Source: an optimization exercise on an open RTL-to-GDS flow (aim: small area, a short achievable clock period and few clock cycles). Production flows keep margins and buffers that such runs may drop. Not every run is shown, and edits may drop behaviour that the tests do not exercise. No functional check of the RTL was part of any run shown here.

<file path="design.v">
`timescale 1ns/100ps
`default_nettype none
module milestone(
	input logic Clock,
	input logic resetn,
	input logic [15:0] SRAM_read_data,
	input logic m1start,
	output logic [17:0] SRAM_address,
	output logic [15:0] SRAM_write_data,
	output logic SRAM_we_n,
	output logic m1end);
localparam logic [17:0] RGB_BASE = 18'd146944;
logic        run;
logic [4:0]  ph;             
logic signed [16:0] ycnt;    
logic [7:0]  col;            
logic [17:0] wa;             
logic        wr_ok;          
logic        wpend;          
always_ff @(posedge Clock) wr_ok <= !ycnt[16] && (ycnt[15:1] != 15'd0);
logic [7:0]  wu [0:6];       
logic [7:0]  wv [0:7];       
logic [15:0] yw;             
logic [7:0] f [0:5];
logic [7:0] t0, t1, t2, t3, t4, t5;
logic e0, e1, e157, e158, e159;   
logic fsel, fseln;                 
always_ff @(posedge Clock) begin
	fseln <= ~ph[3];
	e0 <= (col == 8'd0);
	e1 <= (col == 8'd1);
	e157 <= (col == 8'd157);
	e158 <= (col == 8'd158);
	e159 <= (col == 8'd159);
	fsel <= ph[3];
end
always_comb begin
	for (int i = 0; i < 3; i++) f[i] = fsel ? wu[i] : wv[i];
	for (int i = 3; i < 6; i++) f[i] = fseln ? wv[i] : wu[i];
	t0 = e0 ? f[2] : (e1 ? f[1] : f[0]);
	t1 = e0 ? f[2] : f[1];
	t2 = f[2];
	t3 = e159 ? f[2] : f[3];
	t4 = e159 ? f[2] : (e158 ? f[3] : f[4]);
	t5 = e159 ? f[2] : (e158 ? f[3] : (e157 ? f[4] : f[5]));
end
logic [8:0] fa, fb, fc;      
always_ff @(posedge Clock) begin   
	fa <= {1'b0, t0} + {1'b0, t5};
	fb <= {1'b0, t1} + {1'b0, t4};
	fc <= {1'b0, t2} + {1'b0, t3} + 9'd1;
end
logic [9:0] f_a, f_b;
logic       f_c;
wire f_1 = fb[3] ^ fc[5];
wire f_2 = fb[3] & fc[5];
wire f_3_s, f_3_c;
fa3 u_f_3 (.a(fa[6]), .b(fa[4]), .c(fa[2]), .s(f_3_s), .co(f_3_c));
wire f_4_s, f_4_c;
ha2 u_f_4 (.a(fb[2]), .b(fc[1]), .s(f_4_s), .co(f_4_c));
wire f_5_s, f_5_c;
fa3 u_f_5 (.a(fa[7]), .b(fa[5]), .c(fa[3]), .s(f_5_s), .co(f_5_c));
wire f_6_s, f_6_c;
fa3 u_f_6 (.a(fb[5]), .b(fb[1]), .c(fc[7]), .s(f_6_s), .co(f_6_c));
wire f_7_s, f_7_c;
ha2 u_f_7 (.a(fb[3]), .b(fc[2]), .s(f_7_s), .co(f_7_c));
wire f_8_s, f_8_c;
fa3 u_f_8 (.a(fa[8]), .b(fa[6]), .c(fa[4]), .s(f_8_s), .co(f_8_c));
wire f_9_s, f_9_c;
fa3 u_f_9 (.a(fb[6]), .b(fb[2]), .c(fc[8]), .s(f_9_s), .co(f_9_c));
wire f_10_s, f_10_c;
fa3 u_f_10 (.a(fb[4]), .b(fc[3]), .c(fc[1]), .s(f_10_s), .co(f_10_c));
wire f_11 = fb[7] ^ fb[3];
wire f_12 = fb[7] & fb[3];
wire f_13_s, f_13_c;
fa3 u_f_13 (.a(fa[7]), .b(fa[5]), .c(fb[5]), .s(f_13_s), .co(f_13_c));
wire f_14_s, f_14_c;
ha2 u_f_14 (.a(fc[4]), .b(fc[2]), .s(f_14_s), .co(f_14_c));
wire f_15 = fb[8] ^ fb[4];
wire f_16 = fb[8] & fb[4];
wire f_17_s, f_17_c;
fa3 u_f_17 (.a(fa[8]), .b(fa[6]), .c(fb[6]), .s(f_17_s), .co(f_17_c));
wire f_18_s, f_18_c;
ha2 u_f_18 (.a(fc[5]), .b(fc[3]), .s(f_18_s), .co(f_18_c));
wire f_19_s, f_19_c;
fa3 u_f_19 (.a(fa[7]), .b(fb[7]), .c(fc[6]), .s(f_19_s), .co(f_19_c));
wire f_20_s, f_20_c;
ha2 u_f_20 (.a(fa[3]), .b(fa[1]), .s(f_20_s), .co(f_20_c));
wire f_21_s, f_21_c;
fa3 u_f_21 (.a(fa[4]), .b(fa[2]), .c(fa[0]), .s(f_21_s), .co(f_21_c));
wire f_22 = fb[2] ^ fc[4];
wire f_23 = fb[2] | fc[4];
wire f_24_s, f_24_c;
fa3 u_f_24 (.a(fa[5]), .b(fa[3]), .c(fa[1]), .s(f_24_s), .co(f_24_c));
wire f_25 = ~f_1;
wire f_26_s, f_26_c;
fa3 u_f_26 (.a(fb[1]), .b(fc[0]), .c(f_25), .s(f_26_s), .co(f_26_c));
wire f_27_s, f_27_c;
fa3 u_f_27 (.a(f_2), .b(fb[4]), .c(fb[0]), .s(f_27_s), .co(f_27_c));
wire f_28 = ~fc[6];
wire f_29_s, f_29_c;
fa3 u_f_29 (.a(f_3_s), .b(f_4_s), .c(f_28), .s(f_29_s), .co(f_29_c));
wire f_30_s, f_30_c;
fa3 u_f_30 (.a(f_3_c), .b(f_4_c), .c(f_5_s), .s(f_30_s), .co(f_30_c));
wire f_31 = ~f_6_s;
wire f_32_s, f_32_c;
fa3 u_f_32 (.a(f_7_s), .b(fc[0]), .c(f_31), .s(f_32_s), .co(f_32_c));
wire f_33_s, f_33_c;
fa3 u_f_33 (.a(f_5_c), .b(f_7_c), .c(f_8_s), .s(f_33_s), .co(f_33_c));
wire f_34 = ~f_10_s;
wire f_35_s, f_35_c;
fa3 u_f_35 (.a(f_6_c), .b(f_9_s), .c(f_34), .s(f_35_s), .co(f_35_c));
wire f_36_s, f_36_c;
fa3 u_f_36 (.a(f_8_c), .b(f_10_c), .c(f_13_s), .s(f_36_s), .co(f_36_c));
wire f_37 = ~f_14_s;
wire f_38_s, f_38_c;
fa3 u_f_38 (.a(f_9_c), .b(f_11), .c(f_37), .s(f_38_s), .co(f_38_c));
wire f_39_s, f_39_c;
fa3 u_f_39 (.a(f_13_c), .b(f_14_c), .c(f_17_s), .s(f_39_s), .co(f_39_c));
wire f_40 = ~f_18_s;
wire f_41_s, f_41_c;
fa3 u_f_41 (.a(f_12), .b(f_15), .c(f_40), .s(f_41_s), .co(f_41_c));
wire f_42_s, f_42_c;
fa3 u_f_42 (.a(f_17_c), .b(f_18_c), .c(f_19_s), .s(f_42_s), .co(f_42_c));
wire f_43 = ~fc[4];
wire f_44_s, f_44_c;
fa3 u_f_44 (.a(f_16), .b(fb[5]), .c(f_43), .s(f_44_s), .co(f_44_c));
wire f_45_s, f_45_c;
fa3 u_f_45 (.a(f_19_c), .b(fb[8]), .c(fc[7]), .s(f_45_s), .co(f_45_c));
wire f_46 = ~fc[5];
wire f_47_s, f_47_c;
fa3 u_f_47 (.a(fa[8]), .b(fb[6]), .c(f_46), .s(f_47_s), .co(f_47_c));
wire f_48 = fa[8] ^ fc[8];
wire f_49 = fa[8] | fc[8];
wire f_50 = fc[6] ^ fb[7];
wire f_51 = fc[6] & ~fb[7];
wire f_52 = fa[2] ^ fb[0];
wire f_53 = fa[2] | fb[0];
wire f_54 = ~fb[1];
wire f_55_s, f_55_c;
fa3 u_f_55 (.a(fa[2]), .b(f_20_s), .c(f_54), .s(f_55_s), .co(f_55_c));
wire f_56_s, f_56_c;
fa3 u_f_56 (.a(f_20_c), .b(f_21_s), .c(f_22), .s(f_56_s), .co(f_56_c));
wire f_57_s, f_57_c;
fa3 u_f_57 (.a(f_21_c), .b(f_24_s), .c(f_26_s), .s(f_57_s), .co(f_57_c));
wire f_58_s, f_58_c;
fa3 u_f_58 (.a(f_24_c), .b(f_26_c), .c(f_29_s), .s(f_58_s), .co(f_58_c));
wire f_59_s, f_59_c;
fa3 u_f_59 (.a(f_29_c), .b(f_30_s), .c(f_32_s), .s(f_59_s), .co(f_59_c));
wire f_60_s, f_60_c;
fa3 u_f_60 (.a(f_30_c), .b(f_32_c), .c(f_33_s), .s(f_60_s), .co(f_60_c));
wire f_61 = ~f_35_c;
wire f_62_s, f_62_c;
fa3 u_f_62 (.a(f_33_c), .b(f_36_s), .c(f_61), .s(f_62_s), .co(f_62_c));
wire f_63 = ~f_38_c;
wire f_64_s, f_64_c;
fa3 u_f_64 (.a(f_36_c), .b(f_39_s), .c(f_63), .s(f_64_s), .co(f_64_c));
wire f_65 = ~f_41_c;
wire f_66_s, f_66_c;
fa3 u_f_66 (.a(f_39_c), .b(f_42_s), .c(f_65), .s(f_66_s), .co(f_66_c));
wire f_67 = ~f_44_c;
wire f_68_s, f_68_c;
fa3 u_f_68 (.a(f_42_c), .b(f_45_s), .c(f_67), .s(f_68_s), .co(f_68_c));
wire f_69_s, f_69_c;
fa3 u_f_69 (.a(f_47_c), .b(f_48), .c(f_50), .s(f_69_s), .co(f_69_c));
wire f_70_s, f_70_c;
fa3 u_f_70 (.a(f_49), .b(f_51), .c(fb[8]), .s(f_70_s), .co(f_70_c));
wire f_71 = ~fc[2];
wire f_72_s, f_72_c;
fa3 u_f_72 (.a(f_52), .b(fa[0]), .c(f_71), .s(f_72_s), .co(f_72_c));
wire f_73 = ~f_55_s;
wire f_74_s, f_74_c;
fa3 u_f_74 (.a(f_53), .b(fc[3]), .c(f_73), .s(f_74_s), .co(f_74_c));
wire f_75_s, f_75_c;
fa3 u_f_75 (.a(f_55_c), .b(f_56_s), .c(fb[0]), .s(f_75_s), .co(f_75_c));
wire f_76 = ~f_23;
wire f_77_s, f_77_c;
fa3 u_f_77 (.a(f_56_c), .b(f_57_s), .c(f_76), .s(f_77_s), .co(f_77_c));
wire f_78 = ~f_27_s;
wire f_79_s, f_79_c;
fa3 u_f_79 (.a(f_57_c), .b(f_58_s), .c(f_78), .s(f_79_s), .co(f_79_c));
wire f_80 = ~f_27_c;
wire f_81_s, f_81_c;
fa3 u_f_81 (.a(f_58_c), .b(f_59_s), .c(f_80), .s(f_81_s), .co(f_81_c));
wire f_82 = ~f_35_s;
wire f_83_s, f_83_c;
fa3 u_f_83 (.a(f_59_c), .b(f_60_s), .c(f_82), .s(f_83_s), .co(f_83_c));
wire f_84 = ~f_38_s;
wire f_85_s, f_85_c;
fa3 u_f_85 (.a(f_60_c), .b(f_62_s), .c(f_84), .s(f_85_s), .co(f_85_c));
wire f_86 = ~f_41_s;
wire f_87_s, f_87_c;
fa3 u_f_87 (.a(f_62_c), .b(f_64_s), .c(f_86), .s(f_87_s), .co(f_87_c));
wire f_88 = ~f_44_s;
wire f_89_s, f_89_c;
fa3 u_f_89 (.a(f_64_c), .b(f_66_s), .c(f_88), .s(f_89_s), .co(f_89_c));
wire f_90 = ~f_47_s;
wire f_91_s, f_91_c;
fa3 u_f_91 (.a(f_66_c), .b(f_68_s), .c(f_90), .s(f_91_s), .co(f_91_c));
wire f_92 = ~f_69_s;
wire f_93_s, f_93_c;
fa3 u_f_93 (.a(f_68_c), .b(f_45_c), .c(f_92), .s(f_93_s), .co(f_93_c));
wire f_94 = ~f_69_c;
wire f_95_s, f_95_c;
fa3 u_f_95 (.a(f_70_s), .b(fc[7]), .c(f_94), .s(f_95_s), .co(f_95_c));
wire f_96 = ~fb[8];
wire f_97_s, f_97_c;
fa3 u_f_97 (.a(f_70_c), .b(fc[8]), .c(f_96), .s(f_97_s), .co(f_97_c));
wire [8:0] f_lo = {1'b0, f_79_c, f_77_c, f_75_c, ~f_74_c, f_72_c, fa[1], ~fa[1], fa[0]} + {1'b0, f_81_s, f_79_s, f_77_s, f_75_s, ~f_74_s, f_72_s, ~fc[1], ~fc[0]};
assign f_c = f_lo[8];
assign f_a = {1'b0, f_97_c, f_95_c, f_93_c, f_91_c, f_89_c, f_87_c, f_85_c, f_83_c, f_81_c};
assign f_b = {1'b0, 1'b0, f_97_s, f_95_s, f_93_s, f_91_s, f_89_s, f_87_s, f_85_s, f_83_s};
logic [9:0] fra, frb;
logic       frc;
always_ff @(posedge Clock) begin
	fra <= f_a;
	frb <= f_b;
	frc <= f_c;
end
logic [9:0] fx;
assign fx = fra + frb + {9'd0, frc};
logic [9:0] uo, vo;
logic       uq, vq;
always_ff @(posedge Clock) begin
	uo <= fx;                    
	uq <= ~(fx[9] | fx[8]);
	if (ph[4]) begin
		vo <= fx;
		vq <= ~(fx[9] | fx[8]);
	end
end
logic [7:0]  ysel;
logic [22:0] ymul;           
assign ysel = yw[15:8];      
wire y_1 = ysel[5] ^ ysel[3];
wire y_2 = ysel[5] | ysel[3];
wire y_3 = ysel[6] ^ ysel[4];
wire y_4 = ysel[6] | ysel[4];
wire y_5_s, y_5_c;
fa3 u_y_5 (.a(ysel[5]), .b(ysel[3]), .c(ysel[0]), .s(y_5_s), .co(y_5_c));
wire y_6_s, y_6_c;
fa3 u_y_6 (.a(ysel[7]), .b(ysel[4]), .c(ysel[1]), .s(y_6_s), .co(y_6_c));
wire y_7_s, y_7_c;
fa3 u_y_7 (.a(ysel[6]), .b(ysel[5]), .c(ysel[2]), .s(y_7_s), .co(y_7_c));
wire y_8 = ysel[7] ^ ysel[6];
wire y_9 = ysel[7] | ysel[6];
wire y_10 = ysel[3] ^ ysel[1];
wire y_11 = ysel[3] | ysel[1];
wire y_12 = ~ysel[4];
wire y_13_s, y_13_c;
fa3 u_y_13 (.a(ysel[2]), .b(ysel[0]), .c(y_12), .s(y_13_s), .co(y_13_c));
wire y_14 = ~y_1;
wire y_15_s, y_15_c;
fa3 u_y_15 (.a(ysel[4]), .b(ysel[1]), .c(y_14), .s(y_15_s), .co(y_15_c));
wire y_16 = ~y_3;
wire y_17_s, y_17_c;
fa3 u_y_17 (.a(y_2), .b(ysel[2]), .c(y_16), .s(y_17_s), .co(y_17_c));
wire y_18 = ~ysel[7];
wire y_19_s, y_19_c;
fa3 u_y_19 (.a(y_4), .b(y_5_s), .c(y_18), .s(y_19_s), .co(y_19_c));
wire y_20 = ~ysel[6];
wire y_21_s, y_21_c;
fa3 u_y_21 (.a(y_5_c), .b(y_6_s), .c(y_20), .s(y_21_s), .co(y_21_c));
wire y_22 = ~ysel[7];
wire y_23_s, y_23_c;
fa3 u_y_23 (.a(y_6_c), .b(y_7_s), .c(y_22), .s(y_23_s), .co(y_23_c));
wire y_24 = ~y_8;
wire y_25_s, y_25_c;
fa3 u_y_25 (.a(y_7_c), .b(ysel[3]), .c(y_24), .s(y_25_s), .co(y_25_c));
wire y_26 = ~ysel[7];
wire y_27_s, y_27_c;
fa3 u_y_27 (.a(y_9), .b(ysel[4]), .c(y_26), .s(y_27_s), .co(y_27_c));
wire y_28 = ysel[7] ^ ysel[5];
wire y_29 = ysel[7] | ysel[5];
assign ymul = {ysel[7], ysel[6], y_29, y_27_c, y_25_c, y_23_c, y_21_c, y_19_c, y_17_c, y_15_c, y_13_c, y_11, ysel[2], ~ysel[2], ysel[1], ~ysel[7], ~ysel[6], ~ysel[5], ~ysel[4], ~ysel[3], ~ysel[2], ~ysel[1], ~ysel[0]} + {1'b1, ~ysel[7], ~ysel[6], ~y_28, y_27_s, y_25_s, y_23_s, y_21_s, y_19_s, y_17_s, y_15_s, y_13_s, ~y_10, ysel[0], 1'b1, ysel[0], 1'b0, 1'b0, 1'b0, 1'b0, 1'b0, 1'b0, 1'b1};
logic [22:0] cy;
logic [9:0]  cu, cv;         
logic        cqu, cqv;       
logic [14+3:0] r_lo, g_lo, b_lo;
wire rl_1 = cy[5] ^ cv[5];
wire rl_2 = cy[5] | cv[5];
wire rl_3_s, rl_3_c;
ha2 u_rl_3 (.a(cv[3]), .b(cv[0]), .s(rl_3_s), .co(rl_3_c));
wire rl_4 = cy[6] ^ cv[6];
wire rl_5 = cy[6] | cv[6];
wire rl_6 = ~cv[8];
wire rl_7_s, rl_7_c;
fa3 u_rl_7 (.a(cv[4]), .b(cv[1]), .c(rl_6), .s(rl_7_s), .co(rl_7_c));
wire rl_8 = cy[7] ^ cv[7];
wire rl_9 = cy[7] | cv[7];
wire rl_10 = ~cv[9];
wire rl_11_s, rl_11_c;
fa3 u_rl_11 (.a(cv[5]), .b(cv[2]), .c(rl_10), .s(rl_11_s), .co(rl_11_c));
wire rl_12 = cy[8] ^ cv[8];
wire rl_13 = cy[8] | cv[8];
wire rl_14_s, rl_14_c;
ha2 u_rl_14 (.a(cv[6]), .b(cv[3]), .s(rl_14_s), .co(rl_14_c));
wire rl_15_s, rl_15_c;
fa3 u_rl_15 (.a(cy[9]), .b(cv[9]), .c(cv[7]), .s(rl_15_s), .co(rl_15_c));
wire rl_16 = cv[4] ^ cv[0];
wire rl_17 = cv[4] & ~cv[0];
wire rl_18_s, rl_18_c;
fa3 u_rl_18 (.a(cy[10]), .b(cv[8]), .c(cv[5]), .s(rl_18_s), .co(rl_18_c));
wire rl_19_s, rl_19_c;
fa3 u_rl_19 (.a(cy[11]), .b(cv[9]), .c(cv[6]), .s(rl_19_s), .co(rl_19_c));
wire rl_20_s, rl_20_c;
ha2 u_rl_20 (.a(cy[2]), .b(cv[2]), .s(rl_20_s), .co(rl_20_c));
wire rl_21_s, rl_21_c;
fa3 u_rl_21 (.a(cy[3]), .b(cv[3]), .c(cv[1]), .s(rl_21_s), .co(rl_21_c));
wire rl_22 = ~cy[4];
wire rl_23_s, rl_23_c;
fa3 u_rl_23 (.a(cv[4]), .b(cv[2]), .c(rl_22), .s(rl_23_s), .co(rl_23_c));
wire rl_24 = ~rl_1;
wire rl_25_s, rl_25_c;
fa3 u_rl_25 (.a(cy[4]), .b(rl_3_s), .c(rl_24), .s(rl_25_s), .co(rl_25_c));
wire rl_26_s, rl_26_c;
fa3 u_rl_26 (.a(rl_2), .b(rl_3_c), .c(rl_7_s), .s(rl_26_s), .co(rl_26_c));
wire rl_27_s, rl_27_c;
fa3 u_rl_27 (.a(rl_5), .b(rl_7_c), .c(rl_11_s), .s(rl_27_s), .co(rl_27_c));
wire rl_28_s, rl_28_c;
fa3 u_rl_28 (.a(rl_9), .b(rl_11_c), .c(rl_14_s), .s(rl_28_s), .co(rl_28_c));
wire rl_29_s, rl_29_c;
fa3 u_rl_29 (.a(rl_13), .b(rl_14_c), .c(rl_15_s), .s(rl_29_s), .co(rl_29_c));
wire rl_30_s, rl_30_c;
fa3 u_rl_30 (.a(rl_15_c), .b(rl_17), .c(rl_18_s), .s(rl_30_s), .co(rl_30_c));
wire rl_31_s, rl_31_c;
fa3 u_rl_31 (.a(rl_18_c), .b(rl_19_s), .c(cv[0]), .s(rl_31_s), .co(rl_31_c));
wire rl_32_s, rl_32_c;
ha2 u_rl_32 (.a(cy[0]), .b(cv[0]), .s(rl_32_s), .co(rl_32_c));
wire rl_33 = ~cv[3];
wire rl_34_s, rl_34_c;
fa3 u_rl_34 (.a(cy[1]), .b(cv[1]), .c(rl_33), .s(rl_34_s), .co(rl_34_c));
wire rl_35 = ~cv[4];
wire rl_36_s, rl_36_c;
fa3 u_rl_36 (.a(rl_20_s), .b(cv[0]), .c(rl_35), .s(rl_36_s), .co(rl_36_c));
wire rl_37 = ~cv[5];
wire rl_38_s, rl_38_c;
fa3 u_rl_38 (.a(rl_20_c), .b(rl_21_s), .c(rl_37), .s(rl_38_s), .co(rl_38_c));
wire rl_39 = ~cv[6];
wire rl_40_s, rl_40_c;
fa3 u_rl_40 (.a(rl_21_c), .b(rl_23_s), .c(rl_39), .s(rl_40_s), .co(rl_40_c));
wire rl_41 = ~cv[7];
wire rl_42_s, rl_42_c;
fa3 u_rl_42 (.a(rl_23_c), .b(rl_25_s), .c(rl_41), .s(rl_42_s), .co(rl_42_c));
wire rl_43 = ~rl_4;
wire rl_44_s, rl_44_c;
fa3 u_rl_44 (.a(rl_25_c), .b(rl_26_s), .c(rl_43), .s(rl_44_s), .co(rl_44_c));
wire rl_45 = ~rl_8;
wire rl_46_s, rl_46_c;
fa3 u_rl_46 (.a(rl_26_c), .b(rl_27_s), .c(rl_45), .s(rl_46_s), .co(rl_46_c));
wire rl_47 = ~rl_12;
wire rl_48_s, rl_48_c;
fa3 u_rl_48 (.a(rl_27_c), .b(rl_28_s), .c(rl_47), .s(rl_48_s), .co(rl_48_c));
wire rl_49 = ~rl_16;
wire rl_50_s, rl_50_c;
fa3 u_rl_50 (.a(rl_28_c), .b(rl_29_s), .c(rl_49), .s(rl_50_s), .co(rl_50_c));
wire rl_51 = ~cv[1];
wire rl_52_s, rl_52_c;
fa3 u_rl_52 (.a(rl_29_c), .b(rl_30_s), .c(rl_51), .s(rl_52_s), .co(rl_52_c));
wire rl_53 = ~cv[2];
wire rl_54_s, rl_54_c;
fa3 u_rl_54 (.a(rl_30_c), .b(rl_31_s), .c(rl_53), .s(rl_54_s), .co(rl_54_c));
wire rl_55_s, rl_55_c;
ha2 u_rl_55 (.a(rl_31_c), .b(rl_19_c), .s(rl_55_s), .co(rl_55_c));
assign r_lo = {1'b0, 1'b0, rl_55_c, rl_54_c, rl_52_c, rl_50_c, rl_48_c, rl_46_c, rl_44_c, rl_42_c, rl_40_c, rl_38_c, rl_36_c, rl_34_c, rl_32_c, rl_32_s, ~cv[1], ~cv[0]} + {1'b0, 1'b0, 1'b0, rl_55_s, rl_54_s, rl_52_s, rl_50_s, rl_48_s, rl_46_s, rl_44_s, rl_42_s, rl_40_s, rl_38_s, rl_36_s, rl_34_s, ~cv[2], 1'b0, 1'b1};
wire gl_1_s, gl_1_c;
ha2 u_gl_1 (.a(cy[3]), .b(cu[2]), .s(gl_1_s), .co(gl_1_c));
wire gl_2_s, gl_2_c;
fa3 u_gl_2 (.a(cu[1]), .b(cv[6]), .c(cv[1]), .s(gl_2_s), .co(gl_2_c));
wire gl_3_s, gl_3_c;
fa3 u_gl_3 (.a(cu[2]), .b(cv[7]), .c(cv[2]), .s(gl_3_s), .co(gl_3_c));
wire gl_4_s, gl_4_c;
fa3 u_gl_4 (.a(cu[3]), .b(cv[8]), .c(cv[3]), .s(gl_4_s), .co(gl_4_c));
wire gl_5 = cu[4] ^ cv[9];
wire gl_6 = cu[4] & cv[9];
wire gl_7_s, gl_7_c;
ha2 u_gl_7 (.a(cy[7]), .b(cu[6]), .s(gl_7_s), .co(gl_7_c));
wire gl_8 = cu[5] ^ cu[0];
wire gl_9 = cu[5] & cu[0];
wire gl_10 = ~cv[5];
wire gl_11_s, gl_11_c;
fa3 u_gl_11 (.a(cy[8]), .b(cu[7]), .c(gl_10), .s(gl_11_s), .co(gl_11_c));
wire gl_12_s, gl_12_c;
fa3 u_gl_12 (.a(cu[6]), .b(cu[1]), .c(cv[6]), .s(gl_12_s), .co(gl_12_c));
wire gl_13_s, gl_13_c;
ha2 u_gl_13 (.a(cy[9]), .b(cu[8]), .s(gl_13_s), .co(gl_13_c));
wire gl_14_s, gl_14_c;
fa3 u_gl_14 (.a(cu[7]), .b(cu[2]), .c(cv[7]), .s(gl_14_s), .co(gl_14_c));
wire gl_15 = ~cv[0];
wire gl_16_s, gl_16_c;
fa3 u_gl_16 (.a(cy[10]), .b(cu[9]), .c(gl_15), .s(gl_16_s), .co(gl_16_c));
wire gl_17_s, gl_17_c;
fa3 u_gl_17 (.a(cu[8]), .b(cu[3]), .c(cv[8]), .s(gl_17_s), .co(gl_17_c));
wire gl_18 = ~cv[1];
wire gl_19_s, gl_19_c;
fa3 u_gl_19 (.a(cy[11]), .b(cu[0]), .c(gl_18), .s(gl_19_s), .co(gl_19_c));
wire gl_20 = cu[0] ^ cv[5];
wire gl_21 = cu[0] | cv[5];
wire gl_22_s, gl_22_c;
fa3 u_gl_22 (.a(gl_1_c), .b(cy[4]), .c(cu[3]), .s(gl_22_s), .co(gl_22_c));
wire gl_23 = ~gl_2_c;
wire gl_24_s, gl_24_c;
fa3 u_gl_24 (.a(cy[5]), .b(cu[4]), .c(gl_23), .s(gl_24_s), .co(gl_24_c));
wire gl_25 = ~gl_3_c;
wire gl_26_s, gl_26_c;
fa3 u_gl_26 (.a(cy[6]), .b(cu[5]), .c(gl_25), .s(gl_26_s), .co(gl_26_c));
wire gl_27_s, gl_27_c;
fa3 u_gl_27 (.a(gl_4_c), .b(gl_5), .c(cv[4]), .s(gl_27_s), .co(gl_27_c));
wire gl_28 = ~gl_6;
wire gl_29_s, gl_29_c;
fa3 u_gl_29 (.a(gl_7_c), .b(gl_11_s), .c(gl_28), .s(gl_29_s), .co(gl_29_c));
wire gl_30 = ~gl_9;
wire gl_31_s, gl_31_c;
fa3 u_gl_31 (.a(gl_11_c), .b(gl_13_s), .c(gl_30), .s(gl_31_s), .co(gl_31_c));
wire gl_32 = ~gl_12_c;
wire gl_33_s, gl_33_c;
fa3 u_gl_33 (.a(gl_13_c), .b(gl_16_s), .c(gl_32), .s(gl_33_s), .co(gl_33_c));
wire gl_34 = ~gl_14_c;
wire gl_35_s, gl_35_c;
fa3 u_gl_35 (.a(gl_16_c), .b(gl_19_s), .c(gl_34), .s(gl_35_s), .co(gl_35_c));
wire gl_36_s, gl_36_c;
ha2 u_gl_36 (.a(cy[1]), .b(cu[0]), .s(gl_36_s), .co(gl_36_c));
wire gl_37 = ~cv[4];
wire gl_38_s, gl_38_c;
fa3 u_gl_38 (.a(cy[2]), .b(cu[1]), .c(gl_37), .s(gl_38_s), .co(gl_38_c));
wire gl_39 = ~cv[0];
wire gl_40_s, gl_40_c;
fa3 u_gl_40 (.a(gl_20), .b(gl_1_s), .c(gl_39), .s(gl_40_s), .co(gl_40_c));
wire gl_41 = ~gl_22_s;
wire gl_42_s, gl_42_c;
fa3 u_gl_42 (.a(gl_21), .b(gl_2_s), .c(gl_41), .s(gl_42_s), .co(gl_42_c));
wire gl_43 = ~gl_3_s;
wire gl_44_s, gl_44_c;
fa3 u_gl_44 (.a(gl_22_c), .b(gl_24_s), .c(gl_43), .s(gl_44_s), .co(gl_44_c));
wire gl_45 = ~gl_4_s;
wire gl_46_s, gl_46_c;
fa3 u_gl_46 (.a(gl_24_c), .b(gl_26_s), .c(gl_45), .s(gl_46_s), .co(gl_46_c));
wire gl_47 = ~gl_27_s;
wire gl_48_s, gl_48_c;
fa3 u_gl_48 (.a(gl_26_c), .b(gl_7_s), .c(gl_47), .s(gl_48_s), .co(gl_48_c));
wire gl_49 = ~gl_29_s;
wire gl_50_s, gl_50_c;
fa3 u_gl_50 (.a(gl_27_c), .b(gl_8), .c(gl_49), .s(gl_50_s), .co(gl_50_c));
wire gl_51 = ~gl_12_s;
wire gl_52_s, gl_52_c;
fa3 u_gl_52 (.a(gl_29_c), .b(gl_31_s), .c(gl_51), .s(gl_52_s), .co(gl_52_c));
wire gl_53 = ~gl_14_s;
wire gl_54_s, gl_54_c;
fa3 u_gl_54 (.a(gl_31_c), .b(gl_33_s), .c(gl_53), .s(gl_54_s), .co(gl_54_c));
wire gl_55 = ~gl_17_s;
wire gl_56_s, gl_56_c;
fa3 u_gl_56 (.a(gl_33_c), .b(gl_35_s), .c(gl_55), .s(gl_56_s), .co(gl_56_c));
wire gl_57 = ~gl_17_c;
wire gl_58_s, gl_58_c;
fa3 u_gl_58 (.a(gl_35_c), .b(gl_19_c), .c(gl_57), .s(gl_58_s), .co(gl_58_c));
assign g_lo = {1'b0, 1'b0, gl_58_c, gl_56_c, gl_54_c, gl_52_c, ~gl_50_c, gl_48_c, gl_46_c, gl_44_c, ~gl_42_c, gl_40_c, gl_38_c, gl_36_c, gl_36_s, cy[0], ~cv[1], ~cv[0]} + {1'b0, 1'b0, 1'b0, gl_58_s, gl_56_s, gl_54_s, gl_52_s, ~gl_50_s, gl_48_s, gl_46_s, gl_44_s, ~gl_42_s, gl_40_s, gl_38_s, ~cv[3], ~cv[2], 1'b0, 1'b1};
wire bl_1 = cu[7] ^ cu[5];
wire bl_2 = cu[7] & cu[5];
wire bl_3_s, bl_3_c;
ha2 u_bl_3 (.a(cy[5]), .b(cu[2]), .s(bl_3_s), .co(bl_3_c));
wire bl_4 = cu[8] ^ cu[6];
wire bl_5 = cu[8] & cu[6];
wire bl_6_s, bl_6_c;
fa3 u_bl_6 (.a(cy[6]), .b(cu[3]), .c(cu[1]), .s(bl_6_s), .co(bl_6_c));
wire bl_7 = cu[9] ^ cu[7];
wire bl_8 = cu[9] & cu[7];
wire bl_9_s, bl_9_c;
fa3 u_bl_9 (.a(cy[7]), .b(cu[4]), .c(cu[2]), .s(bl_9_s), .co(bl_9_c));
wire bl_10_s, bl_10_c;
fa3 u_bl_10 (.a(cy[8]), .b(cu[5]), .c(cu[3]), .s(bl_10_s), .co(bl_10_c));
wire bl_11 = cu[0] ^ cu[8];
wire bl_12 = cu[0] & ~cu[8];
wire bl_13_s, bl_13_c;
fa3 u_bl_13 (.a(cy[9]), .b(cu[6]), .c(cu[4]), .s(bl_13_s), .co(bl_13_c));
wire bl_14 = cu[1] ^ cu[9];
wire bl_15 = cu[1] & ~cu[9];
wire bl_16_s, bl_16_c;
fa3 u_bl_16 (.a(cy[10]), .b(cu[7]), .c(cu[5]), .s(bl_16_s), .co(bl_16_c));
wire bl_17 = cy[11] ^ cu[8];
wire bl_18 = cy[11] | cu[8];
wire bl_19 = cu[3] ^ cu[1];
wire bl_20 = cu[3] | cu[1];
wire bl_21 = cu[4] ^ cu[2];
wire bl_22 = cu[4] | cu[2];
wire bl_23 = ~cu[5];
wire bl_24_s, bl_24_c;
fa3 u_bl_24 (.a(cy[3]), .b(cu[0]), .c(bl_23), .s(bl_24_s), .co(bl_24_c));
wire bl_25_s, bl_25_c;
fa3 u_bl_25 (.a(cy[4]), .b(cu[6]), .c(cu[4]), .s(bl_25_s), .co(bl_25_c));
wire bl_26_s, bl_26_c;
fa3 u_bl_26 (.a(cy[4]), .b(bl_3_s), .c(cu[0]), .s(bl_26_s), .co(bl_26_c));
wire bl_27 = ~bl_2;
wire bl_28_s, bl_28_c;
fa3 u_bl_28 (.a(bl_3_c), .b(bl_6_s), .c(bl_27), .s(bl_28_s), .co(bl_28_c));
wire bl_29 = ~bl_5;
wire bl_30_s, bl_30_c;
fa3 u_bl_30 (.a(bl_6_c), .b(bl_9_s), .c(bl_29), .s(bl_30_s), .co(bl_30_c));
wire bl_31 = ~bl_8;
wire bl_32_s, bl_32_c;
fa3 u_bl_32 (.a(bl_9_c), .b(bl_10_s), .c(bl_31), .s(bl_32_s), .co(bl_32_c));
wire bl_33_s, bl_33_c;
fa3 u_bl_33 (.a(bl_10_c), .b(bl_12), .c(bl_13_s), .s(bl_33_s), .co(bl_33_c));
wire bl_34_s, bl_34_c;
fa3 u_bl_34 (.a(bl_13_c), .b(bl_15), .c(bl_16_s), .s(bl_34_s), .co(bl_34_c));
wire bl_35_s, bl_35_c;
fa3 u_bl_35 (.a(bl_16_c), .b(cu[6]), .c(cu[3]), .s(bl_35_s), .co(bl_35_c));
wire bl_36 = cy[0] ^ cu[2];
wire bl_37 = cy[0] | cu[2];
wire bl_38_s, bl_38_c;
fa3 u_bl_38 (.a(cy[0]), .b(bl_19), .c(cy[1]), .s(bl_38_s), .co(bl_38_c));
wire bl_39 = ~bl_20;
wire bl_40_s, bl_40_c;
fa3 u_bl_40 (.a(bl_21), .b(cy[2]), .c(bl_39), .s(bl_40_s), .co(bl_40_c));
wire bl_41 = ~bl_24_s;
wire bl_42_s, bl_42_c;
fa3 u_bl_42 (.a(bl_22), .b(cu[3]), .c(bl_41), .s(bl_42_s), .co(bl_42_c));
wire bl_43 = ~bl_25_s;
wire bl_44_s, bl_44_c;
fa3 u_bl_44 (.a(bl_24_c), .b(cu[1]), .c(bl_43), .s(bl_44_s), .co(bl_44_c));
wire bl_45 = ~bl_26_s;
wire bl_46_s, bl_46_c;
fa3 u_bl_46 (.a(bl_25_c), .b(bl_1), .c(bl_45), .s(bl_46_s), .co(bl_46_c));
wire bl_47 = ~bl_4;
wire bl_48_s, bl_48_c;
fa3 u_bl_48 (.a(bl_26_c), .b(bl_28_s), .c(bl_47), .s(bl_48_s), .co(bl_48_c));
wire bl_49 = ~bl_7;
wire bl_50_s, bl_50_c;
fa3 u_bl_50 (.a(bl_28_c), .b(bl_30_s), .c(bl_49), .s(bl_50_s), .co(bl_50_c));
wire bl_51 = ~bl_11;
wire bl_52_s, bl_52_c;
fa3 u_bl_52 (.a(bl_30_c), .b(bl_32_s), .c(bl_51), .s(bl_52_s), .co(bl_52_c));
wire bl_53 = ~bl_14;
wire bl_54_s, bl_54_c;
fa3 u_bl_54 (.a(bl_32_c), .b(bl_33_s), .c(bl_53), .s(bl_54_s), .co(bl_54_c));
wire bl_55_s, bl_55_c;
fa3 u_bl_55 (.a(bl_33_c), .b(bl_34_s), .c(cu[2]), .s(bl_55_s), .co(bl_55_c));
wire bl_56 = ~bl_17;
wire bl_57_s, bl_57_c;
fa3 u_bl_57 (.a(bl_34_c), .b(bl_35_s), .c(bl_56), .s(bl_57_s), .co(bl_57_c));
wire bl_58_s, bl_58_c;
ha2 u_bl_58 (.a(bl_35_c), .b(bl_18), .s(bl_58_s), .co(bl_58_c));
assign b_lo = {1'b0, 1'b0, bl_58_c, bl_57_c, bl_55_c, bl_54_c, bl_52_c, bl_50_c, bl_48_c, ~bl_46_c, bl_44_c, ~bl_42_c, bl_40_c, bl_38_c, ~bl_37, bl_36, ~cu[1], ~cu[0]} + {1'b0, 1'b0, 1'b0, bl_58_s, bl_57_s, bl_55_s, bl_54_s, bl_52_s, bl_50_s, bl_48_s, ~bl_46_s, bl_44_s, ~bl_42_s, bl_40_s, bl_38_s, ~cu[0], 1'b0, 1'b1};
logic [3:0] r_cy, g_cy, b_cy;
always_ff @(posedge Clock) begin
	r_cy <= r_lo[14+3:14];
	g_cy <= g_lo[14+3:14];
	b_cy <= b_lo[14+3:14];
end
logic r_hc, g_hc, b_hc;
logic [11:0] r_ha, r_hb, g_ha, g_hb, b_ha, b_hb;
wire rh_1_s, rh_1_c;
ha2 u_rh_1 (.a(cy[15]), .b(cv[4]), .s(rh_1_s), .co(rh_1_c));
wire rh_2_s, rh_2_c;
ha2 u_rh_2 (.a(cy[12]), .b(cv[7]), .s(rh_2_s), .co(rh_2_c));
wire rh_3_s, rh_3_c;
fa3 u_rh_3 (.a(cy[13]), .b(cv[8]), .c(cv[2]), .s(rh_3_s), .co(rh_3_c));
wire rh_4 = cv[4] ^ cv[0];
wire rh_5 = cv[4] | cv[0];
wire rh_6_s, rh_6_c;
fa3 u_rh_6 (.a(cy[14]), .b(cv[5]), .c(cv[1]), .s(rh_6_s), .co(rh_6_c));
wire rh_7_s, rh_7_c;
fa3 u_rh_7 (.a(cv[9]), .b(cv[3]), .c(r_cy[2]), .s(rh_7_s), .co(rh_7_c));
wire rh_8_s, rh_8_c;
fa3 u_rh_8 (.a(cy[14]), .b(rh_1_s), .c(cv[0]), .s(rh_8_s), .co(rh_8_c));
wire rh_9 = ~r_cy[3];
wire rh_10_s, rh_10_c;
fa3 u_rh_10 (.a(cv[6]), .b(cv[2]), .c(rh_9), .s(rh_10_s), .co(rh_10_c));
wire rh_11_s, rh_11_c;
fa3 u_rh_11 (.a(rh_1_c), .b(cy[16]), .c(cv[5]), .s(rh_11_s), .co(rh_11_c));
wire rh_12 = ~cv[1];
wire rh_13_s, rh_13_c;
fa3 u_rh_13 (.a(cv[7]), .b(cv[3]), .c(rh_12), .s(rh_13_s), .co(rh_13_c));
wire rh_14 = cv[8] ^ cv[4];
wire rh_15 = cv[8] & cv[4];
wire rh_16_s, rh_16_c;
fa3 u_rh_16 (.a(cy[17]), .b(cv[6]), .c(cv[2]), .s(rh_16_s), .co(rh_16_c));
wire rh_17_s, rh_17_c;
fa3 u_rh_17 (.a(cy[18]), .b(cv[7]), .c(cv[3]), .s(rh_17_s), .co(rh_17_c));
wire rh_18 = cv[9] ^ cv[5];
wire rh_19 = cv[9] | cv[5];
wire rh_20 = cy[19] ^ cv[8];
wire rh_21 = cy[19] | cv[8];
wire rh_22 = cv[4] ^ cv[6];
wire rh_23 = cv[4] & ~cv[6];
wire rh_24 = cy[20] ^ cv[9];
wire rh_25 = cy[20] | cv[9];
wire rh_26 = cv[5] ^ cv[7];
wire rh_27 = cv[5] & ~cv[7];
wire rh_28_s, rh_28_c;
ha2 u_rh_28 (.a(cy[21]), .b(cv[6]), .s(rh_28_s), .co(rh_28_c));
wire rh_29_s, rh_29_c;
ha2 u_rh_29 (.a(rh_2_s), .b(cv[1]), .s(rh_29_s), .co(rh_29_c));
wire rh_30_s, rh_30_c;
fa3 u_rh_30 (.a(rh_2_c), .b(rh_3_s), .c(rh_4), .s(rh_30_s), .co(rh_30_c));
wire rh_31 = ~rh_5;
wire rh_32_s, rh_32_c;
fa3 u_rh_32 (.a(rh_3_c), .b(rh_7_s), .c(rh_31), .s(rh_32_s), .co(rh_32_c));
wire rh_33 = ~rh_6_c;
wire rh_34_s, rh_34_c;
fa3 u_rh_34 (.a(rh_7_c), .b(rh_8_s), .c(rh_33), .s(rh_34_s), .co(rh_34_c));
wire rh_35 = ~rh_10_c;
wire rh_36_s, rh_36_c;
fa3 u_rh_36 (.a(rh_8_c), .b(rh_11_s), .c(rh_35), .s(rh_36_s), .co(rh_36_c));
wire rh_37 = ~rh_13_c;
wire rh_38_s, rh_38_c;
fa3 u_rh_38 (.a(rh_11_c), .b(rh_16_s), .c(rh_37), .s(rh_38_s), .co(rh_38_c));
wire rh_39_s, rh_39_c;
fa3 u_rh_39 (.a(rh_16_c), .b(rh_17_s), .c(rh_18), .s(rh_39_s), .co(rh_39_c));
wire rh_40_s, rh_40_c;
fa3 u_rh_40 (.a(rh_19), .b(rh_20), .c(rh_22), .s(rh_40_s), .co(rh_40_c));
wire rh_41 = ~rh_24;
wire rh_42_s, rh_42_c;
fa3 u_rh_42 (.a(rh_21), .b(rh_23), .c(rh_41), .s(rh_42_s), .co(rh_42_c));
wire rh_43_s, rh_43_c;
fa3 u_rh_43 (.a(rh_25), .b(rh_27), .c(rh_28_s), .s(rh_43_s), .co(rh_43_c));
wire rh_44 = ~cy[22];
wire rh_45_s, rh_45_c;
fa3 u_rh_45 (.a(rh_28_c), .b(cv[7]), .c(rh_44), .s(rh_45_s), .co(rh_45_c));
wire rh_46_s, rh_46_c;
ha2 u_rh_46 (.a(rh_29_s), .b(r_cy[0]), .s(rh_46_s), .co(rh_46_c));
wire rh_47_s, rh_47_c;
fa3 u_rh_47 (.a(rh_29_c), .b(rh_30_s), .c(r_cy[1]), .s(rh_47_s), .co(rh_47_c));
wire rh_48 = ~rh_6_s;
wire rh_49_s, rh_49_c;
fa3 u_rh_49 (.a(rh_30_c), .b(rh_32_s), .c(rh_48), .s(rh_49_s), .co(rh_49_c));
wire rh_50 = ~rh_10_s;
wire rh_51_s, rh_51_c;
fa3 u_rh_51 (.a(rh_32_c), .b(rh_34_s), .c(rh_50), .s(rh_51_s), .co(rh_51_c));
wire rh_52 = ~rh_13_s;
wire rh_53_s, rh_53_c;
fa3 u_rh_53 (.a(rh_34_c), .b(rh_36_s), .c(rh_52), .s(rh_53_s), .co(rh_53_c));
wire rh_54 = ~rh_14;
wire rh_55_s, rh_55_c;
fa3 u_rh_55 (.a(rh_36_c), .b(rh_38_s), .c(rh_54), .s(rh_55_s), .co(rh_55_c));
wire rh_56 = ~rh_15;
wire rh_57_s, rh_57_c;
fa3 u_rh_57 (.a(rh_38_c), .b(rh_39_s), .c(rh_56), .s(rh_57_s), .co(rh_57_c));
wire rh_58 = ~rh_40_s;
wire rh_59_s, rh_59_c;
fa3 u_rh_59 (.a(rh_39_c), .b(rh_17_c), .c(rh_58), .s(rh_59_s), .co(rh_59_c));
wire rh_60 = ~rh_42_s;
wire rh_61_s, rh_61_c;
fa3 u_rh_61 (.a(rh_40_c), .b(rh_26), .c(rh_60), .s(rh_61_s), .co(rh_61_c));
wire rh_62 = ~cv[8];
wire rh_63_s, rh_63_c;
fa3 u_rh_63 (.a(rh_42_c), .b(rh_43_s), .c(rh_62), .s(rh_63_s), .co(rh_63_c));
wire rh_64 = ~cv[9];
wire rh_65_s, rh_65_c;
fa3 u_rh_65 (.a(rh_43_c), .b(rh_45_s), .c(rh_64), .s(rh_65_s), .co(rh_65_c));
wire rh_66 = ~cy[22];
wire rh_67_s, rh_67_c;
fa3 u_rh_67 (.a(rh_45_c), .b(cv[8]), .c(rh_66), .s(rh_67_s), .co(rh_67_c));
wire rh_68_s, rh_68_c;
ha2 u_rh_68 (.a(cy[22]), .b(cv[9]), .s(rh_68_s), .co(rh_68_c));
wire [2:0] r_hl = {1'b0, rh_46_c, rh_46_s} + {1'b0, rh_47_s, ~cv[3]};
assign r_hc = r_hl[2];
assign r_ha = {rh_68_c, rh_67_c, rh_65_c, rh_63_c, ~rh_61_c, rh_59_c, rh_57_c, rh_55_c, rh_53_c, rh_51_c, rh_49_c, rh_47_c};
assign r_hb = {1'b1, rh_68_s, rh_67_s, rh_65_s, rh_63_s, ~rh_61_s, rh_59_s, rh_57_s, rh_55_s, rh_53_s, rh_51_s, rh_49_s};
wire gh_1 = cu[9] ^ cu[4];
wire gh_2 = cu[9] & cu[4];
wire gh_3_s, gh_3_c;
ha2 u_gh_3 (.a(cy[12]), .b(cu[1]), .s(gh_3_s), .co(gh_3_c));
wire gh_4_s, gh_4_c;
fa3 u_gh_4 (.a(cy[13]), .b(cu[2]), .c(cv[1]), .s(gh_4_s), .co(gh_4_c));
wire gh_5 = cu[5] ^ cu[0];
wire gh_6 = cu[5] | cu[0];
wire gh_7_s, gh_7_c;
fa3 u_gh_7 (.a(cu[6]), .b(cu[1]), .c(cv[4]), .s(gh_7_s), .co(gh_7_c));
wire gh_8_s, gh_8_c;
fa3 u_gh_8 (.a(cy[14]), .b(cu[3]), .c(cv[2]), .s(gh_8_s), .co(gh_8_c));
wire gh_9_s, gh_9_c;
fa3 u_gh_9 (.a(cu[7]), .b(cu[2]), .c(cv[5]), .s(gh_9_s), .co(gh_9_c));
wire gh_10_s, gh_10_c;
fa3 u_gh_10 (.a(cy[15]), .b(cu[4]), .c(cv[3]), .s(gh_10_s), .co(gh_10_c));
wire gh_11 = cu[8] ^ cu[3];
wire gh_12 = cu[8] & cu[3];
wire gh_13_s, gh_13_c;
fa3 u_gh_13 (.a(cy[16]), .b(cu[5]), .c(cv[4]), .s(gh_13_s), .co(gh_13_c));
wire gh_14 = cu[9] ^ cu[4];
wire gh_15 = cu[9] & cu[4];
wire gh_16_s, gh_16_c;
fa3 u_gh_16 (.a(cy[17]), .b(cu[6]), .c(cv[5]), .s(gh_16_s), .co(gh_16_c));
wire gh_17_s, gh_17_c;
fa3 u_gh_17 (.a(cu[5]), .b(cv[8]), .c(cv[4]), .s(gh_17_s), .co(gh_17_c));
wire gh_18 = cu[6] ^ cv[9];
wire gh_19 = cu[6] & cv[9];
wire gh_20_s, gh_20_c;
fa3 u_gh_20 (.a(gh_1), .b(cv[9]), .c(cv[2]), .s(gh_20_s), .co(gh_20_c));
wire gh_21_s, gh_21_c;
fa3 u_gh_21 (.a(gh_3_c), .b(gh_4_s), .c(gh_5), .s(gh_21_s), .co(gh_21_c));
wire gh_22 = gh_2 ^ cv[3];
wire gh_23 = gh_2 | cv[3];
wire gh_24_s, gh_24_c;
fa3 u_gh_24 (.a(gh_6), .b(gh_7_s), .c(cv[0]), .s(gh_24_s), .co(gh_24_c));
wire gh_25_s, gh_25_c;
fa3 u_gh_25 (.a(gh_4_c), .b(gh_8_s), .c(g_cy[2]), .s(gh_25_s), .co(gh_25_c));
wire gh_26_s, gh_26_c;
fa3 u_gh_26 (.a(gh_7_c), .b(gh_9_s), .c(cv[1]), .s(gh_26_s), .co(gh_26_c));
wire gh_27_s, gh_27_c;
fa3 u_gh_27 (.a(gh_8_c), .b(gh_10_s), .c(g_cy[3]), .s(gh_27_s), .co(gh_27_c));
wire gh_28_s, gh_28_c;
fa3 u_gh_28 (.a(gh_9_c), .b(gh_11), .c(cv[6]), .s(gh_28_s), .co(gh_28_c));
wire gh_29 = ~cv[2];
wire gh_30_s, gh_30_c;
fa3 u_gh_30 (.a(gh_10_c), .b(gh_13_s), .c(gh_29), .s(gh_30_s), .co(gh_30_c));
wire gh_31_s, gh_31_c;
fa3 u_gh_31 (.a(gh_12), .b(gh_14), .c(cv[7]), .s(gh_31_s), .co(gh_31_c));
wire gh_32 = ~cv[3];
wire gh_33_s, gh_33_c;
fa3 u_gh_33 (.a(gh_13_c), .b(gh_16_s), .c(gh_32), .s(gh_33_s), .co(gh_33_c));
wire gh_34_s, gh_34_c;
fa3 u_gh_34 (.a(gh_16_c), .b(cy[18]), .c(cu[7]), .s(gh_34_s), .co(gh_34_c));
wire gh_35 = ~cv[6];
wire gh_36_s, gh_36_c;
fa3 u_gh_36 (.a(gh_15), .b(gh_17_s), .c(gh_35), .s(gh_36_s), .co(gh_36_c));
wire gh_37_s, gh_37_c;
fa3 u_gh_37 (.a(gh_17_c), .b(gh_18), .c(cv[5]), .s(gh_37_s), .co(gh_37_c));
wire gh_38_s, gh_38_c;
fa3 u_gh_38 (.a(cy[19]), .b(cu[8]), .c(cv[7]), .s(gh_38_s), .co(gh_38_c));
wire gh_39_s, gh_39_c;
fa3 u_gh_39 (.a(gh_19), .b(cy[20]), .c(cu[7]), .s(gh_39_s), .co(gh_39_c));
wire gh_40 = ~cv[6];
wire gh_41_s, gh_41_c;
fa3 u_gh_41 (.a(cu[9]), .b(cv[8]), .c(gh_40), .s(gh_41_s), .co(gh_41_c));
wire gh_42_s, gh_42_c;
fa3 u_gh_42 (.a(cy[20]), .b(cy[21]), .c(cv[9]), .s(gh_42_s), .co(gh_42_c));
wire gh_43 = cu[8] ^ cv[7];
wire gh_44 = cu[8] | cv[7];
wire gh_45 = cu[9] ^ cv[8];
wire gh_46 = cu[9] & cv[8];
wire gh_47_s, gh_47_c;
ha2 u_gh_47 (.a(gh_3_s), .b(cv[0]), .s(gh_47_s), .co(gh_47_c));
wire gh_48_s, gh_48_c;
fa3 u_gh_48 (.a(gh_21_s), .b(gh_22), .c(g_cy[1]), .s(gh_48_s), .co(gh_48_c));
wire gh_49 = ~gh_23;
wire gh_50_s, gh_50_c;
fa3 u_gh_50 (.a(gh_21_c), .b(gh_25_s), .c(gh_49), .s(gh_50_s), .co(gh_50_c));
wire gh_51 = ~gh_24_c;
wire gh_52_s, gh_52_c;
fa3 u_gh_52 (.a(gh_25_c), .b(gh_27_s), .c(gh_51), .s(gh_52_s), .co(gh_52_c));
wire gh_53 = ~gh_26_c;
wire gh_54_s, gh_54_c;
fa3 u_gh_54 (.a(gh_27_c), .b(gh_30_s), .c(gh_53), .s(gh_54_s), .co(gh_54_c));
wire gh_55 = ~gh_28_c;
wire gh_56_s, gh_56_c;
fa3 u_gh_56 (.a(gh_30_c), .b(gh_33_s), .c(gh_55), .s(gh_56_s), .co(gh_56_c));
wire gh_57 = ~gh_31_c;
wire gh_58_s, gh_58_c;
fa3 u_gh_58 (.a(gh_33_c), .b(gh_34_s), .c(gh_57), .s(gh_58_s), .co(gh_58_c));
wire gh_59 = ~gh_36_c;
wire gh_60_s, gh_60_c;
fa3 u_gh_60 (.a(gh_34_c), .b(gh_38_s), .c(gh_59), .s(gh_60_s), .co(gh_60_c));
wire gh_61 = ~gh_37_c;
wire gh_62_s, gh_62_c;
fa3 u_gh_62 (.a(gh_38_c), .b(gh_41_s), .c(gh_61), .s(gh_62_s), .co(gh_62_c));
wire gh_63_s, gh_63_c;
fa3 u_gh_63 (.a(gh_41_c), .b(gh_42_s), .c(gh_43), .s(gh_63_s), .co(gh_63_c));
wire gh_64 = ~gh_44;
wire gh_65_s, gh_65_c;
fa3 u_gh_65 (.a(gh_42_c), .b(cy[22]), .c(gh_64), .s(gh_65_s), .co(gh_65_c));
wire gh_66_s, gh_66_c;
ha2 u_gh_66 (.a(gh_47_s), .b(g_cy[0]), .s(gh_66_s), .co(gh_66_c));
wire gh_67 = ~gh_20_c;
wire gh_68_s, gh_68_c;
fa3 u_gh_68 (.a(gh_47_c), .b(gh_48_s), .c(gh_67), .s(gh_68_s), .co(gh_68_c));
wire gh_69 = ~gh_24_s;
wire gh_70_s, gh_70_c;
fa3 u_gh_70 (.a(gh_48_c), .b(gh_50_s), .c(gh_69), .s(gh_70_s), .co(gh_70_c));
wire gh_71 = ~gh_26_s;
wire gh_72_s, gh_72_c;
fa3 u_gh_72 (.a(gh_50_c), .b(gh_52_s), .c(gh_71), .s(gh_72_s), .co(gh_72_c));
wire gh_73 = ~gh_28_s;
wire gh_74_s, gh_74_c;
fa3 u_gh_74 (.a(gh_52_c), .b(gh_54_s), .c(gh_73), .s(gh_74_s), .co(gh_74_c));
wire gh_75 = ~gh_31_s;
wire gh_76_s, gh_76_c;
fa3 u_gh_76 (.a(gh_54_c), .b(gh_56_s), .c(gh_75), .s(gh_76_s), .co(gh_76_c));
wire gh_77 = ~gh_36_s;
wire gh_78_s, gh_78_c;
fa3 u_gh_78 (.a(gh_56_c), .b(gh_58_s), .c(gh_77), .s(gh_78_s), .co(gh_78_c));
wire gh_79 = ~gh_37_s;
wire gh_80_s, gh_80_c;
fa3 u_gh_80 (.a(gh_58_c), .b(gh_60_s), .c(gh_79), .s(gh_80_s), .co(gh_80_c));
wire gh_81 = ~gh_39_s;
wire gh_82_s, gh_82_c;
fa3 u_gh_82 (.a(gh_60_c), .b(gh_62_s), .c(gh_81), .s(gh_82_s), .co(gh_82_c));
wire gh_83 = ~gh_39_c;
wire gh_84_s, gh_84_c;
fa3 u_gh_84 (.a(gh_62_c), .b(gh_63_s), .c(gh_83), .s(gh_84_s), .co(gh_84_c));
wire gh_85 = ~gh_45;
wire gh_86_s, gh_86_c;
fa3 u_gh_86 (.a(gh_63_c), .b(gh_65_s), .c(gh_85), .s(gh_86_s), .co(gh_86_c));
wire gh_87 = ~cv[9];
wire gh_88_s, gh_88_c;
fa3 u_gh_88 (.a(gh_65_c), .b(gh_46), .c(gh_87), .s(gh_88_s), .co(gh_88_c));
wire [2:0] g_hl = {1'b0, gh_66_c, gh_66_s} + {1'b0, gh_68_s, ~gh_20_s};
assign g_hc = g_hl[2];
assign g_ha = {1'b1, gh_88_c, gh_86_c, gh_84_c, gh_82_c, gh_80_c, gh_78_c, gh_76_c, gh_74_c, gh_72_c, gh_70_c, gh_68_c};
assign g_hb = {1'b0, ~gh_46, gh_88_s, gh_86_s, gh_84_s, gh_82_s, gh_80_s, gh_78_s, gh_76_s, gh_74_s, gh_72_s, gh_70_s};
wire bh_1 = cy[12] ^ cu[9];
wire bh_2 = cy[12] | cu[9];
wire bh_3_s, bh_3_c;
ha2 u_bh_3 (.a(cy[13]), .b(cu[8]), .s(bh_3_s), .co(bh_3_c));
wire bh_4_s, bh_4_c;
ha2 u_bh_4 (.a(cy[14]), .b(cu[9]), .s(bh_4_s), .co(bh_4_c));
wire bh_5 = cy[15] ^ cu[7];
wire bh_6 = cy[15] | cu[7];
wire bh_7_s, bh_7_c;
ha2 u_bh_7 (.a(cu[7]), .b(cu[4]), .s(bh_7_s), .co(bh_7_c));
wire bh_8_s, bh_8_c;
fa3 u_bh_8 (.a(bh_2), .b(bh_3_s), .c(cu[5]), .s(bh_8_s), .co(bh_8_c));
wire bh_9_s, bh_9_c;
fa3 u_bh_9 (.a(bh_3_c), .b(bh_4_s), .c(cu[6]), .s(bh_9_s), .co(bh_9_c));
wire bh_10_s, bh_10_c;
fa3 u_bh_10 (.a(bh_4_c), .b(cu[0]), .c(b_cy[3]), .s(bh_10_s), .co(bh_10_c));
wire bh_11_s, bh_11_c;
fa3 u_bh_11 (.a(bh_6), .b(cu[8]), .c(cu[1]), .s(bh_11_s), .co(bh_11_c));
wire bh_12_s, bh_12_c;
fa3 u_bh_12 (.a(cy[16]), .b(cy[17]), .c(cu[9]), .s(bh_12_s), .co(bh_12_c));
wire bh_13_s, bh_13_c;
ha2 u_bh_13 (.a(bh_7_s), .b(b_cy[0]), .s(bh_13_s), .co(bh_13_c));
wire bh_14_s, bh_14_c;
fa3 u_bh_14 (.a(bh_7_c), .b(bh_8_s), .c(b_cy[1]), .s(bh_14_s), .co(bh_14_c));
wire bh_15_s, bh_15_c;
fa3 u_bh_15 (.a(bh_8_c), .b(bh_9_s), .c(b_cy[2]), .s(bh_15_s), .co(bh_15_c));
wire bh_16 = ~bh_5;
wire bh_17_s, bh_17_c;
fa3 u_bh_17 (.a(bh_9_c), .b(bh_10_s), .c(bh_16), .s(bh_17_s), .co(bh_17_c));
wire bh_18 = ~cy[16];
wire bh_19_s, bh_19_c;
fa3 u_bh_19 (.a(bh_10_c), .b(bh_11_s), .c(bh_18), .s(bh_19_s), .co(bh_19_c));
wire bh_20_s, bh_20_c;
fa3 u_bh_20 (.a(bh_11_c), .b(bh_12_s), .c(cu[2]), .s(bh_20_s), .co(bh_20_c));
wire bh_21_s, bh_21_c;
fa3 u_bh_21 (.a(bh_12_c), .b(cy[18]), .c(cu[3]), .s(bh_21_s), .co(bh_21_c));
wire bh_22 = cy[19] ^ cu[4];
wire bh_23 = cy[19] | cu[4];
wire bh_24 = cy[20] ^ cu[5];
wire bh_25 = cy[20] | cu[5];
wire bh_26 = cy[21] ^ cu[6];
wire bh_27 = cy[21] | cu[6];
wire bh_28_s, bh_28_c;
ha2 u_bh_28 (.a(cy[22]), .b(cu[7]), .s(bh_28_s), .co(bh_28_c));
wire [2:0] b_hl = {1'b0, bh_13_c, bh_13_s} + {1'b0, bh_14_s, ~bh_1};
assign b_hc = b_hl[2];
assign b_ha = {1'b1, cu[9], bh_28_c, bh_27, bh_25, bh_23, bh_21_c, bh_20_c, bh_19_c, bh_17_c, bh_15_c, bh_14_c};
assign b_hb = {1'b0, 1'b1, cu[8], bh_28_s, ~bh_26, ~bh_24, ~bh_22, bh_21_s, bh_20_s, bh_19_s, bh_17_s, bh_15_s};
logic [11:0] ra, rb, ga, gb, ba, bb;   
logic        rc, gc, bc;                 
logic        squ, sqv;
always_ff @(posedge Clock) begin
	ra <= r_ha; rb <= r_hb; rc <= r_hc;
	ga <= g_ha; gb <= g_hb; gc <= g_hc;
	ba <= b_ha; bb <= b_hb; bc <= b_hc;
	squ <= cqu;
	sqv <= cqv;
end
function automatic logic [7:0] clip(input logic [11:0] s, input logic wrapped);
	if (wrapped || s[11]) clip = 8'd0;
	else if (s[10:8] != 3'd0) clip = 8'd255;
	else clip = s[7:0];
endfunction
logic [12:0] rs0, gs0, bs0;   
assign rs0 = {ra, 1'b1} + {rb, rc};
assign gs0 = {ga, 1'b1} + {gb, gc};
assign bs0 = {ba, 1'b1} + {bb, bc};
logic [11:0] rs, gs, bs;
assign rs = rs0[12:1];
assign gs = gs0[12:1];
assign bs = bs0[12:1];
logic [7:0] cr, cg, cb;
assign cr = clip(rs, sqv);
assign cg = clip(gs, squ | sqv);
assign cb = clip(bs, squ);
logic [7:0] b0h;             
logic we;                    
assign SRAM_we_n = ~we;
always_ff @(posedge Clock or negedge resetn) begin
	if (~resetn) begin
		run <= 1'b0;
		we <= 1'b0;
		m1end <= 1'b0;
	end else if (!run) begin
		if (m1start) begin
			run <= 1'b1;
			m1end <= 1'b0;
		end
	end else begin
		if (ph[3]) we <= wr_ok;
		if (ph[0] || ph[1]) we <= wpend;
		if (ph[2] || ph[4]) we <= 1'b0;
		if (ph[2] && we && (&SRAM_address)) begin
			run <= 1'b0;
			m1end <= 1'b1;
		end
	end
end
always_ff @(posedge Clock) begin
	if (!run) begin
		ph <= 5'b01000;
		ycnt <= -17'sd4;
		col <= 8'd155;
		wa <= RGB_BASE;
		wpend <= 1'b0;
		SRAM_address <= 18'd57600;
	end else begin
		ph <= {ph[3:0], ph[4]};
		col <= (ph[0] && col == 8'd159) ? 8'd0 : col + {7'd0, ph[0]};
		ycnt <= ycnt + {16'd0, ph[4]};
		if (ph[3]) wpend <= wr_ok;
		wa <= wa + {17'd0, (ph[3] && wr_ok) || ((ph[0] || ph[1]) && wpend)};
		if (ph[2]) SRAM_address <= {{2{ycnt[16]}}, ycnt[16:1]} + (ycnt[0] ? 18'd38402 : 18'd57602);
		else if (ph[4]) SRAM_address <= {ycnt[16], ycnt};
		else SRAM_address <= wa;
	end
end
always_ff @(posedge Clock) begin
	if (ph[2]) yw <= SRAM_read_data;
	if (ph[0]) yw[15:8] <= yw[7:0];
	if (ph[0]) begin
		if (!ycnt[0]) begin
			for (int i = 0; i < 5; i++) wu[i] <= wu[i+1];
			wu[5] <= SRAM_read_data[15:8];
			wu[6] <= SRAM_read_data[7:0];
			for (int i = 0; i < 7; i++) wv[i] <= wv[i+1];
		end else begin
			for (int i = 0; i < 6; i++) wu[i] <= wu[i+1];
			for (int i = 0; i < 6; i++) wv[i] <= wv[i+1];
			wv[6] <= SRAM_read_data[15:8];
			wv[7] <= SRAM_read_data[7:0];
		end
	end
	if (ph[0]) begin
		cy <= ymul;
		cu <= {2'b01, wu[2]};
		cv <= {2'b01, wv[2]};
		cqu <= 1'b0;
		cqv <= 1'b0;
	end
	if (ph[2]) begin
		cy <= ymul;
		cu <= uo;
		cv <= vo;
		cqu <= uq;
		cqv <= vq;
	end
	if (ph[3]) b0h <= cb;
	if (ph[3]) SRAM_write_data <= {cr, cg};
	else if (ph[0]) SRAM_write_data <= {b0h, cr};
	else SRAM_write_data <= {cg, cb};
end
endmodule
module fa3(input logic a, input logic b, input logic c, output logic s, output logic co);
assign s = a ^ b ^ c;
assign co = (a & b) | (a & c) | (b & c);
endmodule
module ha2(input logic a, input logic b, output logic s, output logic co);
assign s = a ^ b;
assign co = a & b;
endmodule
</file>
<file path="flow/run.sh">
#!/bin/bash
# The standard layout (standard.sh), with ORFS's repair_timing asked
# to leave more setup slack (SETUP_SLACK_MARGIN) than the clock period needs.
# The design is still laid out and signed off at the design's clock period.
set -euo pipefail
MARGIN=${MARGIN:-9}
sed "s/\"\\\${@:-finish}\"/SETUP_SLACK_MARGIN=$MARGIN \"\${@:-finish}\"/" standard.sh > standard_margin.sh
grep -q "SETUP_SLACK_MARGIN=$MARGIN" standard_margin.sh
bash standard_margin.sh > flow_make.log 2>&1
</file>
<file path="standard.sh">
#!/bin/bash
# synth_recipe.tcl (not shown) runs the flow's synth.tcl, then flattens the netlist and writes it again
# the make line also repeats each setting of config.mk as NAME=value (left out here)
make -C /OpenROAD-flow-scripts/flow DESIGN_CONFIG=/design/flow/config.mk WORK_HOME=/design/flow/orfs CLKGATE_MAP_FILE= SYNTH_SCRIPT=/design/flow/synth_recipe.tcl "${@:-finish}"
</file>
<file path="config.mk">
export PLATFORM = sky130hd
export DESIGN_NAME = milestone
export DESIGN_NICKNAME = milestone
export VERILOG_FILES = /design/flow/design.v
export SDC_FILE = /design/flow/constraint.sdc
export NUM_CORES = 4
export LEC_CHECK = 0
export CAP_MARGIN = 20
export CORE_MARGIN = 2
export CORE_UTILIZATION = 55
export CTS_BUF_LIST = sky130_fd_sc_hd__clkbuf_4 sky130_fd_sc_hd__clkbuf_8
export SLEW_MARGIN = 20
export SYNTH_HIERARCHICAL = 1
</file>
<file path="constraint.sdc">
create_clock -name core_clock -period 13.0 [get_ports {Clock}]
set_input_delay 2.6000 -clock core_clock [delete_from_list [all_inputs] [get_ports {Clock}]]
set_output_delay 2.6000 -clock core_clock [all_outputs]
set_load 0.01 [all_outputs]
</file>
Figure 1. Pin placement (run 1).
The bar under the picture is 50 um long. Pins as bars across the die edge, other pins in gray.
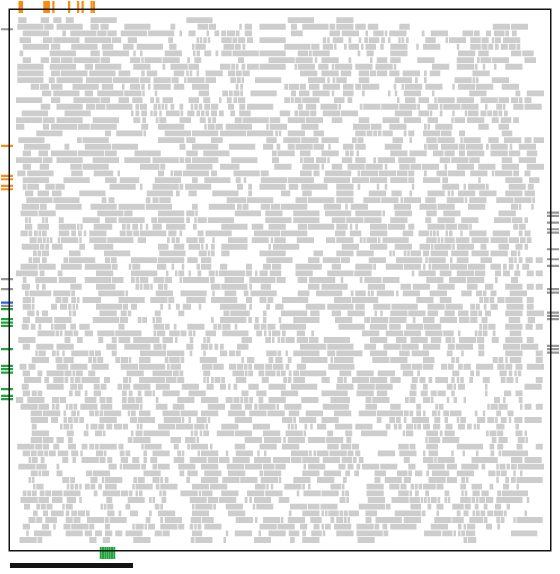
| color | port | pins | direction | edge |
|---|---|---|---|---|
| green | SRAM_address | 18 | output | 11 left, 7 bottom |
| orange | SRAM_read_data | 16 | input | 11 top, 5 left |
| blue | m1end | 1 | output | left |
all pins by edge: 21 left, 16 right, 11 top, 7 bottom

Figure 2. Placement density heat map (run 1).
The bar under the picture is 50 um long. 22 x 22 tiles, from white (low) to dark blue (high), 0 to 100% covered.
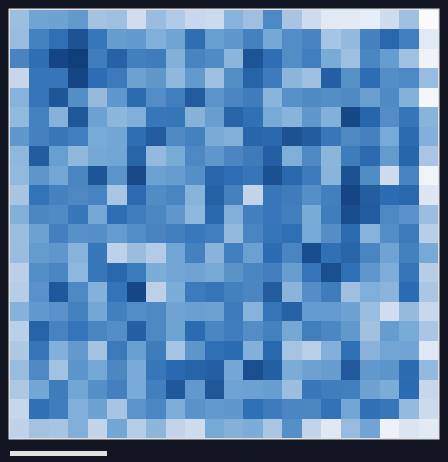
fullest tile: 95%
tiles over 75% full: 15%
mean over tiles: 57%

Figure 3. Wiring heat map (run 1).
The bar under the picture is 50 um long. 22 x 22 tiles, from white (low) to dark blue (high), scaled to the fullest tile. Values are wire area over tile area, all layers added.
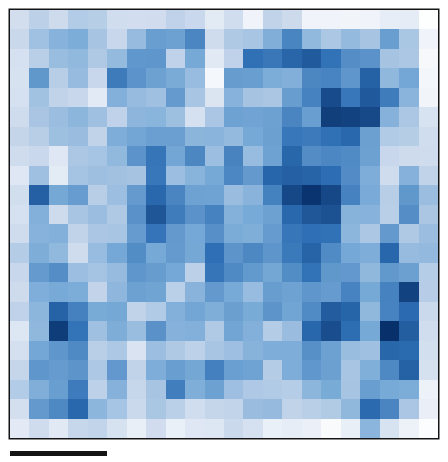
nearly empty tiles: 0.40%
fullest tile: 0.43
tiles over half the peak: 41%
mean over tiles: 0.19

Figure 4. Drive-strength map (run 1).
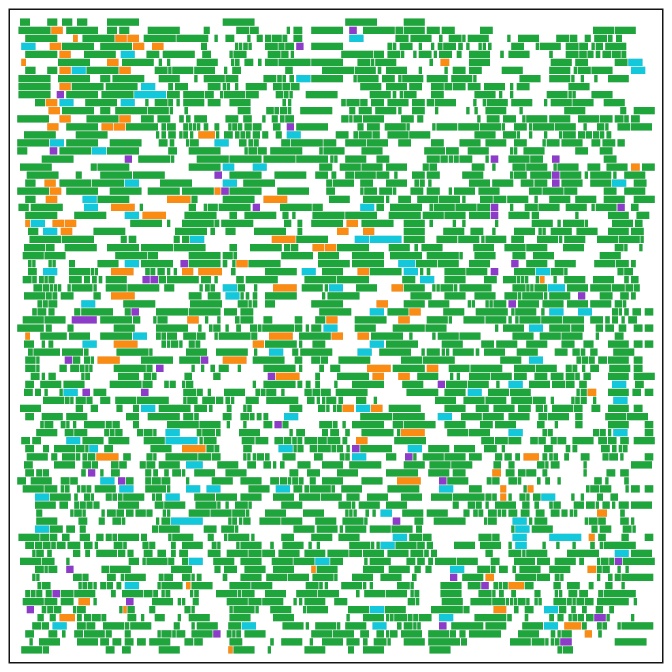
| color | size | cells | share |
|---|---|---|---|
| purple | _3 and _4 cells | 50 | 2.2% |
| green | _0 and _1 cells | 2055 | 89% |
| cyan | _6 and larger | 102 | 4.4% |
| orange | _2 cells | 95 | 4.1% |

==> results by group, run 1 <==
Final layout
  – Dominant class by area: multi-input combinational cells
  – ANT cells: 0
  – Buffers, non-clock: 75
  – Fraction of area in clock buffers and inverters: 5.99%
  – #MultiIn Comb: 1410
  – Layout cells sized above 1: 10.7%
  – Final core occ: 61.9%

Setup path
  – Top Family by Delay on Critical Path: flip-flops
  – Crit path DAT: 1300 ps
  – FF-to-FF path depth: 11
  – Startpoint Class: flip-flop
  – R2R Path End: r_cy[1]
  – CP bufs+invs: 1

Routing
  – Total wire length: around 61000 um
  – Top Metal Used: met4
  – Antenna-violating nets left: 0
  – Met2 Wirelength: between 30000 and 40000 um
  – Met1 wire length: around 25000 um
  – Via count: ~16000
  – Vias/cell: 5.54

Placement
  – Post-DP HPWL: 47400 um
  – DP Worst Slack: 9200 ps
  – GP Congestion: 0.916
  – Total placed instance area: 26900 um^2

Min path
  – Hold crit path type: reg -> reg
  – Hold Path Cell Cnt: 0

Clocking
  – Sink Count: 430
  – Root Buffer: clkbuf_8
  – TritonCTS Buffers: 74
  – Htree depth: 3

Logic synthesis
  – Mapped Cells: 2140
  – Synth unique cells: 75
  – Post-synth EDFFs: 200
  – Post-synthesis sequential area ratio: 41.3%

Timing
  – Worst hold slack: 343 ps
  – Top achievable clock speed: ~0.26 GHz
  – Slew headroom: a little over two fifths
  – Slack of the critical path: 9100 ps
  – Least-Margin Pin Slew: 870 ps

Run status
  – Status: no timing/DRC/antenna violations

Floorplan
  – Top Ports: 55
  – Core area: 46400 um^2
  – Die X: 220 um
  – # Taps: 607

GRT
  – Total grt overflow: 0
  – GR Util met3: ~4.1%
==> run 1: cell families after synthesis <==
group	count (synthesis)	synth area share (%)
flops	430	41.3
compound gates	367	9.47
simple gates	381	7.42
mux	96	4.74
fa+ha+maj	454	28.9
xor+xnor	109	3.71
other cells	2	0.0292
buf+inv	301	4.42
==> run 1: flip-flops by register name, summed over array words and instances, names as in the netlist, 12 cells and up <==
register / cells
SRAM_write_data: 16
wu: 56
yw: 16
SRAM_address: 18
ra: 12
wa: 18
cy: 23
ycnt: 17
wv: 64
==> run 1: what timing repair did <==
item / in CTS / in global routing
endpoints found under the setup margin: 36 / 6
setup buffers: 0 / 9
gates resized for setup: 36 / 3
==> run 1: worst max-delay path by stage <==
stage / slack, ps / start / to / depth (start not counted)
6_report: 9100 / SRAM_address[7] / SRAM_address[7] / 1
5_1_grt: 9010 / SRAM_write_data[8] / SRAM_write_data[8] / 1
4_1_cts: 8900 / we / SRAM_we_n / 2
3_5_place_dp: 9200 / cv[5] / g_cy[1] / 13
3_3_place_gp: 9270 / cv[5] / g_cy[1] / 13
2_1_floorplan: 9550 / fseln / fa[8] / 16
--- run 2 (diff from run 1) ---
--- a/config.mk
+++ b/config.mk
@@ -10,3 +10,3 @@
 export CORE_UTILIZATION = 55
-export CTS_BUF_LIST = sky130_fd_sc_hd__clkbuf_4 sky130_fd_sc_hd__clkbuf_8
+export CTS_BUF_LIST = sky130_fd_sc_hd__clkbuf_8
 export SLEW_MARGIN = 20
Figure 5. Drive-strength map (run 2).
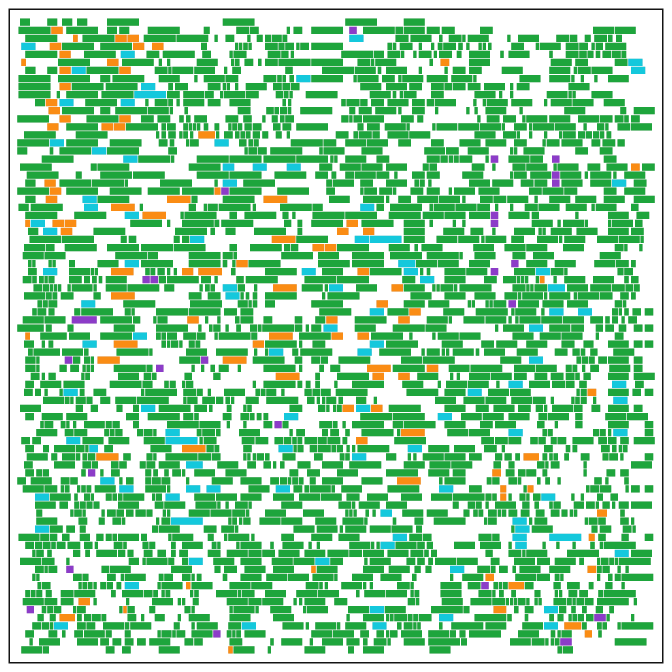
| color | size | cells | share |
|---|---|---|---|
| green | _0 and _1 cells | 2080 | 90% |
| purple | _3 and _4 cells | 25 | 1.1% |
| orange | _2 cells | 95 | 4.1% |
| cyan | _6 and larger | 102 | 4.4% |

Figure 6. Wiring heat map (run 2).
The bar under the picture is 50 um long. 22 x 22 tiles, from white (low) to dark blue (high), scaled to the fullest tile. Values are wire area over tile area, all layers added.
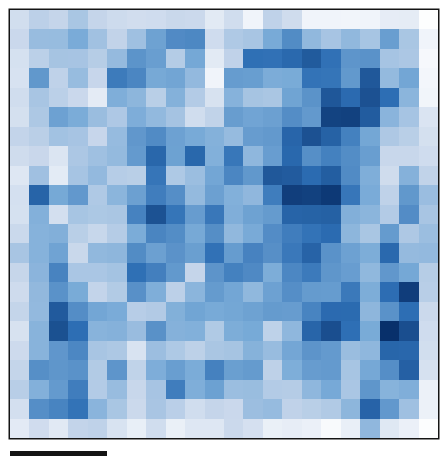
tiles over half the peak: 41%
nearly empty tiles: 0.40%
mean over tiles: 0.20
fullest tile: 0.43

Figure 7. Placement density heat map (run 2).
The bar under the picture is 50 um long. 22 x 22 tiles, from white (low) to dark blue (high), 0 to 100% covered.
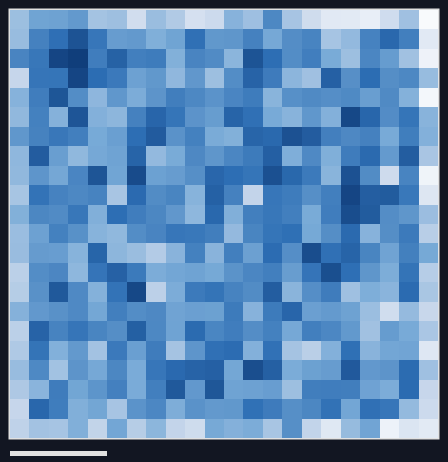
tiles over 75% full: 14%
fullest tile: 95%
mean over tiles: 57%

Figure 8. Critical path on the layout (run 2).
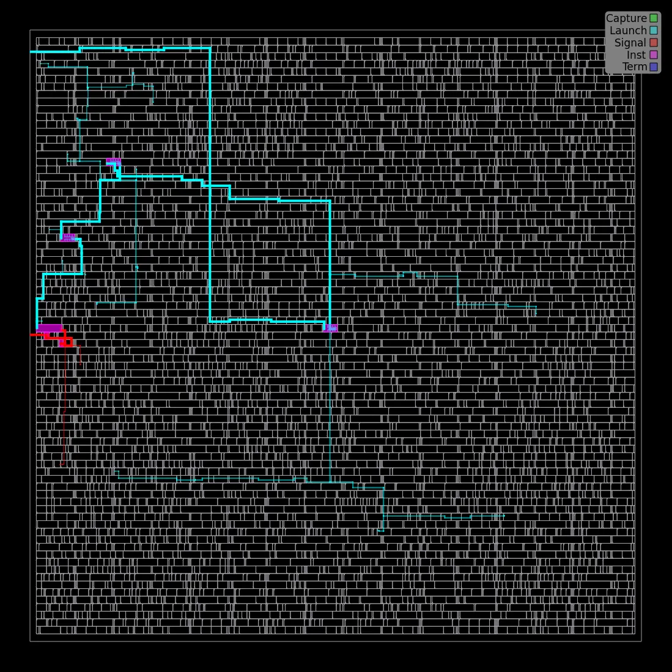
Final min period: 3900 ps
final core occ: 61.7%

==> run 2 against run 1 <==
- still clean on timing, DRC and antenna
- utilization fell by 0.20 points
- critical path depth up 1
- wire length down 0.17%
- area after synthesis unchanged
- global-route usage is essentially flat
- first-iteration DRC count is 2.5% higher
- clock skew is essentially flat
- cell area is 0.33% lower
- highest routed layer unchanged
==> results by group, run 2 <==
Final layout
  – Layout cells sized above 1: 9.64%
  – ANT cells: 0
  – Max reg flops: 64
  – Top reg by flops: wv
  – Regs by FF count: wv x64, wu x56, cy x23

Routing
  – Via count: 16100
  – Total wire length: 60500 um
  – Antenna-violating nets left: 0
  – Vias/cell: 5.53

Placement
  – Total placed instance area: approximately 27000 um^2
  – GP Congestion: 0.916
  – Post-DP HPWL: 47400 um

Timing
  – Slew headroom: 41.9%
  – Least-Margin Pin Slew: 869 ps
  – Top achievable clock speed: 0.256 GHz

GRT
  – Total grt overflow: 0

Min path
  – Hold Path Cell Cnt: 0
  – Hold crit path type: reg -> reg

Clocking
  – Sink Count: 430
  – Root Buffer: clkbuf_8
  – TritonCTS Buffers: 74

Logic synthesis
  – Adder-Cell Fraction of Synth Area: 28.9%
  – XOR/XNOR Fraction of Synth Area: 3.71%
  – Synth unique cells: 75
  – Post-synthesis sequential area ratio: about two fifths
  – Proportion of synthesized area in mux cells: 4.74%

Setup path
  – R2R Path End: r_cy[1]
  – Crit path DAT: approximately 1300 ps
  – Startpoint Class: flip-flop
  – End of the critical path: SRAM_we_n
  – FF-to-FF path depth: 11
  – CP bufs+invs: 2

Run status
  – Status: no timing/DRC/antenna violations

Floorplan
  – Die X: 220 um
  – Top Ports: 55
## run 2: cell counts after synthesis
No cell type changed its count.
## run 2: metal layers
layer,vias up,wire length (um),part of all wire (%),global-route usage [%]
li1,7655,-,-,-
met1,8005,25000,41,31.8
met2,321,31300,52,47.1
met3,115,2050,3.4,4.07
met4,0,2160,3.6,9.98
met5,-,0,0,0
## run 2: metrics by stage
step	cells	setup slack (ps)
after floorplan	2141	9550
after detailed placement	2763	9200
final	2909	9100
after global routing	2909	9010
after global placement	2763	9270
after CTS	2900	8890
## run 2: area by class of cell
cell class	count	area (um^2)	share of cell area, %
clock buffers	90	1240	4.33
clock inverters	47	385	1.35
inverters	250	938	3.28
multi-input cells	1410	14000	48.9
flip-flops and latches	430	10600	37.2
well taps	607	759	2.66
repair buffers	75	651	2.28
## run 2: timing repair
action / in CTS / in global routing
gates resized for setup: 36 / 3
setup endpoints to repair: 36 / 6
hold buffers: 0 / 0
endpoints found under the hold margin: 0 / 0
buffers inserted: 0 / 9
## run 2: per-module statistics from Yosys, one instance, submodules excluded
module	flip-flops and latches	cells
fa3	0	1
milestone	430	1882
ha2	0	1
--- run 3: outline of the changes from run 2 ---
design.v: 960 -> 914 lines; modules unchanged: 2
  milestone: edited, 950 -> 904 lines
==> flow/run.sh (replaced) <==
#!/bin/bash
set -euo pipefail
MARGIN=${MARGIN:-9.3}
sed "s/\"\\\${@:-finish}\"/SETUP_SLACK_MARGIN=$MARGIN \"\${@:-finish}\"/" standard.sh > standard_margin.sh
grep -q "SETUP_SLACK_MARGIN=$MARGIN" standard_margin.sh
bash standard_margin.sh > flow_make.log 2>&1
--- a/config.mk
+++ b/config.mk
@@ -9,5 +9,7 @@
 export CORE_MARGIN = 2
 export CORE_UTILIZATION = 55
-export CTS_BUF_LIST = sky130_fd_sc_hd__clkbuf_8
+export CTS_CLUSTER_DIAMETER = 100
+export CTS_CLUSTER_SIZE = 25
+export PLACE_DENSITY = 0.75
 export SLEW_MARGIN = 20
 export SYNTH_HIERARCHICAL = 1
Figure 9. Critical path on the layout (run 3).
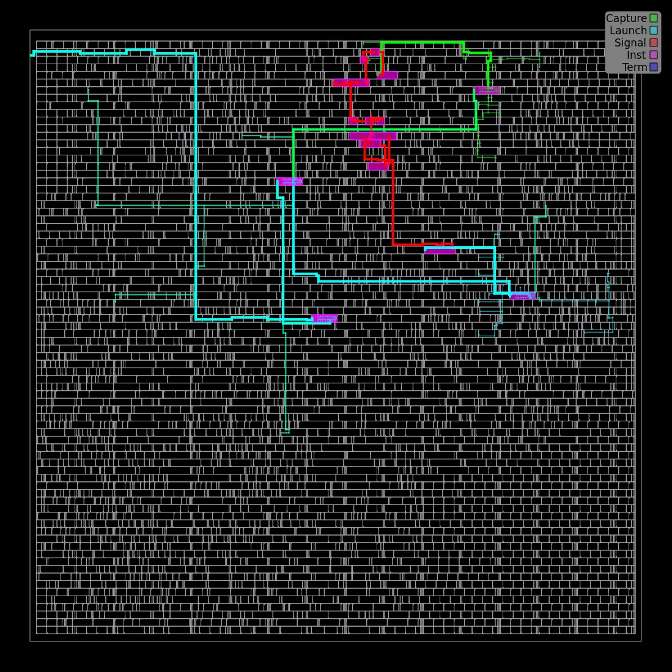
final core occ: 60.4%
Final min period: 3820 ps
slack of the critical path: 9180 ps

Figure 10. Wiring heat map (run 3).
The bar under the picture is 50 um long. 22 x 22 tiles, from white (low) to dark blue (high), scaled to the fullest tile. Values are wire area over tile area, all layers added.
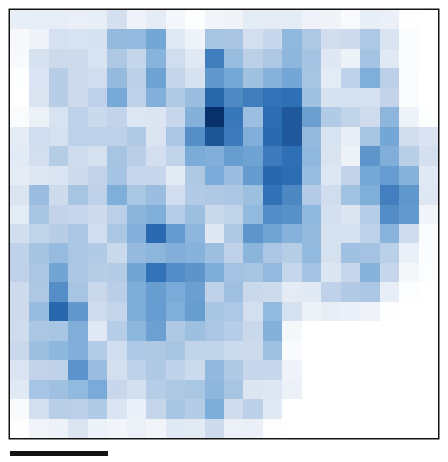
emptiest ninth of the die: bottom right
nearly empty tiles: 13%
fullest tile: 0.67
tiles over half the peak: 12%

Figure 11. Pin placement (run 3).
The bar under the picture is 50 um long. Pins as bars across the die edge, other pins in gray.
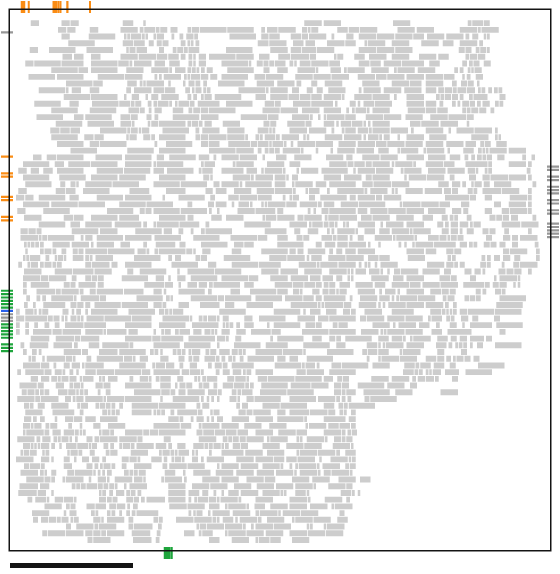
| color | port | pins | direction | edge |
|---|---|---|---|---|
| green | SRAM_address | 18 | output | 14 left, 4 bottom |
| blue | m1end | 1 | output | left |
| orange | SRAM_read_data | 16 | input | 9 top, 7 left |
all pins by edge: 26 left, 16 right, 9 top, 4 bottom

Figure 12. Drive-strength map (run 3).
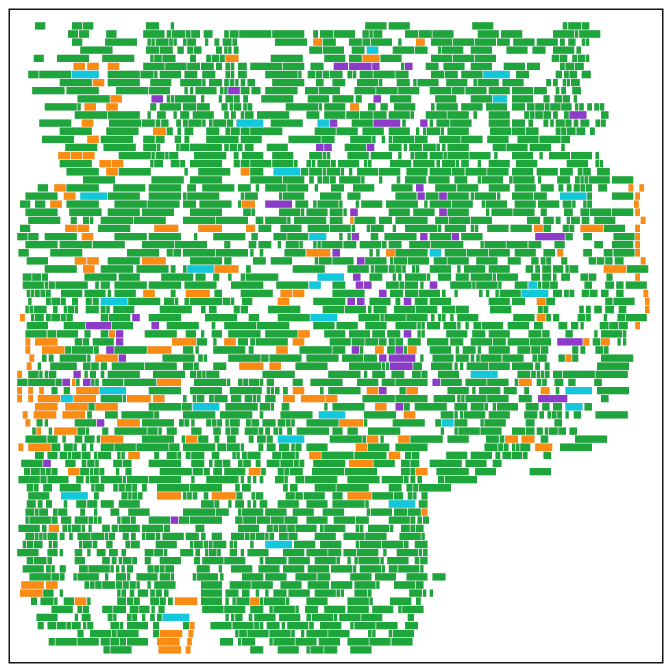
| color | size | cells | share |
|---|---|---|---|
| orange | _2 cells | 158 | 7.2% |
| cyan | _6 and larger | 31 | 1.4% |
| green | _0 and _1 cells | 1936 | 89% |
| purple | _3 and _4 cells | 58 | 2.7% |

==> run 3 against run 2 <==
- final cell count shrank 4.3%
- setup slack improved by 82 ps
- count of clock-buffer cells in the layout is 56 lower
- synthesized cell count is 2.3% lower
- wire length down 8.4%
- critical endpoint is now r_cy[1]
==> results by group, run 3 <==
Logic synthesis
  – Primary FF master, synth: dfxtp_1
  – Most frequent cell after synthesis: inv_1
  – Syn Area/Cell: 12.1 um^2
  – Post-synth top area share: 23.7%
  – Synth unique cells: 84
  – Post-synthesis sequential area ratio: 40.7%
  – Synth top area cells: edfxtp_1, fa_1, dfxtp_1
  – Mapped Cells: between 2000 and 2500
  – XOR/XNOR Fraction of Synth Area: roughly 3.8%
  – Largest family of logic cells by synthesized area: adder cells
  – Proportion of synthesized area in mux cells: approximately 5.5%
  – Post-Synth Simple-Gate Area: 7.51%
  – Adder-Cell Fraction of Synth Area: 28.9%
  – Cell Area, Synth: 25400 um^2
  – Post-synth EDFFs: 200
  – Synth Area in Compound Gates: 9.21%

Run status
  – Status: no timing/DRC/antenna violations

Timing
  – Max-slew violations: 0
  – Worst hold slack: 356 ps
  – Least-Margin Pin Slew: 1010 ps
  – Final setup fails: 0
  – Final Hold Vio Count: 0
  – Worst clock skew: 23.9 ps
  – RSZ-0062 raised after global routing: yes
  – Slew headroom: roughly a third
  – Top achievable clock speed: 0.262 GHz

Setup path
  – Crit-path max cell delay: 610 ps
  – Critical Path Fanout Max: 4
  – CP bufs+invs: 0
  – Flop2flop setup slack: 9180 ps
  – Critical path origin: cv[9]
  – Critical-path cell list: fa_1 -> fa_1 -> fa_1 -> ha_4 -> a21o_1 -> a21o_1 -> a21oi_2 -> or4b_4 -> a31oi_4 -> o21bai_1 -> xor2_1
  – Crit path DAT: 4270 ps
  – FF-to-FF path depth: 11
  – WP depth: 11
  – CP Class: reg -> reg
  – Worst path slowest cell: fa_1
  – R2R Path End: r_cy[1]
  – Worst setup EP type: flip-flop
  – Startpoint Class: flip-flop
  – Worst r2r src: cv[9]
  – CP dominant cell by count: fa_1
  – Top Family by Delay on Critical Path: adder cells
  – End of the critical path: r_cy[1]

Floorplan
  – Starting Density: 55.8%
  – Num rows: 78
  – Die Ht: 219 um
  – Core area: 45500 um^2
  – Top Ports: between 50 and 60
  – Die ar.: approximately 48000 um^2
  – Die X: 219 um

Routing
  – Top Metal Used: met4
  – # DRC: 0
  – Via count: 15700
  – Vias/cell: approximately 5.6
  – Antenna-violating nets left: 0
  – Met2 Wirelength: 27200 um
  – Met3 wire length: 2490 um
  – Met1 wire length: roughly 23000 um
  – Total wire length: 55400 um
  – DR WL/cell: ~20 um

Final layout
  – Top reg by flops: wv
  – Max reg flops: 64
  – Layout area overhead: 8.20%
  – Commonest non-fill, non-tap cell in the layout: inv_1
  – ANT cells: 0
  – Post-route insts no fill: 2783
  – Layout cells sized above 1: 11.3%
  – Regs by FF count: wv x64, wu x56, cy x23

Clocking
  – Worst-skew pair later-pin latency: 560 ps
  – Clock transition at path regs: around 100 ps
  – Cts hold-fix bufs: 0
  – CTS tree: done
  – TritonCTS Buffers: 21
  – Root Buffer: clkbuf_16
  – Htree depth: 1
  – Sink Count: 416

GRT
  – GRT Util Overall: between 20% and 30%
  – Total grt overflow: 0
  – Initial antenna violation count: 0
  – Largest net degree at the start of global routing: 79
  – Grt met2 use: between 40 and 50%
  – Gr busiest metal: met2
  – Vias in the first global route: 16600
  – GR Util met3: 3.26%
  – GR Layer Usage met1: 30.7%

Min path
  – Hold Path Cell Cnt: 0
  – Hold crit path type: reg -> reg
  – Worst Hold Path EP: squ
  – Hold Crit Start: cqu

Placement
  – Dpl cells: 2708
  – PortBufs: 54
  – GP Congestion: 0.918
  – Total placed instance area: about 27000 um^2
  – Post-DP HPWL: roughly 43000 um
  – DP Worst Slack: 8730 ps

Job
  – Max Cap Viol: 0
run 3: final cells by class:
cell class,instances,area (um^2)
Inverter,242,908
Multi-Input combinational cell,1384,14000
Clock inverter,3,41.3
Sequential cell,416,10400
Fill cell,3641,18000
Tap cell,600,751
Clock buffer,34,584
Timing Repair Buffer,104,761
run 3: Yosys stat by module (local to each module, per instance):
module / times used / flops+latches / cells / cell area (um^2)
fa3: 228 / 0 / 1 / 20.0
milestone: 1 / 416 / 1830 / 20400
ha2: 32 / 0 / 1 / 12.5
run 3: what timing repair did:
item,CTS,global route
endpoints found under the setup margin,45,11
buffers inserted,36,2
pin swaps,6,16
gates resized for setup,180,10
run 3: kinds of logic after synthesis:
| logic type | count (synthesis) |
|---|---|
| xor gates and xnor gates | 109 |
| and+or+nand+nor | 368 |
| other | 1 |
| muxes | 113 |
| adders and majority gates | 444 |
| DFF | 416 |
| AOI/OAI and AO/OA | 347 |
| buffers and inverters | 292 |

## what the ideal ports hide
The flow's constraints put no driver on any port. The routed layouts listed below were extracted and timed again, unchanged, in two steps.
Step 1 (the two cells are an assumption about what drives the block):
set clk [get_ports {Clock}]
set_driving_cell -lib_cell sky130_fd_sc_hd__clkbuf_16 $clk
set_driving_cell -lib_cell sky130_fd_sc_hd__buf_2 [delete_from_list [all_inputs] $clk]
Step 2 also shifts input and output timing later by t, the mid clock arrival at the registers, as if the neighbouring blocks saw the same clock.
Slacks: no drivers / after step 1 / after step 2; pairs: no drivers / after step 1.
run | t (ns) | setup WS [ns] | worst hold slack (ns) | worst setup path after step 2 | cell pins on the clock port's net
run 1 | 0.708 | 9.103 / 9.048 / 9.216 | 0.343 / 0.343 / 0.343 | register to register | 1
run 2 | 0.710 | 9.099 / 9.044 / 9.217 | 0.343 / 0.343 / 0.343 | register to register | 1
run 3 | 0.607 | 9.181 / 9.181 / 9.181 | 0.356 / 0.356 / 0.356 | register to register | 1
After both steps setup and hold are still met in every run listed.
